Source: an optimization exercise on an open RTL-to-GDS flow (aim: small area, a short achievable clock period and few clock cycles). Production flows keep margins and buffers that such runs may drop. RTL that was checked went through simulation tests only; none was proved equivalent to the original. Not every run is shown, and edits may drop behaviour that the tests do not exercise. No functional check of the RTL was part of runs 2, 3, 5 and 8.

$ cat design/flow/config.mk
export PLATFORM = sky130hd
export DESIGN_NAME = geofence
export DESIGN_NICKNAME = geofence
export VERILOG_FILES = /design/flow/design.v
export SDC_FILE = /design/flow/constraint.sdc
export NUM_CORES = 4
export LEC_CHECK = 0
export CAP_MARGIN = 20
export CORE_MARGIN = 2
export CORE_UTILIZATION = 40
export SLEW_MARGIN = 20
$ cat design/flow/constraint.sdc
create_clock -name core_clock -period 12.0 [get_ports {clk}]
set_input_delay 2.4000 -clock core_clock [delete_from_list [all_inputs] [get_ports {clk}]]
set_output_delay 2.4000 -clock core_clock [all_outputs]
set_load 0.01 [all_outputs]
$ cat design/flow/design.v
module geofence (clk, reset, X, Y, valid, is_inside);
    input clk;
    input reset;
    input [9:0] X;
    input [9:0] Y;
    output valid;
    output is_inside;
    reg [9:0] targetX, targetY;
    integer i;
    reg [2:0] countGeofence;
    reg [9:0] geofenceX [5:0];
    reg [9:0] geofenceY [5:0];
    reg [1:0] readStatus;
    reg [2:0] calStatus;
    reg [2:0] countElement, countResult;
    reg signed [11:0] xA, yA, xB, yB;
    wire [9:0] sxA, syA, sxB, syB, subxA, subyA, subxB, subyB;
    wire [20:0] outPot;
    wire judge;
    wire [1:0] calResult;
    reg _valid, _inside, bitJudge;
    assign valid = _valid;
    assign is_inside = _inside;
    assign judge = outPot[20];
    assign sxA = (calStatus < 5) ? geofenceX[countElement + 1] : ((calStatus == 5) ? geofenceX[5] : geofenceX[countElement]);
    assign syA = (calStatus < 5) ? geofenceY[countElement + 1] : ((calStatus == 5) ? geofenceY[5] : geofenceY[countElement]);
    assign sxB = (calStatus < 5) ? geofenceX[countElement + 2] : ((calStatus == 5) ? geofenceX[0] : geofenceX[countElement + 1]);
    assign syB = (calStatus < 5) ? geofenceY[countElement + 2] : ((calStatus == 5) ? geofenceY[0] : geofenceY[countElement + 1]);
    assign subxA = (calStatus < 5) ? geofenceX[0] : targetX;
    assign subyA = (calStatus < 5) ? geofenceY[0] : targetY;
    assign subxB = (calStatus < 5) ? geofenceX[0] : ((calStatus == 5) ? geofenceX[5] : geofenceX[countElement]);
    assign subyB = (calStatus < 5) ? geofenceY[0] : ((calStatus == 5) ? geofenceY[5] : geofenceY[countElement]);
    assign outPot = (sxA - subxA) * (syB - subyB) - (sxB - subxB) * (syA - subyA);
    always @(posedge clk or posedge reset) begin
        if (reset) begin
            _valid <= 0;
            _inside <= 0;
            readStatus <= 0;
            calStatus <= 0;
            countGeofence <= 0;
        end else begin
            case(readStatus)
                2'd0: begin
                    _valid <= 0;
                    readStatus <= 1;
                    targetX <= X;
                    targetY <= Y;
                    calStatus <= 0;
                    countGeofence <= 0;
                end
                2'd1: begin
                    for (i = 0; i < 5; i = i + 1) begin
                        geofenceX[i] <= geofenceX[i + 1];
                        geofenceY[i] <= geofenceY[i + 1];
                    end
                    geofenceX[5] <= X;
                    geofenceY[5] <= Y;
                    countGeofence <= countGeofence + 1;
                    if (countGeofence == 5) readStatus <= 2;
                end
                2'd2: begin
                end
                default: begin
                    _valid <= 1'b0;
                    readStatus <= 2'd0;
                end
            endcase
            case(calStatus)
                3'd0: begin
                    if (readStatus == 2) begin
                        calStatus <= 1;
                        countElement <= 0;
                    end
                end
                3'd1: begin
                    if (judge) begin  
                        calStatus <= calStatus + 1;
                        countElement <= countElement + 1;
                    end else begin
                        calStatus <= 3'd7;
                    end
                end
                3'd2: begin
                    if (judge) begin  
                        calStatus <= calStatus + 1;
                        countElement <= countElement + 1;
                    end else begin
                        calStatus <= 3'd7;
                    end
                end
                3'd3: begin
                    if (judge) begin  
                        calStatus <= calStatus + 1;
                        countElement <= countElement + 1;
                    end else begin
                        calStatus <= 3'd7;
                    end
                end
                3'd4: begin
                    if (judge) begin  
                        calStatus <= calStatus + 1;
                    end else begin
                        calStatus <= 3'd7;
                    end
                end
                3'd5: begin
                    countElement <= 0;
                    calStatus <= 6;
                    countResult <= 0;
                    bitJudge <= outPot[20];
                end
                3'd6: begin
                    if (countElement == 5) begin
                        _valid <= 1;
                        _inside <= (countResult == 5) ? 1 : 0;
                        calStatus <= 0;
                        readStatus <= 3;
                    end else begin
                        countElement <= countElement + 1;
                        countResult <= (judge == bitJudge) ? countResult + 1 : countResult;
                    end
                end
                default: begin
                    geofenceX[countElement + 1] <= geofenceX[countElement + 2];
                    geofenceX[countElement + 2] <= geofenceX[countElement + 1];
                    geofenceY[countElement + 1] <= geofenceY[countElement + 2];
                    geofenceY[countElement + 2] <= geofenceY[countElement + 1];
                    calStatus <= 1;
                    countElement <= 3'd0;
                end
            endcase
        end
    end
endmodule
$ cat design/flow/run.sh
#!/bin/bash
# synth_recipe.tcl (not shown) runs the flow's synth.tcl, then flattens the netlist and writes it again
# the make line also repeats each setting of config.mk as NAME=value (left out here)
make -C /OpenROAD-flow-scripts/flow DESIGN_CONFIG=/design/flow/config.mk WORK_HOME=/design/flow/orfs CLKGATE_MAP_FILE= SYNTH_SCRIPT=/design/flow/synth_recipe.tcl finish
==> flow_metrics.env, run 1 <==
export IMPL_numCtsBuffers=17
export IMPL_cts_sinks=157
export IMPL_yosys_area_share_adder=0.2915
export IMPL_crit_required_ns=12.15
export IMPL_period_needed_ns=11.46
export IMPL_synth_area_mux_share=0.06137
export IMPL_end_kind="register"
export IMPL_gp_congestion=0.9638
export IMPL_synthSimpleGateAreaFrac=0.1315
export IMPL_outcome="complete, no violations"
export IMPL_grt_busiest_layer="met2"
export IMPL_pre_cts_slack_ns=0.3032
export IMPL_async_reset_ff_frac=0.06369
export IMPL_max_stage_delay_ns=0.55
export IMPL_critPathSlowestCell="fa_1"
export IMPL_cts_max_path_buffers=2
export IMPL_drc=0
export IMPL_drv_slew=0
export IMPL_numPortBuffers=23
export IMPL_synth_compound_area_frac=0.2112
export IMPL_setup_slack_ns=0.5406
export IMPL_fin_util=0.4404
export IMPL_die_width_um=246.1
export IMPL_fp_dieH_um=246.1
export IMPL_syn_inst=2725
export IMPL_synth_top_family_by_area="adder cells"
export IMPL_slew_headroom=0.3176
export IMPL_htreeDepth=4
export IMPL_syn_area_per_cell_um2=8.604
export IMPL_rsz0062_at_grt="no"
export IMPL_final_nets=3109
export IMPL_cpMostUsedCell="fa_1"
export IMPL_yosys_area_top_type_share=0.2194
export IMPL_insertion_delay_ns=0.47
export IMPL_synthTopCellsByCount="nand2_1 (372), inv_1 (329), fa_1 (257)"
export IMPL_drive_above_1_share=0.08678
export IMPL_grt_util_all_layers=0.2731
export IMPL_whs_path_depth=2
export IMPL_met3_usage=0.04346
export IMPL_antenna_found_initial=0
export IMPL_fin_skew_ns=0.02424
export IMPL_ys_warn_count=3
export IMPL_min_period_over_period=0.9550
export IMPL_netlist_area_um2=23450
export IMPL_cts_root_buf="clkbuf_16"
export IMPL_clkSlewWorstSetupHoldPaths_ns=0.08
export IMPL_cts_tree="built"
export IMPL_cp_start_kind="register"
export IMPL_io_pin_count=24
export IMPL_critPathMaxFanout=21
export IMPL_post_cts_resized=0
export IMPL_worst_slew_pin_slew_ns=1.021
export IMPL_tns_ns=0
export IMPL_ys_flop_type="edfxtp_1"
export IMPL_drt_iter0_drc=2336
export IMPL_synth_xor_area_share=0.02524
export IMPL_yosysMostFrequentCell="nand2_1"
export IMPL_yosys_area_top_type="fa_1"
export IMPL_ys_seq_area_frac=0.1989
export IMPL_drv_cap=0
export IMPL_fill_cells=5664
export IMPL_ys_seq_elements=157
export IMPL_rows=88
export IMPL_setup_violations=0
export IMPL_antenna_cells=0
export IMPL_viasPerCell=6.060
export IMPL_hold_violations=0
export IMPL_grt_max_degree=81
export IMPL_synth_cell_types=71
export IMPL_fmax_mhz=87.26
export IMPL_grt_pass1_wl_mm=126.5
export IMPL_synth_area_leaders="fa_1 (22%), edfxtp_1 (19%), ha_1 (7.2%), nand2_1 (6.0%), inv_1 (5.3%)"
export IMPL_start_util=0.4056
export IMPL_post_cts_buffers=0
export IMPL_core_area_um2=57810
export IMPL_crit_arrival_ns=11.61
export IMPL_grt_overflow=0
export IMPL_critPathKind="reg -> reg"
export IMPL_drt_wirelength_per_cell_um=23.91
export IMPL_syn_to_final_growth_pct=8.576
export IMPL_via_count=21050
export IMPL_dpl_hpwl_mm=61.75
export IMPL_met1_usage=0.3697
export IMPL_die_area_um2=60570
export IMPL_ant_nets=0
export IMPL_synth_edf_count=147
export IMPL_hp_class="reg -> reg"
export IMPL_ff2ff_path_depth=42
export IMPL_drt_first_pass_iters=6
export IMPL_gr_usage_met2=0.4318
export IMPL_whs_ns=0.4978
export IMPL_cts_hold_buf=0
export IMPL_synth_fp_nets=3139
export IMPL_wl_mm=83.03
export IMPL_grt_pass1_vias=21250
Testbench counts for the RTL of run 1, summed over its fixed seeds: cycles 43,816.
-- run 1: worst max-delay path: cells and delay by family (launching register included) --
family	cells	cell delay, ns
adder cells (fa/ha/maj)	11	4.68
AO/OA/AOI/OAI	15	3.39
AND/OR/NAND/NOR	7	1.36
buffers and inverters	7	0.78
flip-flops	1	0.48
XOR/XNOR	2	0.42
-- run 1: layout by cell type, fill, tap and decap left out, types with 27 or more instances in the layout --
cell / count
nand2_1: 370
inv_1: 328
fa_1: 256
nor2_1: 185
a21oi_1: 161
o21ai_0: 155
edfxtp_1: 147
ha_1: 133
buf_4: 97
a22oi_1: 91
mux2i_1: 83
a221oi_1: 61
o22ai_1: 57
mux2_2: 54
and2_1: 50
xnor2_1: 41
a21o_1: 28
o2111ai_1: 28
o211ai_1: 27
-- run 1: state kept, by name, summed over array words and instances, names as in the netlist, 2 cells and up --
signal,cells
geofenceX,60
geofenceY,60
targetX,10
targetY,10
calStatus,3
countElement,3
countGeofence,3
countResult,3
readStatus,2
-- run 1: cell type report --
class | instances | area (um^2) | area share
inverters | 329 | 1237 | 0.04861
repair buffers | 121 | 978.4 | 0.03844
well taps | 765 | 957.2 | 0.03760
multi-input cells | 2069 | 17030 | 0.6688
clock inverters | 13 | 118.9 | 0.004669
flip-flops and latches | 157 | 4664 | 0.1832
clock buffers | 19 | 475.5 | 0.01868
-- run 1: worst paths after layout --
| path | start | to | slack (ns) |
|---|---|---|---|
| max | countElement[0] | countElement[0] | 0.54 |
| min | _inside | _inside | 0.50 |
| max reg2reg | countElement[0] | countElement[0] | 0.54 |
| min reg2reg | _inside | _inside | 0.50 |
| max in group asynchronous | reset | readStatus[1] | 9.43 |
| min in group asynchronous | reset | calStatus[1] | 2.35 |
-- run 1: through the flow --
stage / instance area (um^2) / cells
floorplan: 23450 / 2725
global placement: 24810 / 3441
detailed placement: 24810 / 3441
CTS: 25410 / 3473
global route: 25460 / 3473
finish: 25460 / 3473
-- run 1: routing by layer --
layer	vias to the layer above	part of all wire
met5	-	0
met4	0	0.046
met3	219	0.082
met2	1106	0.45
met1	10370	0.42
li1	9354	-
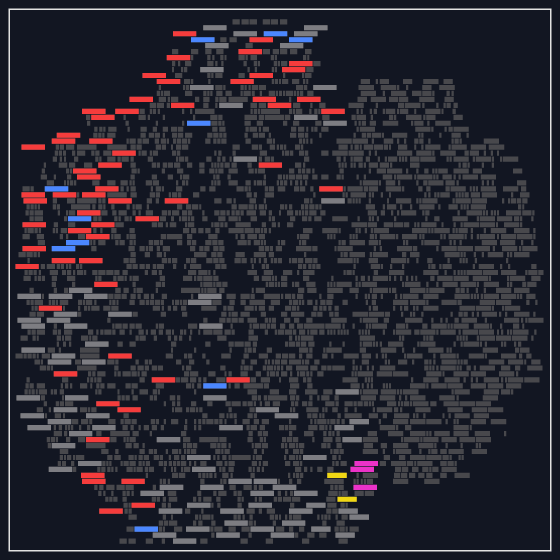
Figure 1: run 1, register map, names as in the netlist.
legend:
  magenta:
    name_in_the_netlist: countResult
    sequential_cells: 3
  red:
    name_in_the_netlist: geofenceX
    sequential_cells: 60
  blue:
    name_in_the_netlist: targetX
    sequential_cells: 10
  yellow:
    name_in_the_netlist: readStatus
    sequential_cells: 2

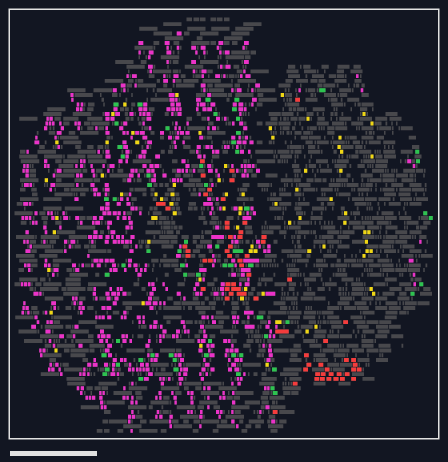
Figure 2: run 1, logic cells by family.
Scale bar: 50 um.
legend:
  magenta:
    family: inverting AOI/OAI gates
    cells: 693
    most_used: a21oi_1
  red:
    family: XOR/XNOR gates
    cells: 66
    most_used: xnor2_1
  yellow:
    family: AND and OR gates
    cells: 74
    most_used: and2_1
  green:
    family: AND-OR and OR-AND gates
    cells: 63
    most_used: a21o_1

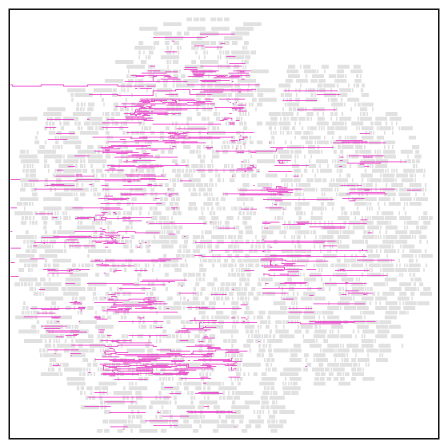
Figure 3: run 1, met3 routing.
Cells faint in the background.
longest straight run: 94.5 um
nets with wire on the layer: 273

--- run 2 (diff from run 1) ---
==> design/flow/design.v (replaced) <==
module geofence (clk, reset, X, Y, valid, is_inside);
    input clk;
    input reset;
    input [9:0] X;
    input [9:0] Y;
    output valid;
    output is_inside;
    reg [3:0] phase;
    reg [9:0] tx, ty;
    reg       vsx, vsy, lsx, lsy, rsx, rsy;
    reg [9:0] vmx, vmy, lmx, lmy, rmx, rmy;
    reg       inside_acc;
    reg       _valid, _inside;
    assign valid = _valid;
    assign is_inside = _inside;
    wire       dsx = X < tx;
    wire       dsy = Y < ty;
    wire [9:0] dmx = dsx ? tx - X : X - tx;
    wire [9:0] dmy = dsy ? ty - Y : Y - ty;
    function cross_neg;
        input       asx, asy;
        input [9:0] amx, amy;
        input       bsx, bsy;
        input [9:0] bmx, bmy;
        reg         s1, s2;
        reg  [20:0] acc;
        integer     i;
        begin
            s1 = asx ^ bsy;
            s2 = bsx ^ asy;
            acc = 21'd2047;
            for (i = 0; i < 10; i = i + 1) begin
                acc = acc + ({11'd0, amx & {10{bmy[i]}}} << i);
                acc = acc + ({11'd0, ~(bmx & {10{amy[i]}})} << i);
            end
            if (s1 == s2)
                cross_neg = ~(s1 ^ acc[20]);
            else
                cross_neg = s1;
        end
    endfunction
    wire nl = cross_neg(lsx, lsy, lmx, lmy, vsx, vsy, vmx, vmy);
    wire nr = cross_neg(rsx, rsy, rmx, rmy, vsx, vsy, vmx, vmy);
    wire wrap = nl & ~nr;
    always @(posedge clk or posedge reset) begin
        if (reset) begin
            phase <= 4'd0;
            _valid <= 1'b0;
            _inside <= 1'b0;
        end else begin
            phase <= (phase == 4'd8) ? 4'd0 : phase + 4'd1;
            _valid <= (phase == 4'd7);
            if (phase == 4'd7) _inside <= inside_acc | wrap;
        end
    end
    always @(posedge clk) begin
        if (phase == 4'd0) begin
            tx <= X;
            ty <= Y;
        end
        vsx <= dsx; vsy <= dsy; vmx <= dmx; vmy <= dmy;
        if (phase == 4'd2) begin
            lsx <= vsx; lsy <= vsy; lmx <= vmx; lmy <= vmy;
            rsx <= vsx; rsy <= vsy; rmx <= vmx; rmy <= vmy;
            inside_acc <= 1'b0;
        end else if (phase >= 4'd3 && phase <= 4'd7) begin
            if (nl & nr) begin
                lsx <= vsx; lsy <= vsy; lmx <= vmx; lmy <= vmy;
            end
            if (~nl & ~nr) begin
                rsx <= vsx; rsy <= vsy; rmx <= vmx; rmy <= vmy;
            end
            if (wrap) inside_acc <= 1'b1;
        end
    end
endmodule
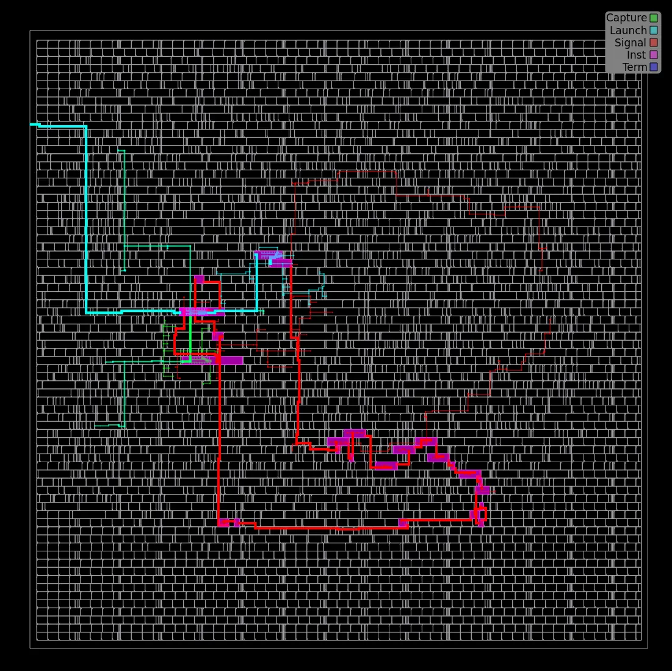
Figure 4: run 2, worst path highlighted.
Non-Filler Instances: 2197
final setup margin: 3.565 ns

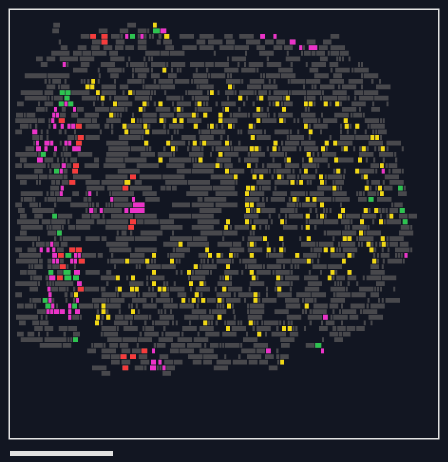
Figure 5: run 2, logic cells by family.
Scale bar: 50 um.
legend:
  yellow:
    family: AND and OR gates
    cells: 203
    most_used: and2_1
  red:
    family: XOR/XNOR gates
    cells: 25
    most_used: xnor2_1
  magenta:
    family: inverting AOI/OAI gates
    cells: 79
    most_used: a21oi_1
  green:
    family: AND-OR and OR-AND gates
    cells: 25
    most_used: a21o_1

==> flow_metrics.env, run 2 <==
export IMPL_die_area_um2=42960
export IMPL_cts_sinks=93
export IMPL_ys_warn_count=1
export IMPL_clkSlewWorstSetupHoldPaths_ns=0.07
export IMPL_synth_edf_count=64
export IMPL_critPathMaxFanout=22
export IMPL_placedCellCount=2181
export IMPL_whs_path_depth=1
export IMPL_ant_nets=0
export IMPL_drv_cap=0
export IMPL_gr_usage_met2=0.3156
export IMPL_drt_iter0_drc=473
export IMPL_met1_usage=0.2257
export IMPL_cpLargestDelayFamily="adder cells"
export IMPL_grt_pass1_vias=12200
export IMPL_yosys_area_top_type="fa_1"
export IMPL_grt_overflow=0
export IMPL_rows=74
export IMPL_max_stage_delay_ns=0.99
export IMPL_grt_util_all_layers=0.1756
export IMPL_antenna_cells=0
export IMPL_ys_seq_area_frac=0.1532
export IMPL_cts_hold_buf=0
export IMPL_numPortBuffers=23
export IMPL_syn_to_final_growth_pct=6.102
export IMPL_cts_tree="built"
export IMPL_setup_violations=0
export IMPL_critPathSlowestCell="dfxtp_1"
export IMPL_antenna_found_initial=0
export IMPL_drc=0
export IMPL_min_period_over_period=0.7029
export IMPL_cts_max_path_buffers=2
export IMPL_outcome="complete, no violations"
export IMPL_fmax_mhz=118.6
export IMPL_final_nets=2187
export IMPL_grt_max_degree=23
export IMPL_drt_first_pass_iters=5
export IMPL_met3_usage=0.01710
export IMPL_hold_violations=0
export IMPL_crit_required_ns=11.97
export IMPL_dpl_cell_area_um2=17220
export IMPL_synth_area_leaders="fa_1 (39%), ha_1 (14%), edfxtp_1 (12%), inv_1 (8.8%), and2_1 (7.5%)"
export IMPL_drt_wirelength_per_cell_um=16.00
export IMPL_tns_ns=0
export IMPL_synth_fp_nets=2220
export IMPL_layout_commonest_cell="inv_1"
export IMPL_grt_busiest_layer="met2"
export IMPL_hp_class="reg -> reg"
export IMPL_drive_above_1_share=0.02282
export IMPL_cp_start_kind="register"
export IMPL_syn_area_per_cell_um2=9.762
export IMPL_layout_common_cells="inv_1 (388), fa_1 (326), nand2_1 (222), and2_1 (199), ha_1 (179)"
export IMPL_post_cts_resized=0
export IMPL_drv_slew=0
export IMPL_start_util=0.4048
export IMPL_cpMostUsedCell="fa_1"
export IMPL_viasPerCell=4.919
export IMPL_slew_headroom=0.3117
export IMPL_yosys_area_top_type_share=0.3949
export IMPL_core_area_um2=40830
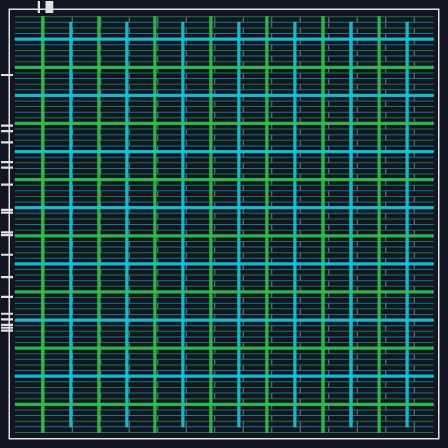
Figure 6: run 2, PDN straps and rails.
Pins as bars on the die edge. Tap cells in gray.
legend:
  green:
    net: VSS
  cyan:
    net: VDD
tap cells: 532
met4 straps: 14

==> run 2: cell types whose count changed after synthesis, sizes merged, moves of 91 or more <==
| cell | delta |
|---|---|
| a21oi | -130 |
| o21ai | -166 |
| and2 | +145 |
| nor2 | -165 |
| nand2 | -151 |
| a22oi | -91 |
==> run 2: area by class of cell <==
class	count	area [um^2]
sequential	93	2532
clock inverter	6	70.07
multi-input combinational	1133	12260
timing repair buffer	35	320.3
tap	532	665.6
inverter	388	1456
fill	3933	23300
clock buffer	10	229.0
==> run 2: through the flow <==
step	hold slack, ns	setup slack, ns	util
after global routing	0.5170	3.039	0.4295
after floorplan	0.4437	4.277	-
after global placement	0.4678	3.505	0.4217
after detailed placement	0.4861	3.376	0.4217
final	0.5042	3.565	0.4295
after CTS	0.4964	3.335	0.4290
==> run 2: kinds of logic after synthesis <==
family | count (synthesis) | synth area share
AOI/OAI and AO/OA | 104 | 0.04020
xor gates and xnor gates | 25 | 0.01325
adders and majority gates | 505 | 0.5304
buffers and inverters | 467 | 0.1067
DFF | 93 | 0.1532
muxes | 19 | 0.01158
and+or+nand+nor | 480 | 0.1446
==> run 2: routing by layer <==
layer | part of all wire | vias up
met5 | 0 | -
met4 | 0.024 | 0
met3 | 0.039 | 49
met2 | 0.51 | 234
met1 | 0.43 | 5552
li1 | - | 4973
==> run 2: path summary, 6_finish.rpt <==
check | from | slack [ns] | end
setup reg to reg | vmy[3] | 3.57 | lmy[8]
hold reg to reg | phase[0] | 0.50 | phase[0]
max in group asynchronous | reset | 9.45 | phase[2]
hold / removal | phase[0] | 0.50 | phase[0]
setup / recovery | vmy[3] | 3.57 | lmy[8]
min in group asynchronous | reset | 2.30 | _inside
--- run 3 (diff from run 2) ---
--- a/design/flow/config.mk
+++ b/design/flow/config.mk
@@ -7,2 +7,3 @@
 export LEC_CHECK = 0
+export ABC_CLOCK_PERIOD_IN_PS = 6000
 export CAP_MARGIN = 20
@@ -10,2 +11,3 @@
 export CORE_UTILIZATION = 40
+export SETUP_SLACK_MARGIN = 5
 export SLEW_MARGIN = 20
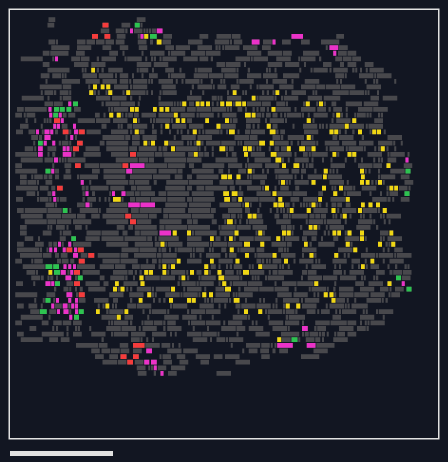
Figure 7: run 3, logic cells by family.
Scale bar: 50 um.
legend:
  red:
    family: XOR/XNOR gates
    cells: 25
    most_used: xnor2_1
  yellow:
    family: AND and OR gates
    cells: 203
    most_used: and2_1
  magenta:
    family: inverting AOI/OAI gates
    cells: 81
    most_used: a21oi_1
  green:
    family: AND-OR and OR-AND gates
    cells: 25
    most_used: a21o_1

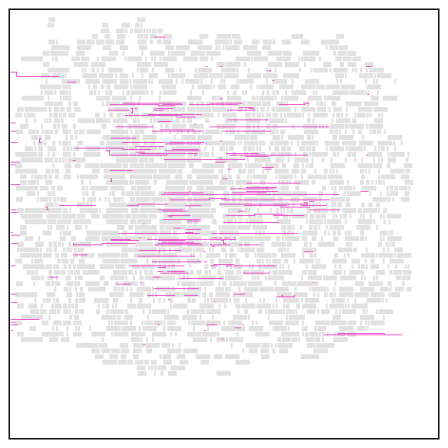
Figure 8: run 3, met3 routing.
Cells faint in the background.
wire length on this layer: 2060 um
share of all routed wire: 5.3%
longest straight run: 86.0 um
nets with wire on the layer: 117

==> flow_metrics.env, run 3 <==
export IMPL_synth_fp_nets=2220
export IMPL_cts_max_path_buffers=2
export IMPL_hold_end="phase[0]"
export IMPL_drc=0
export IMPL_setup_worst_path_end="lsx"
export IMPL_crit_start="lmx[5]"
export IMPL_slew_headroom=0.5309
export IMPL_drive_above_1_share=0.1371
export IMPL_drt_wirelength_per_cell_um=16.84
export IMPL_r2r_setup_slack_ns=4.77
export IMPL_critPathSlowestCell="fa_1"
export IMPL_drv_cap=0
export IMPL_die_area_um2=42960
export IMPL_drv_slew=0
export IMPL_cts_tree="built"
export IMPL_drt_iter0_drc=606
export IMPL_whs_path_depth=1
export IMPL_drt_first_pass_iters=7
export IMPL_clkSlewWorstSetupHoldPaths_ns=0.07
export IMPL_synth_edf_count=64
export IMPL_crit_required_ns=12.07
export IMPL_antenna_found_initial=1
export IMPL_tns_ns=0
export IMPL_hold_violations=0
export IMPL_cpLargestDelayFamily="adder cells"
export IMPL_timing_rr_end="lsx"
export IMPL_min_period_over_period=0.6024
export IMPL_viasPerCell=4.950
export IMPL_post_cts_resized=102
export IMPL_cpMostUsedCell="fa_1"
export IMPL_final_nets=2309
export IMPL_layout_common_cells="inv_1 (379), fa_1 (306), nand2_1 (220), and2_1 (177), ha_1 (175)"
export IMPL_outcome="complete, no violations"
export IMPL_syn_area_per_cell_um2=9.762
export IMPL_setup_violations=0
export IMPL_hp_class="reg -> reg"
export IMPL_ys_warn_count=1
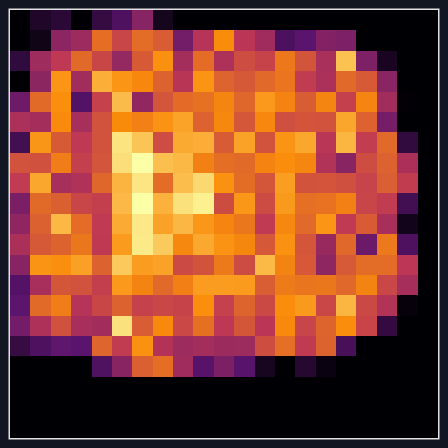
Figure 9: run 3, cell density map.
The die is cut into 21 by 21 equal tiles; black is low, pale yellow is high, 0 to 100% covered.
emptiest ninth of the die: bottom right
tiles over 75% full: 16%
mean over tiles: 43%
fullest tile: 100%
nearly empty tiles: 27%

run 3: changes by cell type in the layout (fill, tap and decap cells not counted), moves of 4 or more:
cell and change:
inv_1 -9, buf_4 +85, ha_1 -4, fa_1 -20, buf_12 +10, and2_4 +22, dfxtp_4 +15, fa_2 +20
dfxtp_1 -16, ha_4 +4, and2_1 -22, inv_2 +9, buf_6 +20
run 3: worst reg2reg max path, stage by stage (launching register included):
cell and delay (ns):
edfxtp_1 0.44, buf_4 0.17, and2_1 0.14, fa_1 0.47, inv_1 0.06, fa_2 0.40, fa_1 0.57, inv_1 0.06
fa_1 0.45, fa_1 0.48, fa_1 0.51, inv_1 0.06, fa_1 0.52, inv_2 0.05, ha_4 0.21, o21ai_2 0.12
nor2_1 0.05, o31a_1 0.30, o31ai_4 0.27, a21oi_2 0.12, xnor2_2 0.32, mux2i_4 0.29, or3b_4 0.44, buf_12 0.14
a21oi_4 0.16, buf_12 0.16
run 3: layer usage:
| layer | GRT usage | up-vias | wire length (um) |
|---|---|---|---|
| met1 | 0.2514 | 5876 | 16320 |
| met5 | 0 | - | 0 |
| met2 | 0.3341 | 321 | 19600 |
| met3 | 0.01710 | 62 | 2060 |
| li1 | - | 5225 | - |
| met4 | 0.05813 | 0 | 1101 |
run 3: layout make-up:
cell class              count  area (um^2)
inverters                 388         1456
repair buffers            155         1519
clock inverters             7        50.05
clock buffers               9        225.2
flip-flops and latches     93         2590
diodes                      1        2.502
well taps                 532        665.6
multi-input cells        1135        12540
fillers                  3753        21790
run 3: metrics by stage:
| stage | util | instances | hold WS [ns] |
|---|---|---|---|
| final | 0.4664 | 2320 | 0.4841 |
| after global routing | 0.4664 | 2319 | 0.5270 |
| after CTS | 0.4609 | 2303 | 0.4827 |
| after detailed placement | 0.4214 | 2178 | 0.4755 |
| after global placement | 0.4214 | 2178 | 0.4714 |
| after floorplan | - | 1693 | 0.4437 |
run 3: cells by family after synthesis:
family                   count (synthesis)  synth area share
adder cells (fa/ha/maj)                505            0.5304
multiplexers                            19           0.01158
AO/OA/AOI/OAI                          104           0.04020
flip-flops                              93            0.1532
XOR/XNOR                                25           0.01325
buffers and inverters                  467            0.1067
AND/OR/NAND/NOR                        480            0.1446
--- run 4 (diff from run 3) ---
--- a/design/flow/design.v
+++ b/design/flow/design.v
@@ -25,4 +25,2 @@
         reg         s1, s2;
-        reg  [20:0] acc;
-        integer     i;
         begin
@@ -30,9 +28,4 @@
             s2 = bsx ^ asy;
-            acc = 21'd2047;
-            for (i = 0; i < 10; i = i + 1) begin
-                acc = acc + ({11'd0, amx & {10{bmy[i]}}} << i);
-                acc = acc + ({11'd0, ~(bmx & {10{amy[i]}})} << i);
-            end
             if (s1 == s2)
-                cross_neg = ~(s1 ^ acc[20]);
+                cross_neg = s1 ^ ({10'd0, amx} * bmy < {10'd0, bmx} * amy);
             else
@@ -61,5 +54,5 @@
         vsx <= dsx; vsy <= dsy; vmx <= dmx; vmy <= dmy;
-        if (phase == 4'd2) begin
-            lsx <= vsx; lsy <= vsy; lmx <= vmx; lmy <= vmy;
-            rsx <= vsx; rsy <= vsy; rmx <= vmx; rmy <= vmy;
+        if (phase == 4'd1) begin
+            lsx <= dsx; lsy <= dsy; lmx <= dmx; lmy <= dmy;
+            rsx <= dsx; rsy <= dsy; rmx <= dmx; rmy <= dmy;
             inside_acc <= 1'b0;
--- a/design/flow/config.mk
+++ b/design/flow/config.mk
@@ -7,3 +7,2 @@
 export LEC_CHECK = 0
-export ABC_CLOCK_PERIOD_IN_PS = 6000
 export CAP_MARGIN = 20
@@ -11,3 +10,2 @@
 export CORE_UTILIZATION = 40
-export SETUP_SLACK_MARGIN = 5
 export SLEW_MARGIN = 20
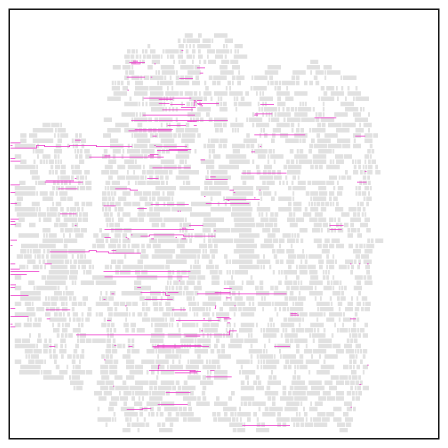
Figure 10: run 4, met3 routing.
Cells faint in the background.
GR Util met3: 0.01819
vias: 13580
WL final: 43.85 mm

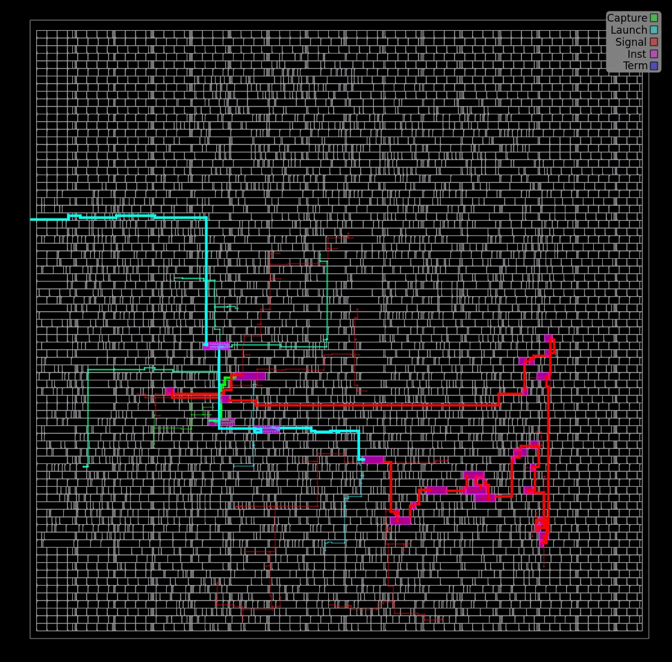
Figure 11: run 4, worst path highlighted.
crit path time final: 8.538 ns
TNS Setup: 0 ns

==> flow_metrics.env, run 4 <==
export IMPL_crit_required_ns=11.97
export IMPL_ys_seq_elements=93
export IMPL_cts_tree="built"
export IMPL_syn_area_per_cell_um2=9.228
export IMPL_netlist_area_um2=18890
export IMPL_setup_worst_path_end="rmy[9]"
export IMPL_critPathMaxFanout=22
export IMPL_drive_above_1_share=0.03020
export IMPL_cts_max_path_buffers=2
export IMPL_yosys_area_top_type="fa_1"
export IMPL_grt_pass1_wl_mm=73.73
export IMPL_start_util=0.4057
export IMPL_synth_cell_types=78
export IMPL_grt_overflow=0
export IMPL_die_area_um2=48980
export IMPL_synth_area_leaders="fa_1 (27%), ha_1 (20%), edfxtp_1 (10%), and2_1 (8.8%), inv_1 (6.2%)"
export IMPL_antenna_found_initial=1
export IMPL_yosysMostFrequentCell="inv_1"
export IMPL_synth_edf_count=64
export IMPL_viasPerCell=5.169
export IMPL_placedCellCount=2611
export IMPL_setup_violations=0
export IMPL_antenna_cells=0
export IMPL_ys_flop_type="edfxtp_1"
export IMPL_numCtsBuffers=9
export IMPL_cts_sinks=93
export IMPL_crit_arrival_ns=8.51
export IMPL_crit_start="vmx[7]"
export IMPL_drt_wirelength_per_cell_um=16.69
export IMPL_drt_iter0_drc=604
export IMPL_grt_util_all_layers=0.1845
export IMPL_final_nets=2588
export IMPL_synth_fp_nets=2620
export IMPL_outcome="complete, no violations"
export IMPL_drt_first_pass_iters=5
export IMPL_slew_headroom=0.2349
export IMPL_drv_cap=0
export IMPL_hp_class="reg -> reg"
export IMPL_clkSlewWorstSetupHoldPaths_ns=0.07
export IMPL_whs_ns=0.4702
export IMPL_critPathSlowestCell="dfxtp_1"
export IMPL_max_stage_delay_ns=0.92
export IMPL_hold_violations=0
export IMPL_post_cts_resized=0
export IMPL_min_period_over_period=0.7115
export IMPL_drc=0
export IMPL_ys_warn_count=1
export IMPL_r2r_setup_slack_ns=3.46
export IMPL_timing_rr_end="rmy[9]"
export IMPL_drv_slew=0
export IMPL_layout_common_cells="inv_1 (311), ha_1 (299), and2_1 (265), fa_1 (252), nand2_1 (214)"
Testbench counts for the RTL of run 4, summed over its fixed seeds: cycles 10,800.
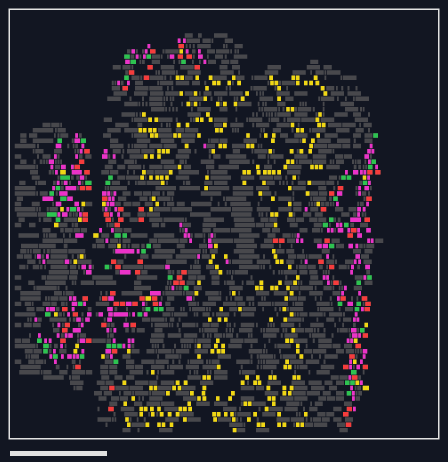
Figure 12: run 4, logic cells by family.
Scale bar: 50 um.
multi-input gate share of total cell area: 0.7463
Non-Filler Instances: 2627
most common cell after layout, fill and taps aside: inv_1

-- run 4: critical path: cells and delay by family, from the launching register on --
kind                       cells  cell delay, ns
adders and majority gates      7            3.17
xor gates and xnor gates       1            0.18
muxes                          1            0.56
AOI/OAI and AO/OA             11            2.82
and+or+nand+nor                2            0.26
DFF                            1            0.92
buffers and inverters          5            0.26
-- run 4: how the worst min path moves through the flow --
stage	endpoint	cells past startpoint
floorplan	inside_acc	2
finish	inside_acc	2
detailed placement	inside_acc	2
global placement	inside_acc	2
global route	inside_acc	2
CTS	inside_acc	2
-- run 4: cells by family (layout without fill, tap and decap cells) --
group,count (synthesis),count (layout),share of synthesized area
AO/OA/AOI/OAI,278,278,0.09889
flip-flops,93,93,0.1341
AND/OR/NAND/NOR,635,635,0.1730
buffers and inverters,384,357,0.07710
adder cells (fa/ha/maj),551,551,0.4651
XOR/XNOR,82,82,0.03802
multiplexers,24,24,0.01378
-- run 4: stage by stage --
| stage | worst slack, ns | util |
|---|---|---|
| floorplan | 4.036 | - |
| global placement | 3.442 | 0.4220 |
| detailed placement | 3.366 | 0.4220 |
| CTS | 3.316 | 0.4290 |
| global route | 2.972 | 0.4292 |
| finish | 3.462 | 0.4292 |
-- run 4: final cells by class --
type / count / area, um^2
clock buffer: 10 / 229.0
clock inverter: 6 / 97.59
fill: 4459 / 26580
inverter: 311 / 1167
multi-input combinational: 1570 / 14910
sequential: 93 / 2532
tap: 607 / 759.5
timing repair buffer: 30 / 282.8
-- run 4: routing by layer --
layer	wire length (um)	global-route usage	up-vias
met2	21090	0.3155	282
met3	1502	0.01819	70
li1	-	-	6552
met5	0	0	-
met1	19730	0.2435	6676
met4	1527	0.06430	0
--- run 5 (changed files replaced; the others as in run 4) ---
==> design/flow/design.v <==
module geofence (clk, reset, X, Y, valid, is_inside);
    input clk;
    input reset;
    input [9:0] X;
    input [9:0] Y;
    output valid;
    output is_inside;
    reg [3:0] phase;
    reg [9:0] tx, ty;
    reg       vsx, vsy, lsx, lsy, rsx, rsy;
    reg [9:0] vmx, vmy, lmx, lmy, rmx, rmy;
    reg [11:0] vmx3, vmy3;   
    reg       inside_acc;
    reg       _valid, _inside;
    assign valid = _valid;
    assign is_inside = _inside;
    wire [10:0] ex = {1'b0, X} + {1'b0, ~tx};
    wire [10:0] ey = {1'b0, Y} + {1'b0, ~ty};
    wire        dsx = ~ex[10];
    wire        dsy = ~ey[10];
    wire [9:0]  dmx = dsx ? ~ex[9:0] : ex[9:0] + 10'd1;
    wire [9:0]  dmy = dsy ? ~ey[9:0] : ey[9:0] + 10'd1;
    wire ge_l, ge_r;   
    geofence_cmp cmp_l (.lx(lmx), .ly(lmy), .vx(vmx), .vy(vmy), .vx3(vmx3), .vy3(vmy3), .msb(ge_l));
    geofence_cmp cmp_r (.lx(rmx), .ly(rmy), .vx(vmx), .vy(vmy), .vx3(vmx3), .vy3(vmy3), .msb(ge_r));
    wire s1l = lsx ^ vsy, s2l = vsx ^ lsy;
    wire s1r = rsx ^ vsy, s2r = vsx ^ rsy;
    wire nl = (s1l == s2l) ? ~(s1l ^ ge_l) : s1l;
    wire nr = (s1r == s2r) ? ~(s1r ^ ge_r) : s1r;
    wire wrap = nl & ~nr;
    always @(posedge clk or posedge reset) begin
        if (reset) begin
            phase <= 4'd0;
            _valid <= 1'b0;
            _inside <= 1'b0;
        end else begin
            phase <= (phase == 4'd8) ? 4'd0 : phase + 4'd1;
            _valid <= (phase == 4'd7);
            if (phase == 4'd7) _inside <= inside_acc | wrap;
        end
    end
    always @(posedge clk) begin
        if (phase == 4'd0) begin
            tx <= X;
            ty <= Y;
        end
        vsx <= dsx; vsy <= dsy; vmx <= dmx; vmy <= dmy;
        vmx3 <= {2'b00, dmx} + {1'b0, dmx, 1'b0};
        vmy3 <= {2'b00, dmy} + {1'b0, dmy, 1'b0};
        if (phase == 4'd2) begin
            lsx <= vsx; lsy <= vsy; lmx <= vmx; lmy <= vmy;
            rsx <= vsx; rsy <= vsy; rmx <= vmx; rmy <= vmy;
            inside_acc <= 1'b0;
        end else if (phase >= 4'd3 && phase <= 4'd7) begin
            if (nl & nr) begin
                lsx <= vsx; lsy <= vsy; lmx <= vmx; lmy <= vmy;
            end
            if (~nl & ~nr) begin
                rsx <= vsx; rsy <= vsy; rmx <= vmx; rmy <= vmy;
            end
            if (wrap) inside_acc <= 1'b1;
        end
    end
endmodule
module geofence_cmp(input [9:0] lx, ly, vx, vy, input [11:0] vx3, vy3, output msb);
  wire t1 = lx[0] & ~lx[1];
  wire t2 = ~lx[0] & lx[1];
  wire t3 = lx[0] & lx[1];
  wire t4 = (t1 & vy[0]) | (t3 & vy3[0]);
  wire t5 = (t1 & vy[1]) | (t2 & vy[0]) | (t3 & vy3[1]);
  wire t6 = (t1 & vy[2]) | (t2 & vy[1]) | (t3 & vy3[2]);
  wire t7 = (t1 & vy[3]) | (t2 & vy[2]) | (t3 & vy3[3]);
  wire t8 = (t1 & vy[4]) | (t2 & vy[3]) | (t3 & vy3[4]);
  wire t9 = (t1 & vy[5]) | (t2 & vy[4]) | (t3 & vy3[5]);
  wire t10 = (t1 & vy[6]) | (t2 & vy[5]) | (t3 & vy3[6]);
  wire t11 = (t1 & vy[7]) | (t2 & vy[6]) | (t3 & vy3[7]);
  wire t12 = (t1 & vy[8]) | (t2 & vy[7]) | (t3 & vy3[8]);
  wire t13 = (t1 & vy[9]) | (t2 & vy[8]) | (t3 & vy3[9]);
  wire t14 = (t2 & vy[9]) | (t3 & vy3[10]);
  wire t15 = (t3 & vy3[11]);
  wire t16 = lx[2] & ~lx[3];
  wire t17 = ~lx[2] & lx[3];
  wire t18 = lx[2] & lx[3];
  wire t19 = (t16 & vy[0]) | (t18 & vy3[0]);
  wire t20 = (t16 & vy[1]) | (t17 & vy[0]) | (t18 & vy3[1]);
  wire t21 = (t16 & vy[2]) | (t17 & vy[1]) | (t18 & vy3[2]);
  wire t22 = (t16 & vy[3]) | (t17 & vy[2]) | (t18 & vy3[3]);
  wire t23 = (t16 & vy[4]) | (t17 & vy[3]) | (t18 & vy3[4]);
  wire t24 = (t16 & vy[5]) | (t17 & vy[4]) | (t18 & vy3[5]);
  wire t25 = (t16 & vy[6]) | (t17 & vy[5]) | (t18 & vy3[6]);
  wire t26 = (t16 & vy[7]) | (t17 & vy[6]) | (t18 & vy3[7]);
  wire t27 = (t16 & vy[8]) | (t17 & vy[7]) | (t18 & vy3[8]);
  wire t28 = (t16 & vy[9]) | (t17 & vy[8]) | (t18 & vy3[9]);
  wire t29 = (t17 & vy[9]) | (t18 & vy3[10]);
  wire t30 = (t18 & vy3[11]);
  wire t31 = lx[4] & ~lx[5];
  wire t32 = ~lx[4] & lx[5];
  wire t33 = lx[4] & lx[5];
  wire t34 = (t31 & vy[0]) | (t33 & vy3[0]);
  wire t35 = (t31 & vy[1]) | (t32 & vy[0]) | (t33 & vy3[1]);
  wire t36 = (t31 & vy[2]) | (t32 & vy[1]) | (t33 & vy3[2]);
  wire t37 = (t31 & vy[3]) | (t32 & vy[2]) | (t33 & vy3[3]);
  wire t38 = (t31 & vy[4]) | (t32 & vy[3]) | (t33 & vy3[4]);
  wire t39 = (t31 & vy[5]) | (t32 & vy[4]) | (t33 & vy3[5]);
  wire t40 = (t31 & vy[6]) | (t32 & vy[5]) | (t33 & vy3[6]);
  wire t41 = (t31 & vy[7]) | (t32 & vy[6]) | (t33 & vy3[7]);
  wire t42 = (t31 & vy[8]) | (t32 & vy[7]) | (t33 & vy3[8]);
  wire t43 = (t31 & vy[9]) | (t32 & vy[8]) | (t33 & vy3[9]);
  wire t44 = (t32 & vy[9]) | (t33 & vy3[10]);
  wire t45 = (t33 & vy3[11]);
  wire t46 = lx[6] & ~lx[7];
  wire t47 = ~lx[6] & lx[7];
  wire t48 = lx[6] & lx[7];
  wire t49 = (t46 & vy[0]) | (t48 & vy3[0]);
  wire t50 = (t46 & vy[1]) | (t47 & vy[0]) | (t48 & vy3[1]);
  wire t51 = (t46 & vy[2]) | (t47 & vy[1]) | (t48 & vy3[2]);
  wire t52 = (t46 & vy[3]) | (t47 & vy[2]) | (t48 & vy3[3]);
  wire t53 = (t46 & vy[4]) | (t47 & vy[3]) | (t48 & vy3[4]);
  wire t54 = (t46 & vy[5]) | (t47 & vy[4]) | (t48 & vy3[5]);
  wire t55 = (t46 & vy[6]) | (t47 & vy[5]) | (t48 & vy3[6]);
  wire t56 = (t46 & vy[7]) | (t47 & vy[6]) | (t48 & vy3[7]);
  wire t57 = (t46 & vy[8]) | (t47 & vy[7]) | (t48 & vy3[8]);
  wire t58 = (t46 & vy[9]) | (t47 & vy[8]) | (t48 & vy3[9]);
  wire t59 = (t47 & vy[9]) | (t48 & vy3[10]);
  wire t60 = (t48 & vy3[11]);
  wire t61 = lx[8] & ~lx[9];
  wire t62 = ~lx[8] & lx[9];
  wire t63 = lx[8] & lx[9];
  wire t64 = (t61 & vy[0]) | (t63 & vy3[0]);
  wire t65 = (t61 & vy[1]) | (t62 & vy[0]) | (t63 & vy3[1]);
  wire t66 = (t61 & vy[2]) | (t62 & vy[1]) | (t63 & vy3[2]);
  wire t67 = (t61 & vy[3]) | (t62 & vy[2]) | (t63 & vy3[3]);
  wire t68 = (t61 & vy[4]) | (t62 & vy[3]) | (t63 & vy3[4]);
  wire t69 = (t61 & vy[5]) | (t62 & vy[4]) | (t63 & vy3[5]);
  wire t70 = (t61 & vy[6]) | (t62 & vy[5]) | (t63 & vy3[6]);
  wire t71 = (t61 & vy[7]) | (t62 & vy[6]) | (t63 & vy3[7]);
  wire t72 = (t61 & vy[8]) | (t62 & vy[7]) | (t63 & vy3[8]);
  wire t73 = (t61 & vy[9]) | (t62 & vy[8]) | (t63 & vy3[9]);
  wire t74 = (t62 & vy[9]) | (t63 & vy3[10]);
  wire t75 = (t63 & vy3[11]);
  wire t76 = ly[0] & ~ly[1];
  wire t77 = ~ly[0] & ly[1];
  wire t78 = ly[0] & ly[1];
  wire t79 = ~((t76 & vx[0]) | (t78 & vx3[0]));
  wire t80 = ~((t76 & vx[1]) | (t77 & vx[0]) | (t78 & vx3[1]));
  wire t81 = ~((t76 & vx[2]) | (t77 & vx[1]) | (t78 & vx3[2]));
  wire t82 = ~((t76 & vx[3]) | (t77 & vx[2]) | (t78 & vx3[3]));
  wire t83 = ~((t76 & vx[4]) | (t77 & vx[3]) | (t78 & vx3[4]));
  wire t84 = ~((t76 & vx[5]) | (t77 & vx[4]) | (t78 & vx3[5]));
  wire t85 = ~((t76 & vx[6]) | (t77 & vx[5]) | (t78 & vx3[6]));
  wire t86 = ~((t76 & vx[7]) | (t77 & vx[6]) | (t78 & vx3[7]));
  wire t87 = ~((t76 & vx[8]) | (t77 & vx[7]) | (t78 & vx3[8]));
  wire t88 = ~((t76 & vx[9]) | (t77 & vx[8]) | (t78 & vx3[9]));
  wire t89 = ~((t77 & vx[9]) | (t78 & vx3[10]));
  wire t90 = ~((t78 & vx3[11]));
  wire t91 = ly[2] & ~ly[3];
  wire t92 = ~ly[2] & ly[3];
  wire t93 = ly[2] & ly[3];
  wire t94 = ~((t91 & vx[0]) | (t93 & vx3[0]));
  wire t95 = ~((t91 & vx[1]) | (t92 & vx[0]) | (t93 & vx3[1]));
  wire t96 = ~((t91 & vx[2]) | (t92 & vx[1]) | (t93 & vx3[2]));
  wire t97 = ~((t91 & vx[3]) | (t92 & vx[2]) | (t93 & vx3[3]));
  wire t98 = ~((t91 & vx[4]) | (t92 & vx[3]) | (t93 & vx3[4]));
  wire t99 = ~((t91 & vx[5]) | (t92 & vx[4]) | (t93 & vx3[5]));
  wire t100 = ~((t91 & vx[6]) | (t92 & vx[5]) | (t93 & vx3[6]));
  wire t101 = ~((t91 & vx[7]) | (t92 & vx[6]) | (t93 & vx3[7]));
  wire t102 = ~((t91 & vx[8]) | (t92 & vx[7]) | (t93 & vx3[8]));
  wire t103 = ~((t91 & vx[9]) | (t92 & vx[8]) | (t93 & vx3[9]));
  wire t104 = ~((t92 & vx[9]) | (t93 & vx3[10]));
  wire t105 = ~((t93 & vx3[11]));
  wire t106 = ly[4] & ~ly[5];
  wire t107 = ~ly[4] & ly[5];
  wire t108 = ly[4] & ly[5];
  wire t109 = ~((t106 & vx[0]) | (t108 & vx3[0]));
  wire t110 = ~((t106 & vx[1]) | (t107 & vx[0]) | (t108 & vx3[1]));
  wire t111 = ~((t106 & vx[2]) | (t107 & vx[1]) | (t108 & vx3[2]));
  wire t112 = ~((t106 & vx[3]) | (t107 & vx[2]) | (t108 & vx3[3]));
  wire t113 = ~((t106 & vx[4]) | (t107 & vx[3]) | (t108 & vx3[4]));
  wire t114 = ~((t106 & vx[5]) | (t107 & vx[4]) | (t108 & vx3[5]));
  wire t115 = ~((t106 & vx[6]) | (t107 & vx[5]) | (t108 & vx3[6]));
  wire t116 = ~((t106 & vx[7]) | (t107 & vx[6]) | (t108 & vx3[7]));
  wire t117 = ~((t106 & vx[8]) | (t107 & vx[7]) | (t108 & vx3[8]));
  wire t118 = ~((t106 & vx[9]) | (t107 & vx[8]) | (t108 & vx3[9]));
  wire t119 = ~((t107 & vx[9]) | (t108 & vx3[10]));
  wire t120 = ~((t108 & vx3[11]));
  wire t121 = ly[6] & ~ly[7];
  wire t122 = ~ly[6] & ly[7];
  wire t123 = ly[6] & ly[7];
  wire t124 = ~((t121 & vx[0]) | (t123 & vx3[0]));
  wire t125 = ~((t121 & vx[1]) | (t122 & vx[0]) | (t123 & vx3[1]));
  wire t126 = ~((t121 & vx[2]) | (t122 & vx[1]) | (t123 & vx3[2]));
  wire t127 = ~((t121 & vx[3]) | (t122 & vx[2]) | (t123 & vx3[3]));
  wire t128 = ~((t121 & vx[4]) | (t122 & vx[3]) | (t123 & vx3[4]));
  wire t129 = ~((t121 & vx[5]) | (t122 & vx[4]) | (t123 & vx3[5]));
  wire t130 = ~((t121 & vx[6]) | (t122 & vx[5]) | (t123 & vx3[6]));
  wire t131 = ~((t121 & vx[7]) | (t122 & vx[6]) | (t123 & vx3[7]));
  wire t132 = ~((t121 & vx[8]) | (t122 & vx[7]) | (t123 & vx3[8]));
  wire t133 = ~((t121 & vx[9]) | (t122 & vx[8]) | (t123 & vx3[9]));
  wire t134 = ~((t122 & vx[9]) | (t123 & vx3[10]));
  wire t135 = ~((t123 & vx3[11]));
  wire t136 = ly[8] & ~ly[9];
  wire t137 = ~ly[8] & ly[9];
  wire t138 = ly[8] & ly[9];
  wire t139 = ~((t136 & vx[0]) | (t138 & vx3[0]));
  wire t140 = ~((t136 & vx[1]) | (t137 & vx[0]) | (t138 & vx3[1]));
  wire t141 = ~((t136 & vx[2]) | (t137 & vx[1]) | (t138 & vx3[2]));
  wire t142 = ~((t136 & vx[3]) | (t137 & vx[2]) | (t138 & vx3[3]));
  wire t143 = ~((t136 & vx[4]) | (t137 & vx[3]) | (t138 & vx3[4]));
  wire t144 = ~((t136 & vx[5]) | (t137 & vx[4]) | (t138 & vx3[5]));
  wire t145 = ~((t136 & vx[6]) | (t137 & vx[5]) | (t138 & vx3[6]));
  wire t146 = ~((t136 & vx[7]) | (t137 & vx[6]) | (t138 & vx3[7]));
  wire t147 = ~((t136 & vx[8]) | (t137 & vx[7]) | (t138 & vx3[8]));
  wire t148 = ~((t136 & vx[9]) | (t137 & vx[8]) | (t138 & vx3[9]));
  wire t149 = ~((t137 & vx[9]) | (t138 & vx3[10]));
  wire t150 = ~((t138 & vx3[11]));
  wire t151, t152;
  assign {t152, t151} = t12 + t25 + t38;
  wire t153, t154;
  assign {t154, t153} = t13 + t26 + t39;
  wire t155, t156;
  assign {t156, t155} = t14 + t27 + t40;
  wire t157, t158;
  assign {t158, t157} = t15 + t28 + t41;
  wire t159 = t29 ^ t42;
  wire t160 = t29 & t42;
  wire t161 = t30 ^ t43;
  wire t162 = t30 & t43;
  wire t163 = t8 ^ t21;
  wire t164 = t8 & t21;
  wire t165 = t9 ^ t22;
  wire t166 = t9 & t22;
  wire t167, t168;
  assign {t168, t167} = t10 + t23 + t36;
  wire t169, t170;
  assign {t170, t169} = t49 + t85 + t98;
  wire t171, t172;
  assign {t172, t171} = t11 + t24 + t37;
  wire t173, t174;
  assign {t174, t173} = t50 + t86 + t99;
  wire t175, t176;
  assign {t176, t175} = t51 + t64 + t87;
  wire t177, t178;
  assign {t178, t177} = t100 + t113 + t126;
  wire t179 = t139 ^ 1'b1;
  wire t180 = t139 & 1'b1;
  wire t181, t182;
  assign {t182, t181} = t52 + t65 + t88;
  wire t183, t184;
  assign {t184, t183} = t101 + t114 + t127;
  wire t185, t186;
  assign {t186, t185} = t140 + t152 + t153;
  wire t187, t188;
  assign {t188, t187} = t53 + t66 + t89;
  wire t189, t190;
  assign {t190, t189} = t102 + t115 + t128;
  wire t191, t192;
  assign {t192, t191} = t141 + t154 + t155;
  wire t193, t194;
  assign {t194, t193} = t54 + t67 + t90;
  wire t195, t196;
  assign {t196, t195} = t103 + t116 + t129;
  wire t197, t198;
  assign {t198, t197} = t142 + t156 + t157;
  wire t199, t200;
  assign {t200, t199} = t55 + t68 + t104;
  wire t201, t202;
  assign {t202, t201} = t117 + t130 + t143;
  wire t203, t204;
  assign {t204, t203} = 1'b1 + t158 + t159;
  wire t205, t206;
  assign {t206, t205} = t56 + t69 + t105;
  wire t207, t208;
  assign {t208, t207} = t118 + t131 + t144;
  wire t209, t210;
  assign {t210, t209} = 1'b1 + t160 + t161;
  wire t211, t212;
  assign {t212, t211} = t44 + t57 + t70;
  wire t213, t214;
  assign {t214, t213} = t119 + t132 + t145;
  wire t215, t216;
  assign {t216, t215} = t45 + t58 + t71;
  wire t217 = t120 ^ t133;
  wire t218 = t120 & t133;
  wire t219 = t6 ^ t19;
  wire t220 = t6 & t19;
  wire t221 = t7 ^ t20;
  wire t222 = t7 & t20;
  wire t223, t224;
  assign {t224, t223} = t34 + t83 + t96;
  wire t225 = t109 ^ 1'b1;
  wire t226 = t109 & 1'b1;
  wire t227, t228;
  assign {t228, t227} = t35 + t84 + t97;
  wire t229, t230;
  assign {t230, t229} = t110 + t164 + t165;
  wire t231, t232;
  assign {t232, t231} = t111 + t124 + 1'b1;
  wire t233, t234;
  assign {t234, t233} = t166 + t167 + t169;
  wire t235, t236;
  assign {t236, t235} = t112 + t125 + t168;
  wire t237, t238;
  assign {t238, t237} = t170 + t171 + t173;
  wire t239, t240;
  assign {t240, t239} = t151 + t172 + t174;
  wire t241, t242;
  assign {t242, t241} = t175 + t177 + t179;
  wire t243, t244;
  assign {t244, t243} = t176 + t178 + t180;
  wire t245, t246;
  assign {t246, t245} = t181 + t183 + t185;
  wire t247, t248;
  assign {t248, t247} = t182 + t184 + t186;
  wire t249, t250;
  assign {t250, t249} = t187 + t189 + t191;
  wire t251, t252;
  assign {t252, t251} = t188 + t190 + t192;
  wire t253, t254;
  assign {t254, t253} = t193 + t195 + t197;
  wire t255, t256;
  assign {t256, t255} = t194 + t196 + t198;
  wire t257, t258;
  assign {t258, t257} = t199 + t201 + t203;
  wire t259, t260;
  assign {t260, t259} = t200 + t202 + t204;
  wire t261, t262;
  assign {t262, t261} = t205 + t207 + t209;
  wire t263, t264;
  assign {t264, t263} = t162 + t206 + t208;
  wire t265, t266;
  assign {t266, t265} = t210 + t211 + t213;
  wire t267, t268;
  assign {t268, t267} = t146 + 1'b1 + t212;
  wire t269, t270;
  assign {t270, t269} = t214 + t215 + t217;
  wire t271, t272;
  assign {t272, t271} = t59 + t72 + t134;
  wire t273, t274;
  assign {t274, t273} = t147 + t216 + t218;
  wire t275, t276;
  assign {t276, t275} = t60 + t73 + t135;
  wire t277 = t148 ^ 1'b1;
  wire t278 = t148 & 1'b1;
  wire t279 = t81 ^ t94;
  wire t280 = t81 & t94;
  wire t281, t282;
  assign {t282, t281} = t82 + t95 + t220;
  wire t283, t284;
  assign {t284, t283} = t163 + t222 + t223;
  wire t285, t286;
  assign {t286, t285} = t224 + t226 + t227;
  wire t287, t288;
  assign {t288, t287} = t228 + t230 + t231;
  wire t289, t290;
  assign {t290, t289} = t232 + t234 + t235;
  wire t291, t292;
  assign {t292, t291} = t236 + t238 + t239;
  wire t293, t294;
  assign {t294, t293} = t240 + t242 + t243;
  wire t295, t296;
  assign {t296, t295} = t244 + t246 + t247;
  wire t297, t298;
  assign {t298, t297} = t248 + t250 + t251;
  wire t299, t300;
  assign {t300, t299} = t252 + t254 + t255;
  wire t301, t302;
  assign {t302, t301} = t256 + t258 + t259;
  wire t303, t304;
  assign {t304, t303} = t260 + t262 + t263;
  wire t305, t306;
  assign {t306, t305} = t264 + t266 + t267;
  wire t307, t308;
  assign {t308, t307} = t268 + t270 + t271;
  wire t309, t310;
  assign {t310, t309} = t272 + t274 + t275;
  wire t311, t312;
  assign {t312, t311} = t74 + t149 + t276;
  wire t313 = t75 ^ t150;
  wire t314 = t75 & t150;
  wire t315 = t4 ^ t79;
  wire t316 = t4 & t79;
  wire t317 = t5 ^ t80;
  wire t318 = t5 & t80;
  wire t319, t320;
  assign {t320, t319} = 1'b1 + t219 + t279;
  wire t321, t322;
  assign {t322, t321} = t221 + t280 + t281;
  wire t323, t324;
  assign {t324, t323} = t225 + t282 + t283;
  wire t325, t326;
  assign {t326, t325} = t229 + t284 + t285;
  wire t327, t328;
  assign {t328, t327} = t233 + t286 + t287;
  wire t329, t330;
  assign {t330, t329} = t237 + t288 + t289;
  wire t331, t332;
  assign {t332, t331} = t241 + t290 + t291;
  wire t333, t334;
  assign {t334, t333} = t245 + t292 + t293;
  wire t335, t336;
  assign {t336, t335} = t249 + t294 + t295;
  wire t337, t338;
  assign {t338, t337} = t253 + t296 + t297;
  wire t339, t340;
  assign {t340, t339} = t257 + t298 + t299;
  wire t341, t342;
  assign {t342, t341} = t261 + t300 + t301;
  wire t343, t344;
  assign {t344, t343} = t265 + t302 + t303;
  wire t345, t346;
  assign {t346, t345} = t269 + t304 + t305;
  wire t347, t348;
  assign {t348, t347} = t273 + t306 + t307;
  wire t349, t350;
  assign {t350, t349} = t277 + t308 + t309;
  wire t351, t352;
  assign {t352, t351} = t278 + t310 + t311;
  wire t353, t354;
  assign {t354, t353} = 1'b1 + t312 + t313;
  wire t355 = 1'b1 ^ t314;
  wire t356 = 1'b1 & t314;
  wire [20:0] r0 = {t354, t352, t350, t348, t346, t344, t342, t340, t338, t336, t334, t332, t330, t328, t326, t324, t322, t320, t318, t316, 1'b1};
  wire [20:0] r1 = {t355, t353, t351, t349, t347, t345, t343, t341, t339, t337, t335, t333, t331, t329, t327, t325, t323, t321, t319, t317, t315};
  wire [20:0] s = r0 + r1;
  assign msb = s[20];
endmodule
==> design/flow/config.mk <==
export PLATFORM = sky130hd
export DESIGN_NAME = geofence
export DESIGN_NICKNAME = geofence
export VERILOG_FILES = /design/flow/design.v
export SDC_FILE = /design/flow/constraint.sdc
export NUM_CORES = 4
export LEC_CHECK = 0
export ABC_CLOCK_PERIOD_IN_PS = 6000
export CAP_MARGIN = 20
export CORE_MARGIN = 2
export CORE_UTILIZATION = 60
export SETUP_SLACK_MARGIN = 5
export SLEW_MARGIN = 20
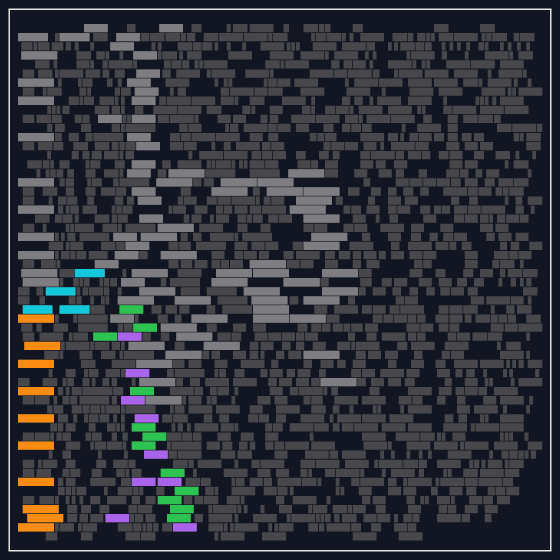
Figure 13: run 5, register map, names as in the netlist.
legend:
  cyan:
    name_in_the_netlist: phase
    sequential_cells: 4
    where: left middle
  orange:
    name_in_the_netlist: tx
    sequential_cells: 10
    where: bottom left
  green:
    name_in_the_netlist: vmx3
    sequential_cells: 12
    where: bottom left
  purple:
    name_in_the_netlist: vmx
    sequential_cells: 9
    where: bottom left
not colored: 80

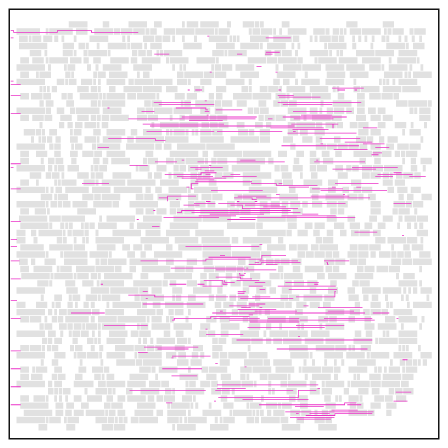
Figure 14: run 5, met3 routing.
Cells faint in the background.
vias: 11000
GR Util met3: 0.05797
WL final: 39.20 mm

==> flow_metrics.env, run 5 <==
export IMPL_timing_rr_end="rsx"
export IMPL_numPortBuffers=23
export IMPL_synth_xor_area_share=0.03081
export IMPL_outcome="complete, no violations"
export IMPL_fin_skew_ns=0.01623
export IMPL_whs_ns=0.4880
export IMPL_drt_iter0_drc=831
export IMPL_netlist_area_um2=14950
export IMPL_syn_inst=1452
export IMPL_reg2reg_from="rmx[4]"
export IMPL_layout_common_cells="inv_1 (218), mux2_2 (190), fa_1 (168), ha_1 (119), a22oi_1 (102)"
export IMPL_critPathSlowestCell="edfxtp_1"
export IMPL_drv_slew=0
export IMPL_cts_root_buf="clkbuf_16"
export IMPL_drc=0
export IMPL_tns_ns=0
export IMPL_cts_tree="built"
export IMPL_largest_registers="vmx3 x12, vmy3 x12"
export IMPL_slew_headroom=0.2794
export IMPL_cp_cell_sequence="mux2_2 -> a22o_1 -> fa_1 -> inv_1 -> fa_1 -> fa_1 -> fa_1 -> inv_1 -> fa_1 -> ha_1 -> nand2_1 -> nor4_1 -> a22oi_1 -> o211ai_1 -> xnor2_1 -> mux2i_1 -> nand2b_1 -> o22ai_4"
export IMPL_critPathKind="reg -> reg"
export IMPL_worst_slew_pin_slew_ns=1.079
export IMPL_hp_class="reg -> reg"
export IMPL_fmax_mhz=149.0
export IMPL_grt_overflow=0
export IMPL_ys_seq_area_frac=0.1989
export IMPL_async_reset_ff_frac=0.05217
export IMPL_fp_dieH_um=161.8
export IMPL_antenna_cells=0
export IMPL_cpMostUsedCell="fa_1"
export IMPL_synth_edf_count=64
export IMPL_numCtsBuffers=17
export IMPL_final_nets=1725
export IMPL_end_kind="register"
export IMPL_layout_commonest_cell="inv_1"
export IMPL_cts_max_path_buffers=2
export IMPL_viasPerCell=6.277
export IMPL_die_width_um=161.8
export IMPL_yosys_area_share_adder=0.3246
export IMPL_ys_seq_elements=115
export IMPL_antenna_found_initial=0
export IMPL_synth_compound_area_frac=0.1477
export IMPL_grt_max_degree=23
export IMPL_dpl_hpwl_mm=28.53
export IMPL_rsz0062_at_grt="no"
export IMPL_hold_violations=0
export IMPL_synth_area_leaders="fa_1 (23%), mux2_2 (14%), edfxtp_1 (13%), ha_1 (10%), dfxtp_1 (6.0%)"
export IMPL_grt_pass1_vias=11350
export IMPL_crit_start="rmx[4]"
export IMPL_htreeDepth=4
export IMPL_core_area_um2=24390
export IMPL_whs_path_depth=1
export IMPL_drt_first_pass_iters=6
export IMPL_cp_start_kind="register"
export IMPL_synthSimpleGateAreaFrac=0.06488
export IMPL_min_period_over_period=0.5593
export IMPL_ff2ff_path_depth=18
export IMPL_setup_violations=0
export IMPL_grt_pass1_wl_mm=61.91
export IMPL_rows=57
export IMPL_yosysMostFrequentCell="inv_1"
export IMPL_synth_top_family_by_area="adder cells"
export IMPL_start_util=0.6128
export IMPL_drv_cap=0
export IMPL_drt_wirelength_per_cell_um=22.36
export IMPL_gp_congestion=0.8686
export IMPL_syn_to_final_growth_pct=7.358
export IMPL_period_needed_ns=6.712
export IMPL_max_stage_delay_ns=0.73
export IMPL_crit_required_ns=12.04
export IMPL_insertion_delay_ns=0.41
export IMPL_synth_fp_nets=1761
export IMPL_ys_flop_type="edfxtp_1"
export IMPL_clkSlewWorstSetupHoldPaths_ns=0.05
export IMPL_io_pin_count=24
export IMPL_ys_warn_count=1
export IMPL_drive_above_1_share=0.1896
export IMPL_syn_area_per_cell_um2=10.29
export IMPL_synth_area_mux_share=0.1525
export IMPL_crit_arrival_ns=6.76
export IMPL_die_area_um2=26190
export IMPL_r2r_setup_slack_ns=5.29
export IMPL_synthTopCellsByCount="inv_1 (218), mux2_2 (190), fa_1 (168)"
export IMPL_cts_sinks=115
export IMPL_setup_worst_path_end="rsx"
export IMPL_ant_nets=0
export IMPL_yosys_area_top_type_share=0.2250
export IMPL_grt_util_all_layers=0.3084
export IMPL_yosys_area_top_type="fa_1"
export IMPL_critPathMaxFanout=13
export IMPL_synth_cell_types=60
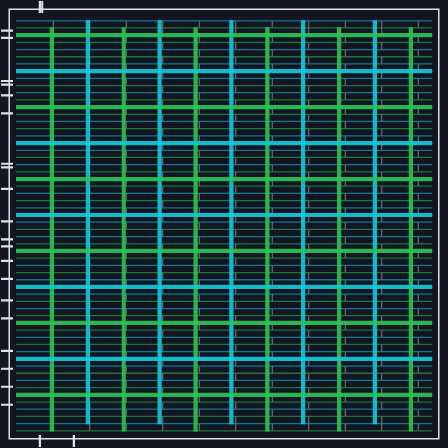
Figure 15: run 5, PDN straps and rails.
Pins as bars on the die edge. Tap cells in gray.
legend:
  cyan:
    net: VDD
  green:
    net: VSS
met1 rails: 58
met4 straps: 11
rows: 57
tap cells: 324
met5 straps: 11

run 5: kinds of logic after synthesis:
| kind of cell | Yosys count |
|---|---|
| multiplexers | 204 |
| AO/OA/AOI/OAI | 292 |
| buffers and inverters | 321 |
| flip-flops | 115 |
| AND/OR/NAND/NOR | 183 |
| XOR/XNOR | 50 |
| adder cells (fa/ha/maj) | 287 |
run 5: metrics by stage:
stage	std cells	instance area (um^2)	utilization	worst slack (ns)
5_1_grt	1753	16050	0.6579	4.984
4_1_cts	1749	15980	0.6552	5.046
6_report	1753	16050	0.6579	5.288
2_1_floorplan	1452	14950	-	5.286
3_3_place_gp	1717	15370	0.6300	5.000
3_5_place_dp	1717	15370	0.6300	4.929
run 5: worst min path at each step:
stage          startpoint       end  slack (ns)
2_1_floorplan      vmx[1]    lmx[1]        0.44
3_3_place_gp      _inside   _inside        0.47
3_5_place_dp      _inside   _inside        0.48
4_1_cts          phase[0]  phase[0]        0.49
5_1_grt          phase[0]  phase[0]        0.54
6_report         phase[0]  phase[0]        0.49
run 5: layout make-up:
cell class | count | area (um^2)
inverter | 218 | 818.3
sequential | 115 | 2973
clock buffer | 22 | 529.3
clock inverter | 10 | 78.83
fill | 2046 | 8344
tap | 324 | 405.4
multi-input combinational | 1017 | 10830
timing repair buffer | 47 | 410.4
run 5: layer usage:
| layer | track usage | wire [um] | vias up |
|---|---|---|---|
| met2 | 0.5304 | 19160 | 447 |
| met3 | 0.05797 | 2912 | 89 |
| met4 | 0.1070 | 1333 | 0 |
| met1 | 0.3915 | 15800 | 5497 |
| li1 | - | - | 4970 |
| met5 | 0 | 0 | - |
run 5: timing repair:
action	in CTS	in global routing
cloned	0	1
gates resized for setup	1	7
setup buffers	0	3
setup endpoints to repair	22	44
pin swaps	0	1
hold buffers	0	0
run 5: critical path: cells and delay by family, from the launching register on:
| family | cells | cell delay [ns] |
|---|---|---|
| and+or+nand+nor | 3 | 0.59 |
| muxes | 2 | 0.75 |
| adders and majority gates | 6 | 2.83 |
| xor gates and xnor gates | 1 | 0.27 |
| AOI/OAI and AO/OA | 4 | 1.06 |
| buffers and inverters | 2 | 0.12 |
| DFF | 1 | 0.73 |
--- run 6 (changed files replaced; the others as in run 5) ---
==> design/flow/design.v <==
module geofence (clk, reset, X, Y, valid, is_inside);
    input clk;
    input reset;
    input [9:0] X;
    input [9:0] Y;
    output valid;
    output is_inside;
    reg [3:0] phase;
    reg [9:0] tx, ty;
    reg       vsx, vsy, lsx, lsy, rsx, rsy;
    reg [9:0] vmx, vmy, lmx, lmy, rmx, rmy;
    reg       inside_acc;
    reg       _valid, _inside;
    assign valid = _valid;
    assign is_inside = _inside;
    wire       dsx = X < tx;
    wire       dsy = Y < ty;
    wire [9:0] dmx = dsx ? tx - X : X - tx;
    wire [9:0] dmy = dsy ? ty - Y : Y - ty;
    wire ge_l, ge_r;   
    geofence_cmp cmp_l (.a(lmx), .b(vmy), .c(vmx), .d(lmy), .msb(ge_l));
    geofence_cmp cmp_r (.a(rmx), .b(vmy), .c(vmx), .d(rmy), .msb(ge_r));
    wire s1l = lsx ^ vsy, s2l = vsx ^ lsy;
    wire s1r = rsx ^ vsy, s2r = vsx ^ rsy;
    wire nl = (s1l == s2l) ? ~(s1l ^ ge_l) : s1l;
    wire nr = (s1r == s2r) ? ~(s1r ^ ge_r) : s1r;
    wire wrap = nl & ~nr;
    always @(posedge clk or posedge reset) begin
        if (reset) begin
            phase <= 4'd0;
            _valid <= 1'b0;
            _inside <= 1'b0;
        end else begin
            phase <= (phase == 4'd8) ? 4'd0 : phase + 4'd1;
            _valid <= (phase == 4'd7);
            if (phase == 4'd7) _inside <= inside_acc | wrap;
        end
    end
    always @(posedge clk) begin
        if (phase == 4'd0) begin
            tx <= X;
            ty <= Y;
        end
        vsx <= dsx; vsy <= dsy; vmx <= dmx; vmy <= dmy;
        if (phase == 4'd2) begin
            lsx <= vsx; lsy <= vsy; lmx <= vmx; lmy <= vmy;
            rsx <= vsx; rsy <= vsy; rmx <= vmx; rmy <= vmy;
            inside_acc <= 1'b0;
        end else if (phase >= 4'd3 && phase <= 4'd7) begin
            if (nl & nr) begin
                lsx <= vsx; lsy <= vsy; lmx <= vmx; lmy <= vmy;
            end
            if (~nl & ~nr) begin
                rsx <= vsx; rsy <= vsy; rmx <= vmx; rmy <= vmy;
            end
            if (wrap) inside_acc <= 1'b1;
        end
    end
endmodule
module geofence_cmp(input [9:0] a,b,c,d, output msb);
  wire t1 = a[0] & b[0];
  wire t2 = ~(c[0] & d[0]);
  wire t3 = a[1] & b[0];
  wire t4 = ~(c[1] & d[0]);
  wire t5 = a[2] & b[0];
  wire t6 = ~(c[2] & d[0]);
  wire t7 = a[3] & b[0];
  wire t8 = ~(c[3] & d[0]);
  wire t9 = a[4] & b[0];
  wire t10 = ~(c[4] & d[0]);
  wire t11 = a[5] & b[0];
  wire t12 = ~(c[5] & d[0]);
  wire t13 = a[6] & b[0];
  wire t14 = ~(c[6] & d[0]);
  wire t15 = a[7] & b[0];
  wire t16 = ~(c[7] & d[0]);
  wire t17 = a[8] & b[0];
  wire t18 = ~(c[8] & d[0]);
  wire t19 = a[9] & b[0];
  wire t20 = ~(c[9] & d[0]);
  wire t21 = a[0] & b[1];
  wire t22 = ~(c[0] & d[1]);
  wire t23 = a[1] & b[1];
  wire t24 = ~(c[1] & d[1]);
  wire t25 = a[2] & b[1];
  wire t26 = ~(c[2] & d[1]);
  wire t27 = a[3] & b[1];
  wire t28 = ~(c[3] & d[1]);
  wire t29 = a[4] & b[1];
  wire t30 = ~(c[4] & d[1]);
  wire t31 = a[5] & b[1];
  wire t32 = ~(c[5] & d[1]);
  wire t33 = a[6] & b[1];
  wire t34 = ~(c[6] & d[1]);
  wire t35 = a[7] & b[1];
  wire t36 = ~(c[7] & d[1]);
  wire t37 = a[8] & b[1];
  wire t38 = ~(c[8] & d[1]);
  wire t39 = a[9] & b[1];
  wire t40 = ~(c[9] & d[1]);
  wire t41 = a[0] & b[2];
  wire t42 = ~(c[0] & d[2]);
  wire t43 = a[1] & b[2];
  wire t44 = ~(c[1] & d[2]);
  wire t45 = a[2] & b[2];
  wire t46 = ~(c[2] & d[2]);
  wire t47 = a[3] & b[2];
  wire t48 = ~(c[3] & d[2]);
  wire t49 = a[4] & b[2];
  wire t50 = ~(c[4] & d[2]);
  wire t51 = a[5] & b[2];
  wire t52 = ~(c[5] & d[2]);
  wire t53 = a[6] & b[2];
  wire t54 = ~(c[6] & d[2]);
  wire t55 = a[7] & b[2];
  wire t56 = ~(c[7] & d[2]);
  wire t57 = a[8] & b[2];
  wire t58 = ~(c[8] & d[2]);
  wire t59 = a[9] & b[2];
  wire t60 = ~(c[9] & d[2]);
  wire t61 = a[0] & b[3];
  wire t62 = ~(c[0] & d[3]);
  wire t63 = a[1] & b[3];
  wire t64 = ~(c[1] & d[3]);
  wire t65 = a[2] & b[3];
  wire t66 = ~(c[2] & d[3]);
  wire t67 = a[3] & b[3];
  wire t68 = ~(c[3] & d[3]);
  wire t69 = a[4] & b[3];
  wire t70 = ~(c[4] & d[3]);
  wire t71 = a[5] & b[3];
  wire t72 = ~(c[5] & d[3]);
  wire t73 = a[6] & b[3];
  wire t74 = ~(c[6] & d[3]);
  wire t75 = a[7] & b[3];
  wire t76 = ~(c[7] & d[3]);
  wire t77 = a[8] & b[3];
  wire t78 = ~(c[8] & d[3]);
  wire t79 = a[9] & b[3];
  wire t80 = ~(c[9] & d[3]);
  wire t81 = a[0] & b[4];
  wire t82 = ~(c[0] & d[4]);
  wire t83 = a[1] & b[4];
  wire t84 = ~(c[1] & d[4]);
  wire t85 = a[2] & b[4];
  wire t86 = ~(c[2] & d[4]);
  wire t87 = a[3] & b[4];
  wire t88 = ~(c[3] & d[4]);
  wire t89 = a[4] & b[4];
  wire t90 = ~(c[4] & d[4]);
  wire t91 = a[5] & b[4];
  wire t92 = ~(c[5] & d[4]);
  wire t93 = a[6] & b[4];
  wire t94 = ~(c[6] & d[4]);
  wire t95 = a[7] & b[4];
  wire t96 = ~(c[7] & d[4]);
  wire t97 = a[8] & b[4];
  wire t98 = ~(c[8] & d[4]);
  wire t99 = a[9] & b[4];
  wire t100 = ~(c[9] & d[4]);
  wire t101 = a[0] & b[5];
  wire t102 = ~(c[0] & d[5]);
  wire t103 = a[1] & b[5];
  wire t104 = ~(c[1] & d[5]);
  wire t105 = a[2] & b[5];
  wire t106 = ~(c[2] & d[5]);
  wire t107 = a[3] & b[5];
  wire t108 = ~(c[3] & d[5]);
  wire t109 = a[4] & b[5];
  wire t110 = ~(c[4] & d[5]);
  wire t111 = a[5] & b[5];
  wire t112 = ~(c[5] & d[5]);
  wire t113 = a[6] & b[5];
  wire t114 = ~(c[6] & d[5]);
  wire t115 = a[7] & b[5];
  wire t116 = ~(c[7] & d[5]);
  wire t117 = a[8] & b[5];
  wire t118 = ~(c[8] & d[5]);
  wire t119 = a[9] & b[5];
  wire t120 = ~(c[9] & d[5]);
  wire t121 = a[0] & b[6];
  wire t122 = ~(c[0] & d[6]);
  wire t123 = a[1] & b[6];
  wire t124 = ~(c[1] & d[6]);
  wire t125 = a[2] & b[6];
  wire t126 = ~(c[2] & d[6]);
  wire t127 = a[3] & b[6];
  wire t128 = ~(c[3] & d[6]);
  wire t129 = a[4] & b[6];
  wire t130 = ~(c[4] & d[6]);
  wire t131 = a[5] & b[6];
  wire t132 = ~(c[5] & d[6]);
  wire t133 = a[6] & b[6];
  wire t134 = ~(c[6] & d[6]);
  wire t135 = a[7] & b[6];
  wire t136 = ~(c[7] & d[6]);
  wire t137 = a[8] & b[6];
  wire t138 = ~(c[8] & d[6]);
  wire t139 = a[9] & b[6];
  wire t140 = ~(c[9] & d[6]);
  wire t141 = a[0] & b[7];
  wire t142 = ~(c[0] & d[7]);
  wire t143 = a[1] & b[7];
  wire t144 = ~(c[1] & d[7]);
  wire t145 = a[2] & b[7];
  wire t146 = ~(c[2] & d[7]);
  wire t147 = a[3] & b[7];
  wire t148 = ~(c[3] & d[7]);
  wire t149 = a[4] & b[7];
  wire t150 = ~(c[4] & d[7]);
  wire t151 = a[5] & b[7];
  wire t152 = ~(c[5] & d[7]);
  wire t153 = a[6] & b[7];
  wire t154 = ~(c[6] & d[7]);
  wire t155 = a[7] & b[7];
  wire t156 = ~(c[7] & d[7]);
  wire t157 = a[8] & b[7];
  wire t158 = ~(c[8] & d[7]);
  wire t159 = a[9] & b[7];
  wire t160 = ~(c[9] & d[7]);
  wire t161 = a[0] & b[8];
  wire t162 = ~(c[0] & d[8]);
  wire t163 = a[1] & b[8];
  wire t164 = ~(c[1] & d[8]);
  wire t165 = a[2] & b[8];
  wire t166 = ~(c[2] & d[8]);
  wire t167 = a[3] & b[8];
  wire t168 = ~(c[3] & d[8]);
  wire t169 = a[4] & b[8];
  wire t170 = ~(c[4] & d[8]);
  wire t171 = a[5] & b[8];
  wire t172 = ~(c[5] & d[8]);
  wire t173 = a[6] & b[8];
  wire t174 = ~(c[6] & d[8]);
  wire t175 = a[7] & b[8];
  wire t176 = ~(c[7] & d[8]);
  wire t177 = a[8] & b[8];
  wire t178 = ~(c[8] & d[8]);
  wire t179 = a[9] & b[8];
  wire t180 = ~(c[9] & d[8]);
  wire t181 = a[0] & b[9];
  wire t182 = ~(c[0] & d[9]);
  wire t183 = a[1] & b[9];
  wire t184 = ~(c[1] & d[9]);
  wire t185 = a[2] & b[9];
  wire t186 = ~(c[2] & d[9]);
  wire t187 = a[3] & b[9];
  wire t188 = ~(c[3] & d[9]);
  wire t189 = a[4] & b[9];
  wire t190 = ~(c[4] & d[9]);
  wire t191 = a[5] & b[9];
  wire t192 = ~(c[5] & d[9]);
  wire t193 = a[6] & b[9];
  wire t194 = ~(c[6] & d[9]);
  wire t195 = a[7] & b[9];
  wire t196 = ~(c[7] & d[9]);
  wire t197 = a[8] & b[9];
  wire t198 = ~(c[8] & d[9]);
  wire t199 = a[9] & b[9];
  wire t200 = ~(c[9] & d[9]);
  wire t201, t202;
  assign {t202, t201} = t19 + t20 + t37;
  wire t203 = t39 ^ t40;
  wire t204 = t39 & t40;
  wire t205, t206;
  assign {t206, t205} = t13 + t14 + t31;
  wire t207, t208;
  assign {t208, t207} = t15 + t16 + t33;
  wire t209, t210;
  assign {t210, t209} = t34 + t51 + t52;
  wire t211 = t69 ^ t70;
  wire t212 = t69 & t70;
  wire t213, t214;
  assign {t214, t213} = t17 + t18 + t35;
  wire t215, t216;
  assign {t216, t215} = t36 + t53 + t54;
  wire t217, t218;
  assign {t218, t217} = t71 + t72 + t89;
  wire t219, t220;
  assign {t220, t219} = t90 + t107 + t108;
  wire t221 = t125 ^ t126;
  wire t222 = t125 & t126;
  wire t223, t224;
  assign {t224, t223} = t38 + t55 + t56;
  wire t225, t226;
  assign {t226, t225} = t73 + t74 + t91;
  wire t227, t228;
  assign {t228, t227} = t92 + t109 + t110;
  wire t229, t230;
  assign {t230, t229} = t127 + t128 + t145;
  wire t231, t232;
  assign {t232, t231} = t146 + t163 + t164;
  wire t233 = t181 ^ t182;
  wire t234 = t181 & t182;
  wire t235, t236;
  assign {t236, t235} = t57 + t58 + t75;
  wire t237, t238;
  assign {t238, t237} = t76 + t93 + t94;
  wire t239, t240;
  assign {t240, t239} = t111 + t112 + t129;
  wire t241, t242;
  assign {t242, t241} = t130 + t147 + t148;
  wire t243, t244;
  assign {t244, t243} = t165 + t166 + t183;
  wire t245, t246;
  assign {t246, t245} = t184 + 1'b1 + t202;
  wire t247, t248;
  assign {t248, t247} = t59 + t60 + t77;
  wire t249, t250;
  assign {t250, t249} = t78 + t95 + t96;
  wire t251, t252;
  assign {t252, t251} = t113 + t114 + t131;
  wire t253, t254;
  assign {t254, t253} = t132 + t149 + t150;
  wire t255, t256;
  assign {t256, t255} = t167 + t168 + t185;
  wire t257, t258;
  assign {t258, t257} = t79 + t80 + t97;
  wire t259, t260;
  assign {t260, t259} = t98 + t115 + t116;
  wire t261, t262;
  assign {t262, t261} = t133 + t134 + t151;
  wire t263, t264;
  assign {t264, t263} = t99 + t100 + t117;
  wire t265, t266;
  assign {t266, t265} = t9 + t10 + t27;
  wire t267, t268;
  assign {t268, t267} = t11 + t12 + t29;
  wire t269, t270;
  assign {t270, t269} = t30 + t47 + t48;
  wire t271 = t65 ^ t66;
  wire t272 = t65 & t66;
  wire t273, t274;
  assign {t274, t273} = t32 + t49 + t50;
  wire t275, t276;
  assign {t276, t275} = t67 + t68 + t85;
  wire t277, t278;
  assign {t278, t277} = t86 + t103 + t104;
  wire t279 = t121 ^ t122;
  wire t280 = t121 & t122;
  wire t281, t282;
  assign {t282, t281} = t87 + t88 + t105;
  wire t283, t284;
  assign {t284, t283} = t106 + t123 + t124;
  wire t285, t286;
  assign {t286, t285} = t141 + t142 + 1'b1;
  wire t287, t288;
  assign {t288, t287} = t206 + t207 + t209;
  wire t289, t290;
  assign {t290, t289} = t143 + t144 + t161;
  wire t291, t292;
  assign {t292, t291} = t162 + 1'b1 + t208;
  wire t293, t294;
  assign {t294, t293} = t210 + t212 + t213;
  wire t295, t296;
  assign {t296, t295} = t215 + t217 + t219;
  wire t297, t298;
  assign {t298, t297} = 1'b1 + t201 + t214;
  wire t299, t300;
  assign {t300, t299} = t216 + t218 + t220;
  wire t301, t302;
  assign {t302, t301} = t222 + t223 + t225;
  wire t303, t304;
  assign {t304, t303} = t227 + t229 + t231;
  wire t305, t306;
  assign {t306, t305} = t203 + t224 + t226;
  wire t307, t308;
  assign {t308, t307} = t228 + t230 + t232;
  wire t309, t310;
  assign {t310, t309} = t234 + t235 + t237;
  wire t311, t312;
  assign {t312, t311} = t239 + t241 + t243;
  wire t313, t314;
  assign {t314, t313} = t186 + t204 + t236;
  wire t315, t316;
  assign {t316, t315} = t238 + t240 + t242;
  wire t317, t318;
  assign {t318, t317} = t244 + t246 + t247;
  wire t319, t320;
  assign {t320, t319} = t249 + t251 + t253;
  wire t321, t322;
  assign {t322, t321} = t152 + t169 + t170;
  wire t323, t324;
  assign {t324, t323} = t187 + t188 + t248;
  wire t325, t326;
  assign {t326, t325} = t250 + t252 + t254;
  wire t327, t328;
  assign {t328, t327} = t256 + t257 + t259;
  wire t329, t330;
  assign {t330, t329} = t118 + t135 + t136;
  wire t331, t332;
  assign {t332, t331} = t153 + t154 + t171;
  wire t333, t334;
  assign {t334, t333} = t172 + t189 + t190;
  wire t335, t336;
  assign {t336, t335} = t258 + t260 + t262;
  wire t337, t338;
  assign {t338, t337} = t119 + t120 + t137;
  wire t339, t340;
  assign {t340, t339} = t138 + t155 + t156;
  wire t341, t342;
  assign {t342, t341} = t173 + t174 + t191;
  wire t343, t344;
  assign {t344, t343} = t139 + t140 + t157;
  wire t345 = t5 ^ t6;
  wire t346 = t5 & t6;
  wire t347, t348;
  assign {t348, t347} = t7 + t8 + t25;
  wire t349, t350;
  assign {t350, t349} = t26 + t43 + t44;
  wire t351, t352;
  assign {t352, t351} = t28 + t45 + t46;
  wire t353, t354;
  assign {t354, t353} = t63 + t64 + t81;
  wire t355 = t82 ^ 1'b1;
  wire t356 = t82 & 1'b1;
  wire t357, t358;
  assign {t358, t357} = t83 + t84 + t101;
  wire t359, t360;
  assign {t360, t359} = t102 + 1'b1 + t266;
  wire t361, t362;
  assign {t362, t361} = t267 + t269 + t271;
  wire t363, t364;
  assign {t364, t363} = 1'b1 + t205 + t268;
  wire t365, t366;
  assign {t366, t365} = t270 + t272 + t273;
  wire t367, t368;
  assign {t368, t367} = t275 + t277 + t279;
  wire t369, t370;
  assign {t370, t369} = t211 + t274 + t276;
  wire t371, t372;
  assign {t372, t371} = t278 + t280 + t281;
  wire t373, t374;
  assign {t374, t373} = t283 + t285 + t287;
  wire t375, t376;
  assign {t376, t375} = t221 + t282 + t284;
  wire t377, t378;
  assign {t378, t377} = t286 + t288 + t289;
  wire t379, t380;
  assign {t380, t379} = t291 + t293 + t295;
  wire t381, t382;
  assign {t382, t381} = t233 + t290 + t292;
  wire t383, t384;
  assign {t384, t383} = t294 + t296 + t297;
  wire t385, t386;
  assign {t386, t385} = t299 + t301 + t303;
  wire t387, t388;
  assign {t388, t387} = t245 + t298 + t300;
  wire t389, t390;
  assign {t390, t389} = t302 + t304 + t305;
  wire t391, t392;
  assign {t392, t391} = t307 + t309 + t311;
  wire t393, t394;
  assign {t394, t393} = t255 + t306 + t308;
  wire t395, t396;
  assign {t396, t395} = t310 + t312 + t313;
  wire t397, t398;
  assign {t398, t397} = t315 + t317 + t319;
  wire t399, t400;
  assign {t400, t399} = t261 + t314 + t316;
  wire t401, t402;
  assign {t402, t401} = t318 + t320 + t321;
  wire t403, t404;
  assign {t404, t403} = t323 + t325 + t327;
  wire t405, t406;
  assign {t406, t405} = t263 + t322 + t324;
  wire t407, t408;
  assign {t408, t407} = t326 + t328 + t329;
  wire t409, t410;
  assign {t410, t409} = t331 + t333 + t335;
  wire t411, t412;
  assign {t412, t411} = t192 + t264 + t330;
  wire t413, t414;
  assign {t414, t413} = t332 + t334 + t336;
  wire t415, t416;
  assign {t416, t415} = t337 + t339 + t341;
  wire t417, t418;
  assign {t418, t417} = t158 + t175 + t176;
  wire t419, t420;
  assign {t420, t419} = t193 + t194 + t338;
  wire t421, t422;
  assign {t422, t421} = t340 + t342 + t343;
  wire t423, t424;
  assign {t424, t423} = t159 + t160 + t177;
  wire t425, t426;
  assign {t426, t425} = t178 + t195 + t196;
  wire t427 = t3 ^ t4;
  wire t428 = t3 & t4;
  wire t429, t430;
  assign {t430, t429} = t23 + t24 + t41;
  wire t431 = t42 ^ 1'b1;
  wire t432 = t42 & 1'b1;
  wire t433, t434;
  assign {t434, t433} = t61 + t62 + 1'b1;
  wire t435, t436;
  assign {t436, t435} = t346 + t347 + t349;
  wire t437, t438;
  assign {t438, t437} = t265 + t348 + t350;
  wire t439, t440;
  assign {t440, t439} = t351 + t353 + t355;
  wire t441, t442;
  assign {t442, t441} = t352 + t354 + t356;
  wire t443, t444;
  assign {t444, t443} = t357 + t359 + t361;
  wire t445, t446;
  assign {t446, t445} = t358 + t360 + t362;
  wire t447, t448;
  assign {t448, t447} = t363 + t365 + t367;
  wire t449, t450;
  assign {t450, t449} = t364 + t366 + t368;
  wire t451, t452;
  assign {t452, t451} = t369 + t371 + t373;
  wire t453, t454;
  assign {t454, t453} = t370 + t372 + t374;
  wire t455, t456;
  assign {t456, t455} = t375 + t377 + t379;
  wire t457, t458;
  assign {t458, t457} = t376 + t378 + t380;
  wire t459, t460;
  assign {t460, t459} = t381 + t383 + t385;
  wire t461, t462;
  assign {t462, t461} = t382 + t384 + t386;
  wire t463, t464;
  assign {t464, t463} = t387 + t389 + t391;
  wire t465, t466;
  assign {t466, t465} = t388 + t390 + t392;
  wire t467, t468;
  assign {t468, t467} = t393 + t395 + t397;
  wire t469, t470;
  assign {t470, t469} = t394 + t396 + t398;
  wire t471, t472;
  assign {t472, t471} = t399 + t401 + t403;
  wire t473, t474;
  assign {t474, t473} = t400 + t402 + t404;
  wire t475, t476;
  assign {t476, t475} = t405 + t407 + t409;
  wire t477, t478;
  assign {t478, t477} = t406 + t408 + t410;
  wire t479, t480;
  assign {t480, t479} = t411 + t413 + t415;
  wire t481, t482;
  assign {t482, t481} = t412 + t414 + t416;
  wire t483, t484;
  assign {t484, t483} = t417 + t419 + t421;
  wire t485, t486;
  assign {t486, t485} = t344 + t418 + t420;
  wire t487, t488;
  assign {t488, t487} = t422 + t423 + t425;
  wire t489, t490;
  assign {t490, t489} = t179 + t180 + t197;
  wire t491, t492;
  assign {t492, t491} = t198 + t424 + t426;
  wire t493 = t21 ^ t22;
  wire t494 = t21 & t22;
  wire t495, t496;
  assign {t496, t495} = t345 + t428 + t429;
  wire t497, t498;
  assign {t498, t497} = t430 + t432 + t433;
  wire t499, t500;
  assign {t500, t499} = t434 + t436 + t437;
  wire t501, t502;
  assign {t502, t501} = t438 + t440 + t441;
  wire t503, t504;
  assign {t504, t503} = t442 + t444 + t445;
  wire t505, t506;
  assign {t506, t505} = t446 + t448 + t449;
  wire t507, t508;
  assign {t508, t507} = t450 + t452 + t453;
  wire t509, t510;
  assign {t510, t509} = t454 + t456 + t457;
  wire t511, t512;
  assign {t512, t511} = t458 + t460 + t461;
  wire t513, t514;
  assign {t514, t513} = t462 + t464 + t465;
  wire t515, t516;
  assign {t516, t515} = t466 + t468 + t469;
  wire t517, t518;
  assign {t518, t517} = t470 + t472 + t473;
  wire t519, t520;
  assign {t520, t519} = t474 + t476 + t477;
  wire t521, t522;
  assign {t522, t521} = t478 + t480 + t481;
  wire t523, t524;
  assign {t524, t523} = t482 + t484 + t485;
  wire t525, t526;
  assign {t526, t525} = t486 + t488 + t489;
  wire t527, t528;
  assign {t528, t527} = t199 + t200 + t490;
  wire t529 = t1 ^ t2;
  wire t530 = t1 & t2;
  wire t531, t532;
  assign {t532, t531} = 1'b1 + t427 + t493;
  wire t533, t534;
  assign {t534, t533} = t431 + t494 + t495;
  wire t535, t536;
  assign {t536, t535} = t435 + t496 + t497;
  wire t537, t538;
  assign {t538, t537} = t439 + t498 + t499;
  wire t539, t540;
  assign {t540, t539} = t443 + t500 + t501;
  wire t541, t542;
  assign {t542, t541} = t447 + t502 + t503;
  wire t543, t544;
  assign {t544, t543} = t451 + t504 + t505;
  wire t545, t546;
  assign {t546, t545} = t455 + t506 + t507;
  wire t547, t548;
  assign {t548, t547} = t459 + t508 + t509;
  wire t549, t550;
  assign {t550, t549} = t463 + t510 + t511;
  wire t551, t552;
  assign {t552, t551} = t467 + t512 + t513;
  wire t553, t554;
  assign {t554, t553} = t471 + t514 + t515;
  wire t555, t556;
  assign {t556, t555} = t475 + t516 + t517;
  wire t557, t558;
  assign {t558, t557} = t479 + t518 + t519;
  wire t559, t560;
  assign {t560, t559} = t483 + t520 + t521;
  wire t561, t562;
  assign {t562, t561} = t487 + t522 + t523;
  wire t563, t564;
  assign {t564, t563} = t491 + t524 + t525;
  wire t565, t566;
  assign {t566, t565} = t492 + t526 + t527;
  wire [20:0] r0 = {1'b0, t528, t564, t562, t560, t558, t556, t554, t552, t550, t548, t546, t544, t542, t540, t538, t536, t534, t532, t530, 1'b1};
  wire [20:0] r1 = {1'b0, t566, t565, t563, t561, t559, t557, t555, t553, t551, t549, t547, t545, t543, t541, t539, t537, t535, t533, t531, t529};
  wire [20:0] s = r0 + r1;
  assign msb = s[20];
endmodule
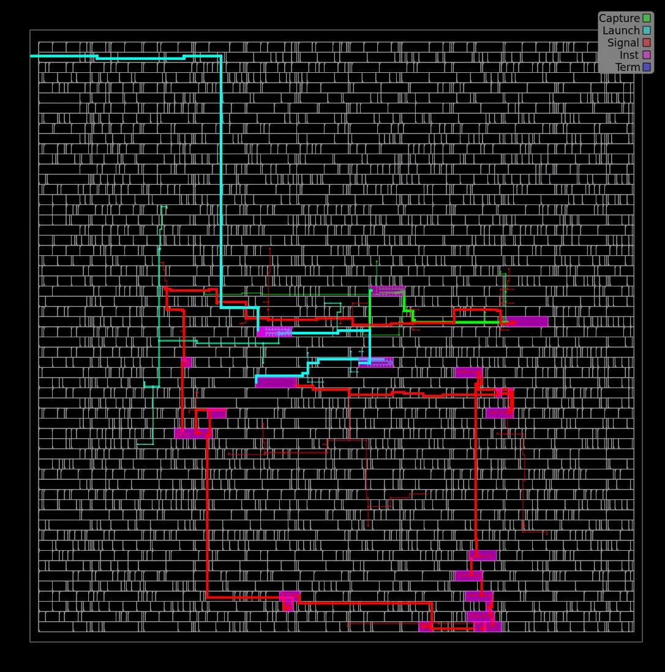
Figure 16: run 6, worst path highlighted.
Final Util: 0.6399
crit path time final: 6.699 ns
final setup margin: 5.301 ns
Non-Filler Instances: 1832

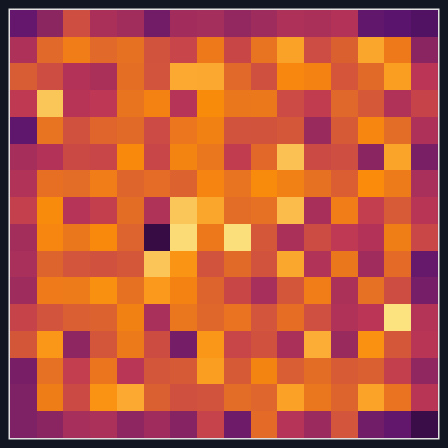
Figure 17: run 6, cell density map.
The die is cut into 16 by 16 equal tiles; black is low, pale yellow is high, 0 to 100% covered.
tiles over 75% full: 11%
mean over tiles: 58%
densest ninth of the die: middle
fullest tile: 94%

==> flow_metrics.env, run 6 <==
export IMPL_grt_pass1_wl_mm=56.53
export IMPL_ant_nets=0
export IMPL_setup_worst_path_end="lmx[3]"
export IMPL_io_pin_count=24
export IMPL_fill_cells=2079
export IMPL_async_reset_ff_frac=0.06452
export IMPL_antenna_found_initial=1
export IMPL_cts_sinks=93
export IMPL_cts_root_buf="clkbuf_16"
export IMPL_seqCellArea_um2=2542
export IMPL_whs_ns=0.4666
export IMPL_ys_seq_elements=93
export IMPL_htreeDepth=3
export IMPL_syn_area_per_cell_um2=9.989
export IMPL_cts_hold_buf=0
export IMPL_grt_overflow=0
export IMPL_cp_start_kind="register"
export IMPL_drv_slew=0
export IMPL_min_period_over_period=0.5583
export IMPL_drt_first_pass_iters=5
export IMPL_setup_violations=0
export IMPL_hold_violations=0
export IMPL_insertion_delay_ns=0.34
export IMPL_hp_class="reg -> reg"
export IMPL_start_util=0.6095
export IMPL_syn_inst=1532
export IMPL_antenna_cells=0
export IMPL_drt_iter0_drc=662
export IMPL_rsz0062_at_grt="no"
export IMPL_fmax_mhz=149.3
export IMPL_timing_rr_end="lmx[3]"
export IMPL_grt_max_degree=23
export IMPL_drc=0
export IMPL_syn_to_final_growth_pct=4.995
export IMPL_outcome="complete, no violations"
export IMPL_cpMostUsedCell="fa_1"
export IMPL_worst_slew_pin_slew_ns=0.6105
export IMPL_critPathMaxFanout=22
export IMPL_ys_warn_count=1
export IMPL_yosys_area_top_type_share=0.4317
export IMPL_netlist_area_um2=15300
export IMPL_drt_wirelength_per_cell_um=18.79
export IMPL_r2r_setup_slack_ns=5.30
export IMPL_crit_start="rmy[5]"
export IMPL_synth_area_leaders="fa_1 (43%), edfxtp_1 (13%), ha_1 (9.4%), inv_1 (7.4%), and2_1 (6.5%)"
Testbench counts for the RTL of run 6, summed over its fixed seeds: cycles 10,800.
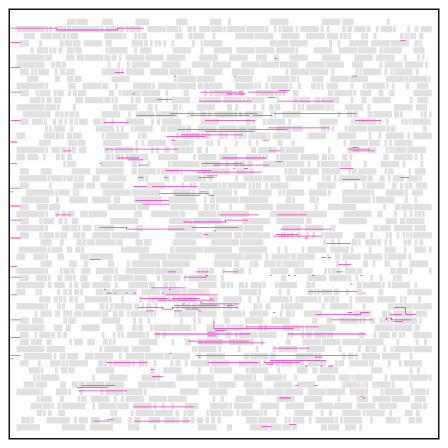
Figure 18: run 6, met3 routing.
Cells faint in the background.
vias: 9977
GR Util met3: 0.03232

==> run 6: worst max-delay path, delay by kind of cell, from the launching register on <==
| kind | cells | cell delay, ns |
|---|---|---|
| adder cells (fa/ha/maj) | 7 | 3.39 |
| AND/OR/NAND/NOR | 1 | 0.17 |
| flip-flops | 1 | 0.67 |
| AO/OA/AOI/OAI | 5 | 1.41 |
| multiplexers | 1 | 0.27 |
| buffers and inverters | 3 | 0.46 |
==> run 6: cell type report <==
class                      instances  share of cell area
multi-input combinational       1053              0.7063
sequential                        93              0.1582
inverter                         301             0.07032
tap                              330             0.02570
timing repair buffer              39             0.02180
clock buffer                      11             0.01581
clock inverter                     5            0.001869
==> run 6: cells by family after synthesis <==
logic type,count (synthesis),synth area share
xor+xnor,21,0.01202
compound gates,99,0.04211
buf+inv,386,0.09533
mux,19,0.01267
flops,93,0.1655
fa+ha+maj,445,0.5257
simple gates,469,0.1467
==> run 6: what timing repair did <==
item / 4_1_cts / 5_1_grt
resized for setup: 9 / 1
setup buffers: 0 / 0
endpoints found under the setup margin: 44 / 44
==> run 6: worst min path at each step <==
| stage | from | cells past startpoint | slack [ns] | end |
|---|---|---|---|---|
| CTS | inside_acc | 2 | 0.47 | inside_acc |
| global placement | inside_acc | 2 | 0.46 | inside_acc |
| detailed placement | inside_acc | 2 | 0.45 | inside_acc |
| finish | inside_acc | 2 | 0.47 | inside_acc |
| floorplan | inside_acc | 2 | 0.42 | inside_acc |
| global route | inside_acc | 2 | 0.49 | inside_acc |
==> run 6: through the flow <==
stage               area, um^2  std cells  setup slack (ns)  utilization
floorplan                15310       1532             5.054            -
global placement         15760       1816             4.795       0.6277
detailed placement       15760       1816             4.631       0.6277
CTS                      16060       1832             5.104       0.6398
global route             16070       1832             5.042       0.6399
finish                   16070       1832             5.301       0.6399
==> run 6: layer usage <==
metal	up-vias	part of all wire	GRT usage
li1	4517	-	-
met5	-	0	0
met4	0	0.039	0.1112
met1	5068	0.40	0.3611
met2	308	0.51	0.4882
met3	84	0.048	0.03232
--- run 7 (diff from run 6) ---
--- a/design/flow/config.mk
+++ b/design/flow/config.mk
@@ -10,3 +10,3 @@
 export CORE_MARGIN = 2
-export CORE_UTILIZATION = 60
+export CORE_UTILIZATION = 40
 export SETUP_SLACK_MARGIN = 5
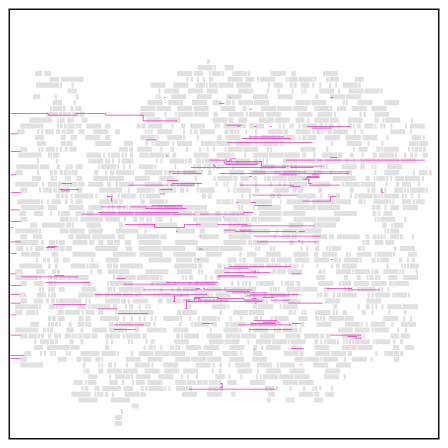
Figure 19: run 7, met3 routing.
Cells faint in the background.
longest straight run: 60.3 um
nets with wire on the layer: 90
share of all routed wire: 5.6%
main direction: horizontal
wire length on this layer: 1960 um

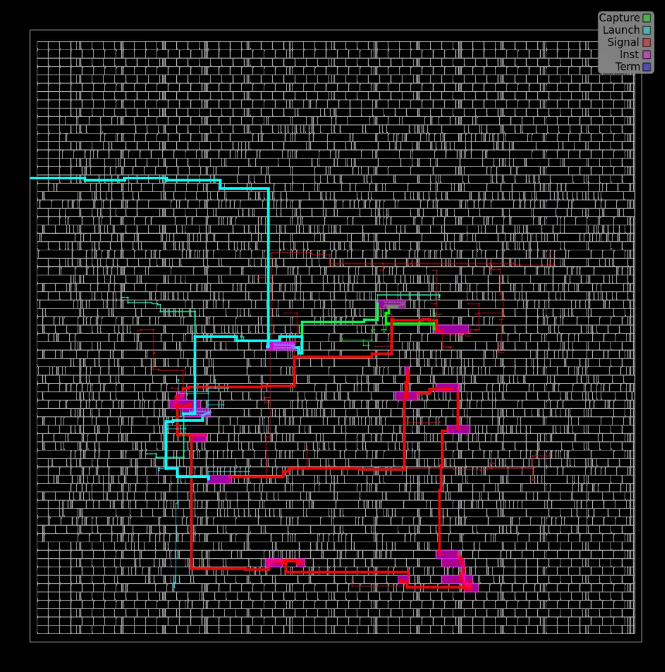
Figure 20: run 7, worst path highlighted.
crit path time final: 6.736 ns
Non-Filler Instances: 2019
final setup margin: 5.264 ns
Final Util: 0.4350

==> flow_metrics.env, run 7 <==
export IMPL_via_count=10030
export IMPL_final_cell_area_um2=16380
export IMPL_cts_root_buf="clkbuf_16"
export IMPL_grt_pass1_wl_mm=58.79
export IMPL_fin_skew_ns=0.01676
export IMPL_insertion_delay_ns=0.35
export IMPL_syn_to_final_growth_pct=7.064
export IMPL_netlist_area_um2=15300
export IMPL_cts_hold_buf=0
export IMPL_outcome="complete, no violations"
export IMPL_crit_required_ns=12.01
export IMPL_crit_arrival_ns=6.74
export IMPL_core_area_um2=37670
export IMPL_synth_area_leaders="fa_1 (43%), edfxtp_1 (13%), ha_1 (9.4%), inv_1 (7.4%), and2_1 (6.5%)"
export IMPL_ant_nets=0
export IMPL_dpl_hpwl_mm=26.77
export IMPL_wl_mm=35.00
export IMPL_die_area_um2=39840
export IMPL_layout_common_cells="fa_1 (330), inv_1 (300), nand2_1 (260), and2_1 (159), ha_1 (115)"
export IMPL_die_width_um=199.6
export IMPL_final_nets=1970
export IMPL_drt_wirelength_per_cell_um=17.34
export IMPL_cts_sinks=93
export IMPL_grt_pass1_vias=11290
export IMPL_drt_first_pass_iters=5
export IMPL_ys_warn_count=1
export IMPL_drv_cap=0
export IMPL_ys_seq_area_frac=0.1655
export IMPL_rows=71
export IMPL_yosys_area_top_type_share=0.4317
export IMPL_numPortBuffers=23
export IMPL_end_kind="register"
export IMPL_io_pin_count=24
export IMPL_yosysMostFrequentCell="fa_1"
export IMPL_cts_tree="built"
export IMPL_layout_commonest_cell="fa_1"
export IMPL_grt_util_all_layers=0.1920
export IMPL_drt_iter0_drc=573
export IMPL_fill_cells=3689
export IMPL_viasPerCell=4.968
export IMPL_critPathMaxFanout=22
export IMPL_htreeDepth=3
export IMPL_grt_max_degree=23
export IMPL_drc=0
export IMPL_drv_slew=0
export IMPL_gp_congestion=0.8390
export IMPL_dpl_cell_area_um2=16000
export IMPL_ys_flop_type="edfxtp_1"
export IMPL_critPathKind="reg -> reg"
export IMPL_syn_area_per_cell_um2=9.989
export IMPL_setup_violations=0
export IMPL_yosys_area_top_type="fa_1"
export IMPL_fmax_mhz=148.5
export IMPL_clkSlewWorstSetupHoldPaths_ns=0.07
export IMPL_numCtsBuffers=9
export IMPL_async_reset_ff_frac=0.06452
export IMPL_antenna_cells=0
export IMPL_cts_max_path_buffers=2
export IMPL_hp_class="reg -> reg"
export IMPL_whs_ns=0.4610
export IMPL_drive_above_1_share=0.04045
export IMPL_antenna_found_initial=0
export IMPL_start_util=0.4063
export IMPL_worst_slew_pin_slew_ns=0.6526
export IMPL_synth_fp_nets=1999
export IMPL_synthTopCellsByCount="fa_1 (330), inv_1 (300), nand2_1 (260)"
export IMPL_hold_violations=0
export IMPL_synth_cell_types=49
export IMPL_slew_headroom=0.5623
export IMPL_grt_overflow=0
export IMPL_min_period_over_period=0.5613
export IMPL_syn_inst=1532
export IMPL_synth_edf_count=64
export IMPL_ys_seq_elements=93
export IMPL_cp_start_kind="register"
export IMPL_tns_ns=0
export IMPL_fp_dieH_um=199.6
export IMPL_rsz0062_at_grt="yes"
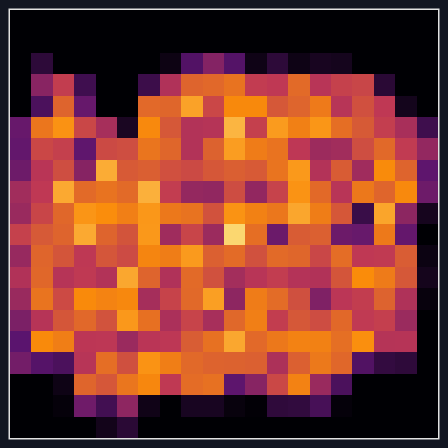
Figure 21: run 7, cell density map.
The die is cut into 20 by 20 equal tiles; black is low, pale yellow is high, 0 to 100% covered.
fullest tile: 91%
mean over tiles: 40%
tiles over 75% full: 6.8%
nearly empty tiles: 24%

-- run 7: cell counts after synthesis --
Identical to the previous run, type by type.
-- run 7: area by class of cell --
class,count,area (um^2),area share
inverter,301,1130,0.06896
clock buffer,10,229.0,0.01397
tap,511,639.4,0.03902
clock inverter,6,93.84,0.005727
timing repair buffer,45,395.4,0.02413
multi-input combinational,1053,11350,0.6928
sequential,93,2546,0.1554
-- run 7: logic make-up after synthesis --
group	after synthesis	synth area share
AND/OR/NAND/NOR	469	0.1467
adder cells (fa/ha/maj)	445	0.5257
buffers and inverters	386	0.09533
AO/OA/AOI/OAI	99	0.04211
flip-flops	93	0.1655
XOR/XNOR	21	0.01202
multiplexers	19	0.01267
-- run 7: worst paths after layout --
path                            start    endpoint  slack [ns]  cells after the start
max                            vmy[4]      lmx[1]        5.26                     16
min                        inside_acc  inside_acc        0.46                      2
max reg2reg                    vmy[4]      lmx[1]        5.26                     16
min reg2reg                inside_acc  inside_acc        0.46                      2
max in group asynchronous       reset     _inside        9.52                      2
min in group asynchronous       reset    phase[1]        2.27                      2
-- run 7: repair_timing --
action                                  CTS  global route
gates resized for setup                   7             4
setup buffers                             0             5
endpoints found under the setup margin   44            44
-- run 7: metrics by stage --
| stage | setup WS (ns) | instances |
|---|---|---|
| finish | 5.264 | 2019 |
| global route | 4.997 | 2019 |
| CTS | 5.062 | 2014 |
| detailed placement | 4.742 | 1998 |
| global placement | 4.866 | 1998 |
| floorplan | 5.054 | 1532 |
-- run 7: worst max-delay path, cell delays in order, from the launching register on --
cell and delay, ns:
dfxtp_2 0.70, nand2_1 0.17, fa_1 0.59, fa_1 0.45, fa_1 0.47, fa_1 0.52, fa_1 0.54, inv_1 0.05
fa_1 0.47, ha_1 0.33, a21o_1 0.19, a221o_1 0.37, a221oi_2 0.29, o211ai_1 0.25, mux2i_2 0.28, o41ai_4 0.34
buf_4 0.35
-- run 7: layer usage --
layer	GRT usage	up-vias	wire [um]
met5	0	-	0
met4	0.04417	0	754
met3	0.02802	53	1958
met2	0.3359	293	17570
met1	0.2517	5154	14730
li1	-	4530	-
--- run 8 (diff from run 7) ---
--- a/design/flow/design.v
+++ b/design/flow/design.v
@@ -15,6 +15,8 @@
     assign is_inside = _inside;
-    wire       dsx = X < tx;
-    wire       dsy = Y < ty;
-    wire [9:0] dmx = dsx ? tx - X : X - tx;
-    wire [9:0] dmy = dsy ? ty - Y : Y - ty;
+    wire [10:0] ex = {1'b0, X} + {1'b0, ~tx};
+    wire [10:0] ey = {1'b0, Y} + {1'b0, ~ty};
+    wire        dsx = ~ex[10];
+    wire        dsy = ~ey[10];
+    wire [9:0]  dmx = dsx ? ~ex[9:0] : ex[9:0] + 10'd1;
+    wire [9:0]  dmy = dsy ? ~ey[9:0] : ey[9:0] + 10'd1;
     wire ge_l, ge_r;   
--- a/design/flow/config.mk
+++ b/design/flow/config.mk
@@ -10,3 +10,3 @@
 export CORE_MARGIN = 2
-export CORE_UTILIZATION = 40
+export CORE_UTILIZATION = 60
 export SETUP_SLACK_MARGIN = 5
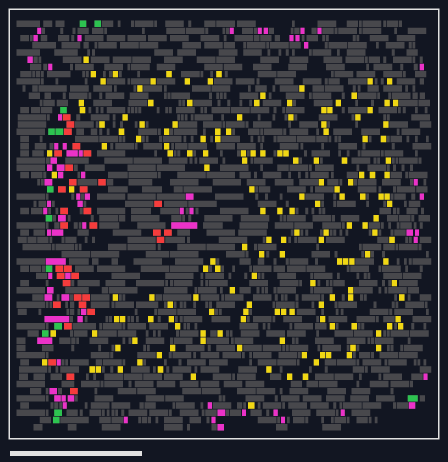
Figure 22: run 8, logic cells by family.
Scale bar: 50 um.
legend:
  green:
    family: AND-OR and OR-AND gates
    cells: 13
    most_used: a21o_1
  yellow:
    family: AND and OR gates
    cells: 164
    most_used: and2_1
  magenta:
    family: inverting AOI/OAI gates
    cells: 70
    most_used: a21oi_1
    where: spread over the die
  red:
    family: XOR/XNOR gates
    cells: 33
    most_used: xnor2_1
    where: left middle

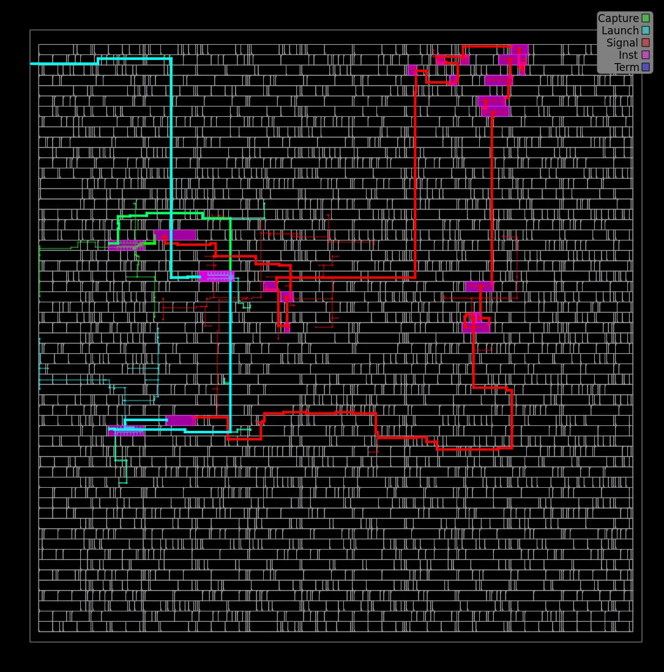
Figure 23: run 8, worst path highlighted.
Final Util: 0.6443
crit path time final: 6.796 ns

==> flow_metrics.env, run 8 <==
export IMPL_outcome="complete, no violations"
export IMPL_crit_start="vmx[5]"
export IMPL_numPortBuffers=23
export IMPL_crit_arrival_ns=6.75
export IMPL_ys_flop_type="edfxtp_1"
export IMPL_yosys_area_top_type="fa_1"
export IMPL_crit_required_ns=11.95
export IMPL_grt_overflow=0
export IMPL_cts_root_buf="clkbuf_16"
export IMPL_fp_dieH_um=161.6
export IMPL_core_area_um2=24320
export IMPL_grt_util_all_layers=0.2764
export IMPL_fin_skew_ns=0.007121
export IMPL_netlist_area_um2=14900
export IMPL_synthTopCellsByCount="fa_1 (328), inv_1 (282), nand2_1 (262)"
export IMPL_wl_met2_mm=16.72
export IMPL_yosysMostFrequentCell="fa_1"
export IMPL_drv_cap=0
export IMPL_via_count=9603
export IMPL_worst_slew_pin_slew_ns=1.041
export IMPL_drt_first_pass_iters=7
export IMPL_min_from="inside_acc"
export IMPL_rows=57
export IMPL_yosys_area_share_adder=0.5239
export IMPL_start_util=0.6125
export IMPL_htreeDepth=3
export IMPL_drive_above_1_share=0.03780
export IMPL_ant_nets=0
export IMPL_viasPerCell=5.398
export IMPL_rsz0062_at_grt="yes"
export IMPL_syn_inst=1484
export IMPL_setup_violations=0
export IMPL_drt_iter0_drc=465
export IMPL_hp_class="reg -> reg"
export IMPL_synth_fp_nets=1933
export IMPL_wl_mm=32.73
export IMPL_drc=0
export IMPL_fmax_mhz=147.1
export IMPL_insertion_delay_ns=0.34
export IMPL_ys_seq_area_frac=0.1700
export IMPL_ys_warn_count=1
export IMPL_critPathKind="reg -> reg"
export IMPL_layout_commonest_cell="fa_1"
export IMPL_synth_compound_area_frac=0.03872
export IMPL_fill_cells=2041
export IMPL_highest_layer="met4"
export IMPL_die_area_um2=26100
export IMPL_tns_ns=0
export IMPL_async_reset_ff_frac=0.06452
export IMPL_synth_xor_area_share=0.01940
export IMPL_numCtsBuffers=9
export IMPL_slew_headroom=0.3062
export IMPL_whs_ns=0.4610
export IMPL_io_pin_count=24
export IMPL_synth_edf_count=64
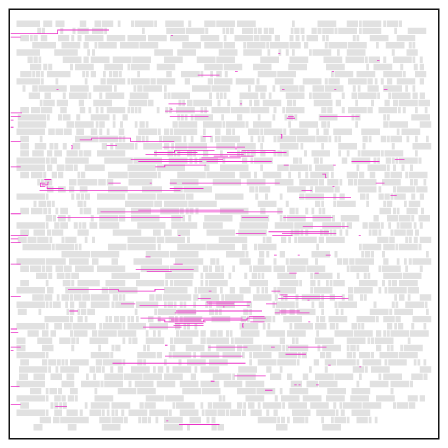
Figure 24: run 8, met3 routing.
Cells faint in the background.
nets with wire on the layer: 87
wire length on this layer: 1480 um
longest straight run: 68.5 um
main direction: horizontal

==> run 8: area by class of cell <==
| type | count | area, um^2 | share of cell area |
|---|---|---|---|
| well taps | 324 | 405.4 | 0.02587 |
| clock inverters | 4 | 47.55 | 0.003034 |
| multi-input cells | 1028 | 11030 | 0.7039 |
| inverters | 284 | 1066 | 0.06803 |
| clock buffers | 12 | 246.5 | 0.01573 |
| repair buffers | 34 | 316.6 | 0.02020 |
| flip-flops and latches | 93 | 2557 | 0.1632 |
==> run 8: worst paths after layout <==
kind / end / slack (ns) / cells after the start
max: lmy[8] / 5.20 / 17
min: inside_acc / 0.46 / 2
max reg2reg: lmy[8] / 5.20 / 17
min reg2reg: inside_acc / 0.46 / 2
max in group asynchronous: phase[1] / 9.54 / 2
min in group asynchronous: _inside / 2.27 / 2
==> run 8: metal layers <==
metal	up-vias	global-route usage
li1	4372	-
met1	4927	0.3634
met2	244	0.4874
met4	0	0.08726
met3	60	0.02773
met5	-	0
==> run 8: cell families (layout without fill, tap and decap cells) <==
group / Yosys count / count (layout)
compound gates: 83 / 83
mux: 3 / 3
fa+ha+maj: 427 / 427
simple gates: 482 / 482
flops: 93 / 93
xor+xnor: 33 / 33
buf+inv: 363 / 334
==> run 8: worst max-delay path: stages, from the launching register on <==
cell and delay [ns]:
dfxtp_2 0.65, nand2_1 0.16, fa_1 0.56, inv_1 0.06, fa_1 0.55, fa_1 0.47
fa_1 0.52, fa_1 0.52, fa_1 0.54, inv_1 0.04, ha_1 0.28, nand4_1 0.12
nor4_1 0.22, o21ai_1 0.12, nand4_1 0.20, mux2i_1 0.42, nand2_1 0.14, o21ai_2 0.82
==> run 8: timing repair <==
| item | CTS | global route |
|---|---|---|
| setup endpoints to repair | 44 | 44 |
| hold endpoints to repair | 0 | 0 |
| setup buffers | 0 | 2 |
| cloned | 0 | 0 |
| resized for setup | 13 | 6 |
| pin swaps | 0 | 1 |
==> run 8: through the flow <==
stage / setup slack, ns / area (um^2)
6_report: 5.204 / 15670
5_1_grt: 4.809 / 15670
4_1_cts: 4.981 / 15640
3_5_place_dp: 4.806 / 15330
3_3_place_gp: 4.952 / 15330
2_1_floorplan: 5.368 / 14920

==> gallery <==
PDN straps and rails.
Pins as bars on the die edge. Tap cells in gray.
picture 1
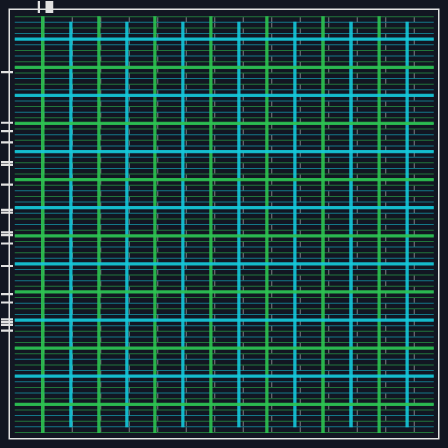
picture 2
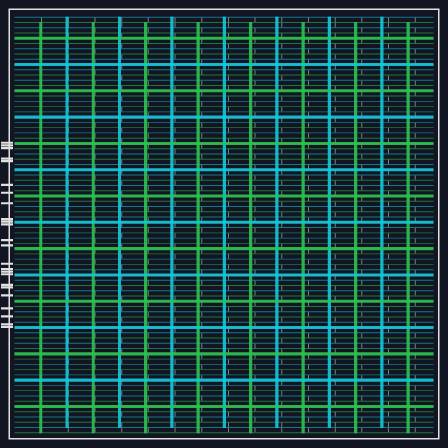
picture 3
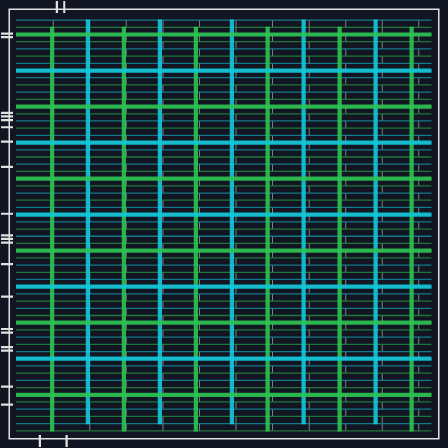
picture 4
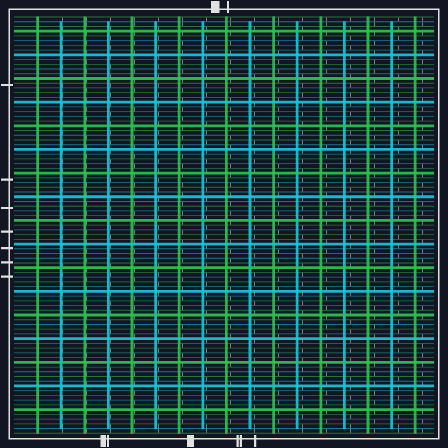
picture 5
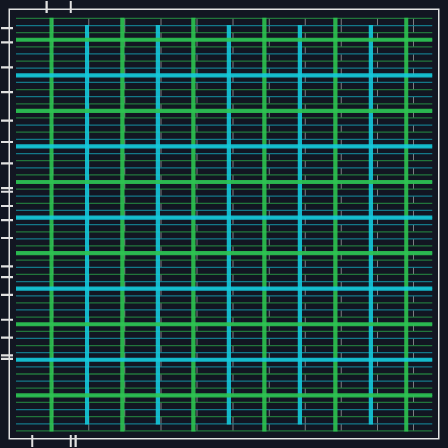
- run 8 = picture 3
- run 3 = picture 1
- run 6 = picture 5
- run 1 = picture 4
- run 4 = picture 2

Key to picture 4:
legend:
  green:
    net: VSS
  cyan:
    net: VDD
met5 straps: 17
tap cells: 765
met1 rails: 89


==> notes/layouts.md <==
Pictures saved along the way, in no particular order.

Worst path highlighted.
image #1
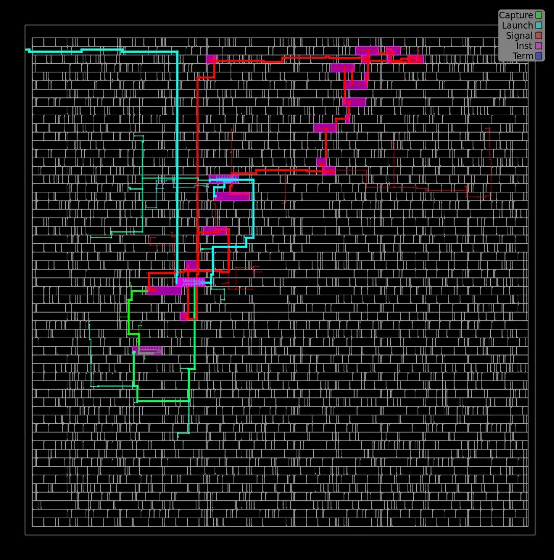
image #2
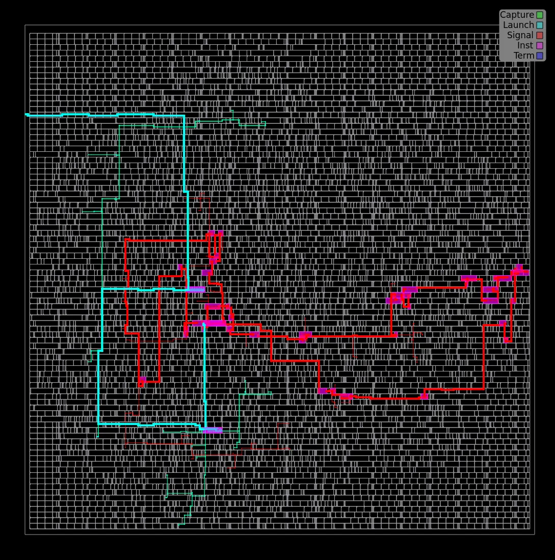
run 5: image #1
run 1: image #2

## what the ideal ports hide
The results above use ideal ports. As a check the final layouts listed here were re-extracted and re-timed, cells and wires unchanged. Step 1 (the two cells are an assumption about what drives the block):
set clk [get_ports {clk}]
set_driving_cell -lib_cell sky130_fd_sc_hd__clkbuf_16 $clk
set_driving_cell -lib_cell sky130_fd_sc_hd__buf_2 [delete_from_list [all_inputs] $clk]
Step 2 times the ports against the registers' clock, not the clock port: input delays grow and output delays shrink by t, the midpoint of the rising clock arrivals with the driver on. Three values: ideal, step 1, step 2; two values: the first two.
run | t, ns | setup WS [ns] | worst hold slack (ns) | slew at the worst register clock pin (ns) | worst slew at a driven data input, ns
run 1 | 0.510 | 0.541 / 0.541 / 0.541 | 0.498 / 0.498 / 0.498 | 0.09 / 0.09 | 0.04
run 2 | 0.385 | 3.565 / 3.565 / 3.565 | 0.504 / 0.504 / 0.504 | 0.07 / 0.07 | 0.04
run 3 | 0.384 | 4.771 / 4.771 / 4.771 | 0.484 / 0.484 / 0.484 | 0.07 / 0.07 | 0.04
run 4 | 0.392 | 3.462 / 3.462 / 3.462 | 0.470 / 0.470 / 0.470 | 0.07 / 0.07 | 0.04
run 5 | 0.453 | 5.288 / 5.288 / 5.159 | 0.488 / 0.488 / 0.488 | 0.06 / 0.06 | 0.03
run 6 | 0.380 | 5.301 / 5.301 / 5.301 | 0.467 / 0.467 / 0.467 | 0.07 / 0.07 | 0.03
run 7 | 0.388 | 5.264 / 5.264 / 5.264 | 0.461 / 0.461 / 0.461 | 0.08 / 0.08 | 0.04
run 8 | 0.374 | 5.204 / 5.204 / 5.204 | 0.461 / 0.461 / 0.461 | 0.07 / 0.07 | 0.03
After both steps every run listed still meets setup and hold. For run 5, which loses most, drivers alone change the setup slack by 0.000 ns; drivers and shift together by -0.129 ns.
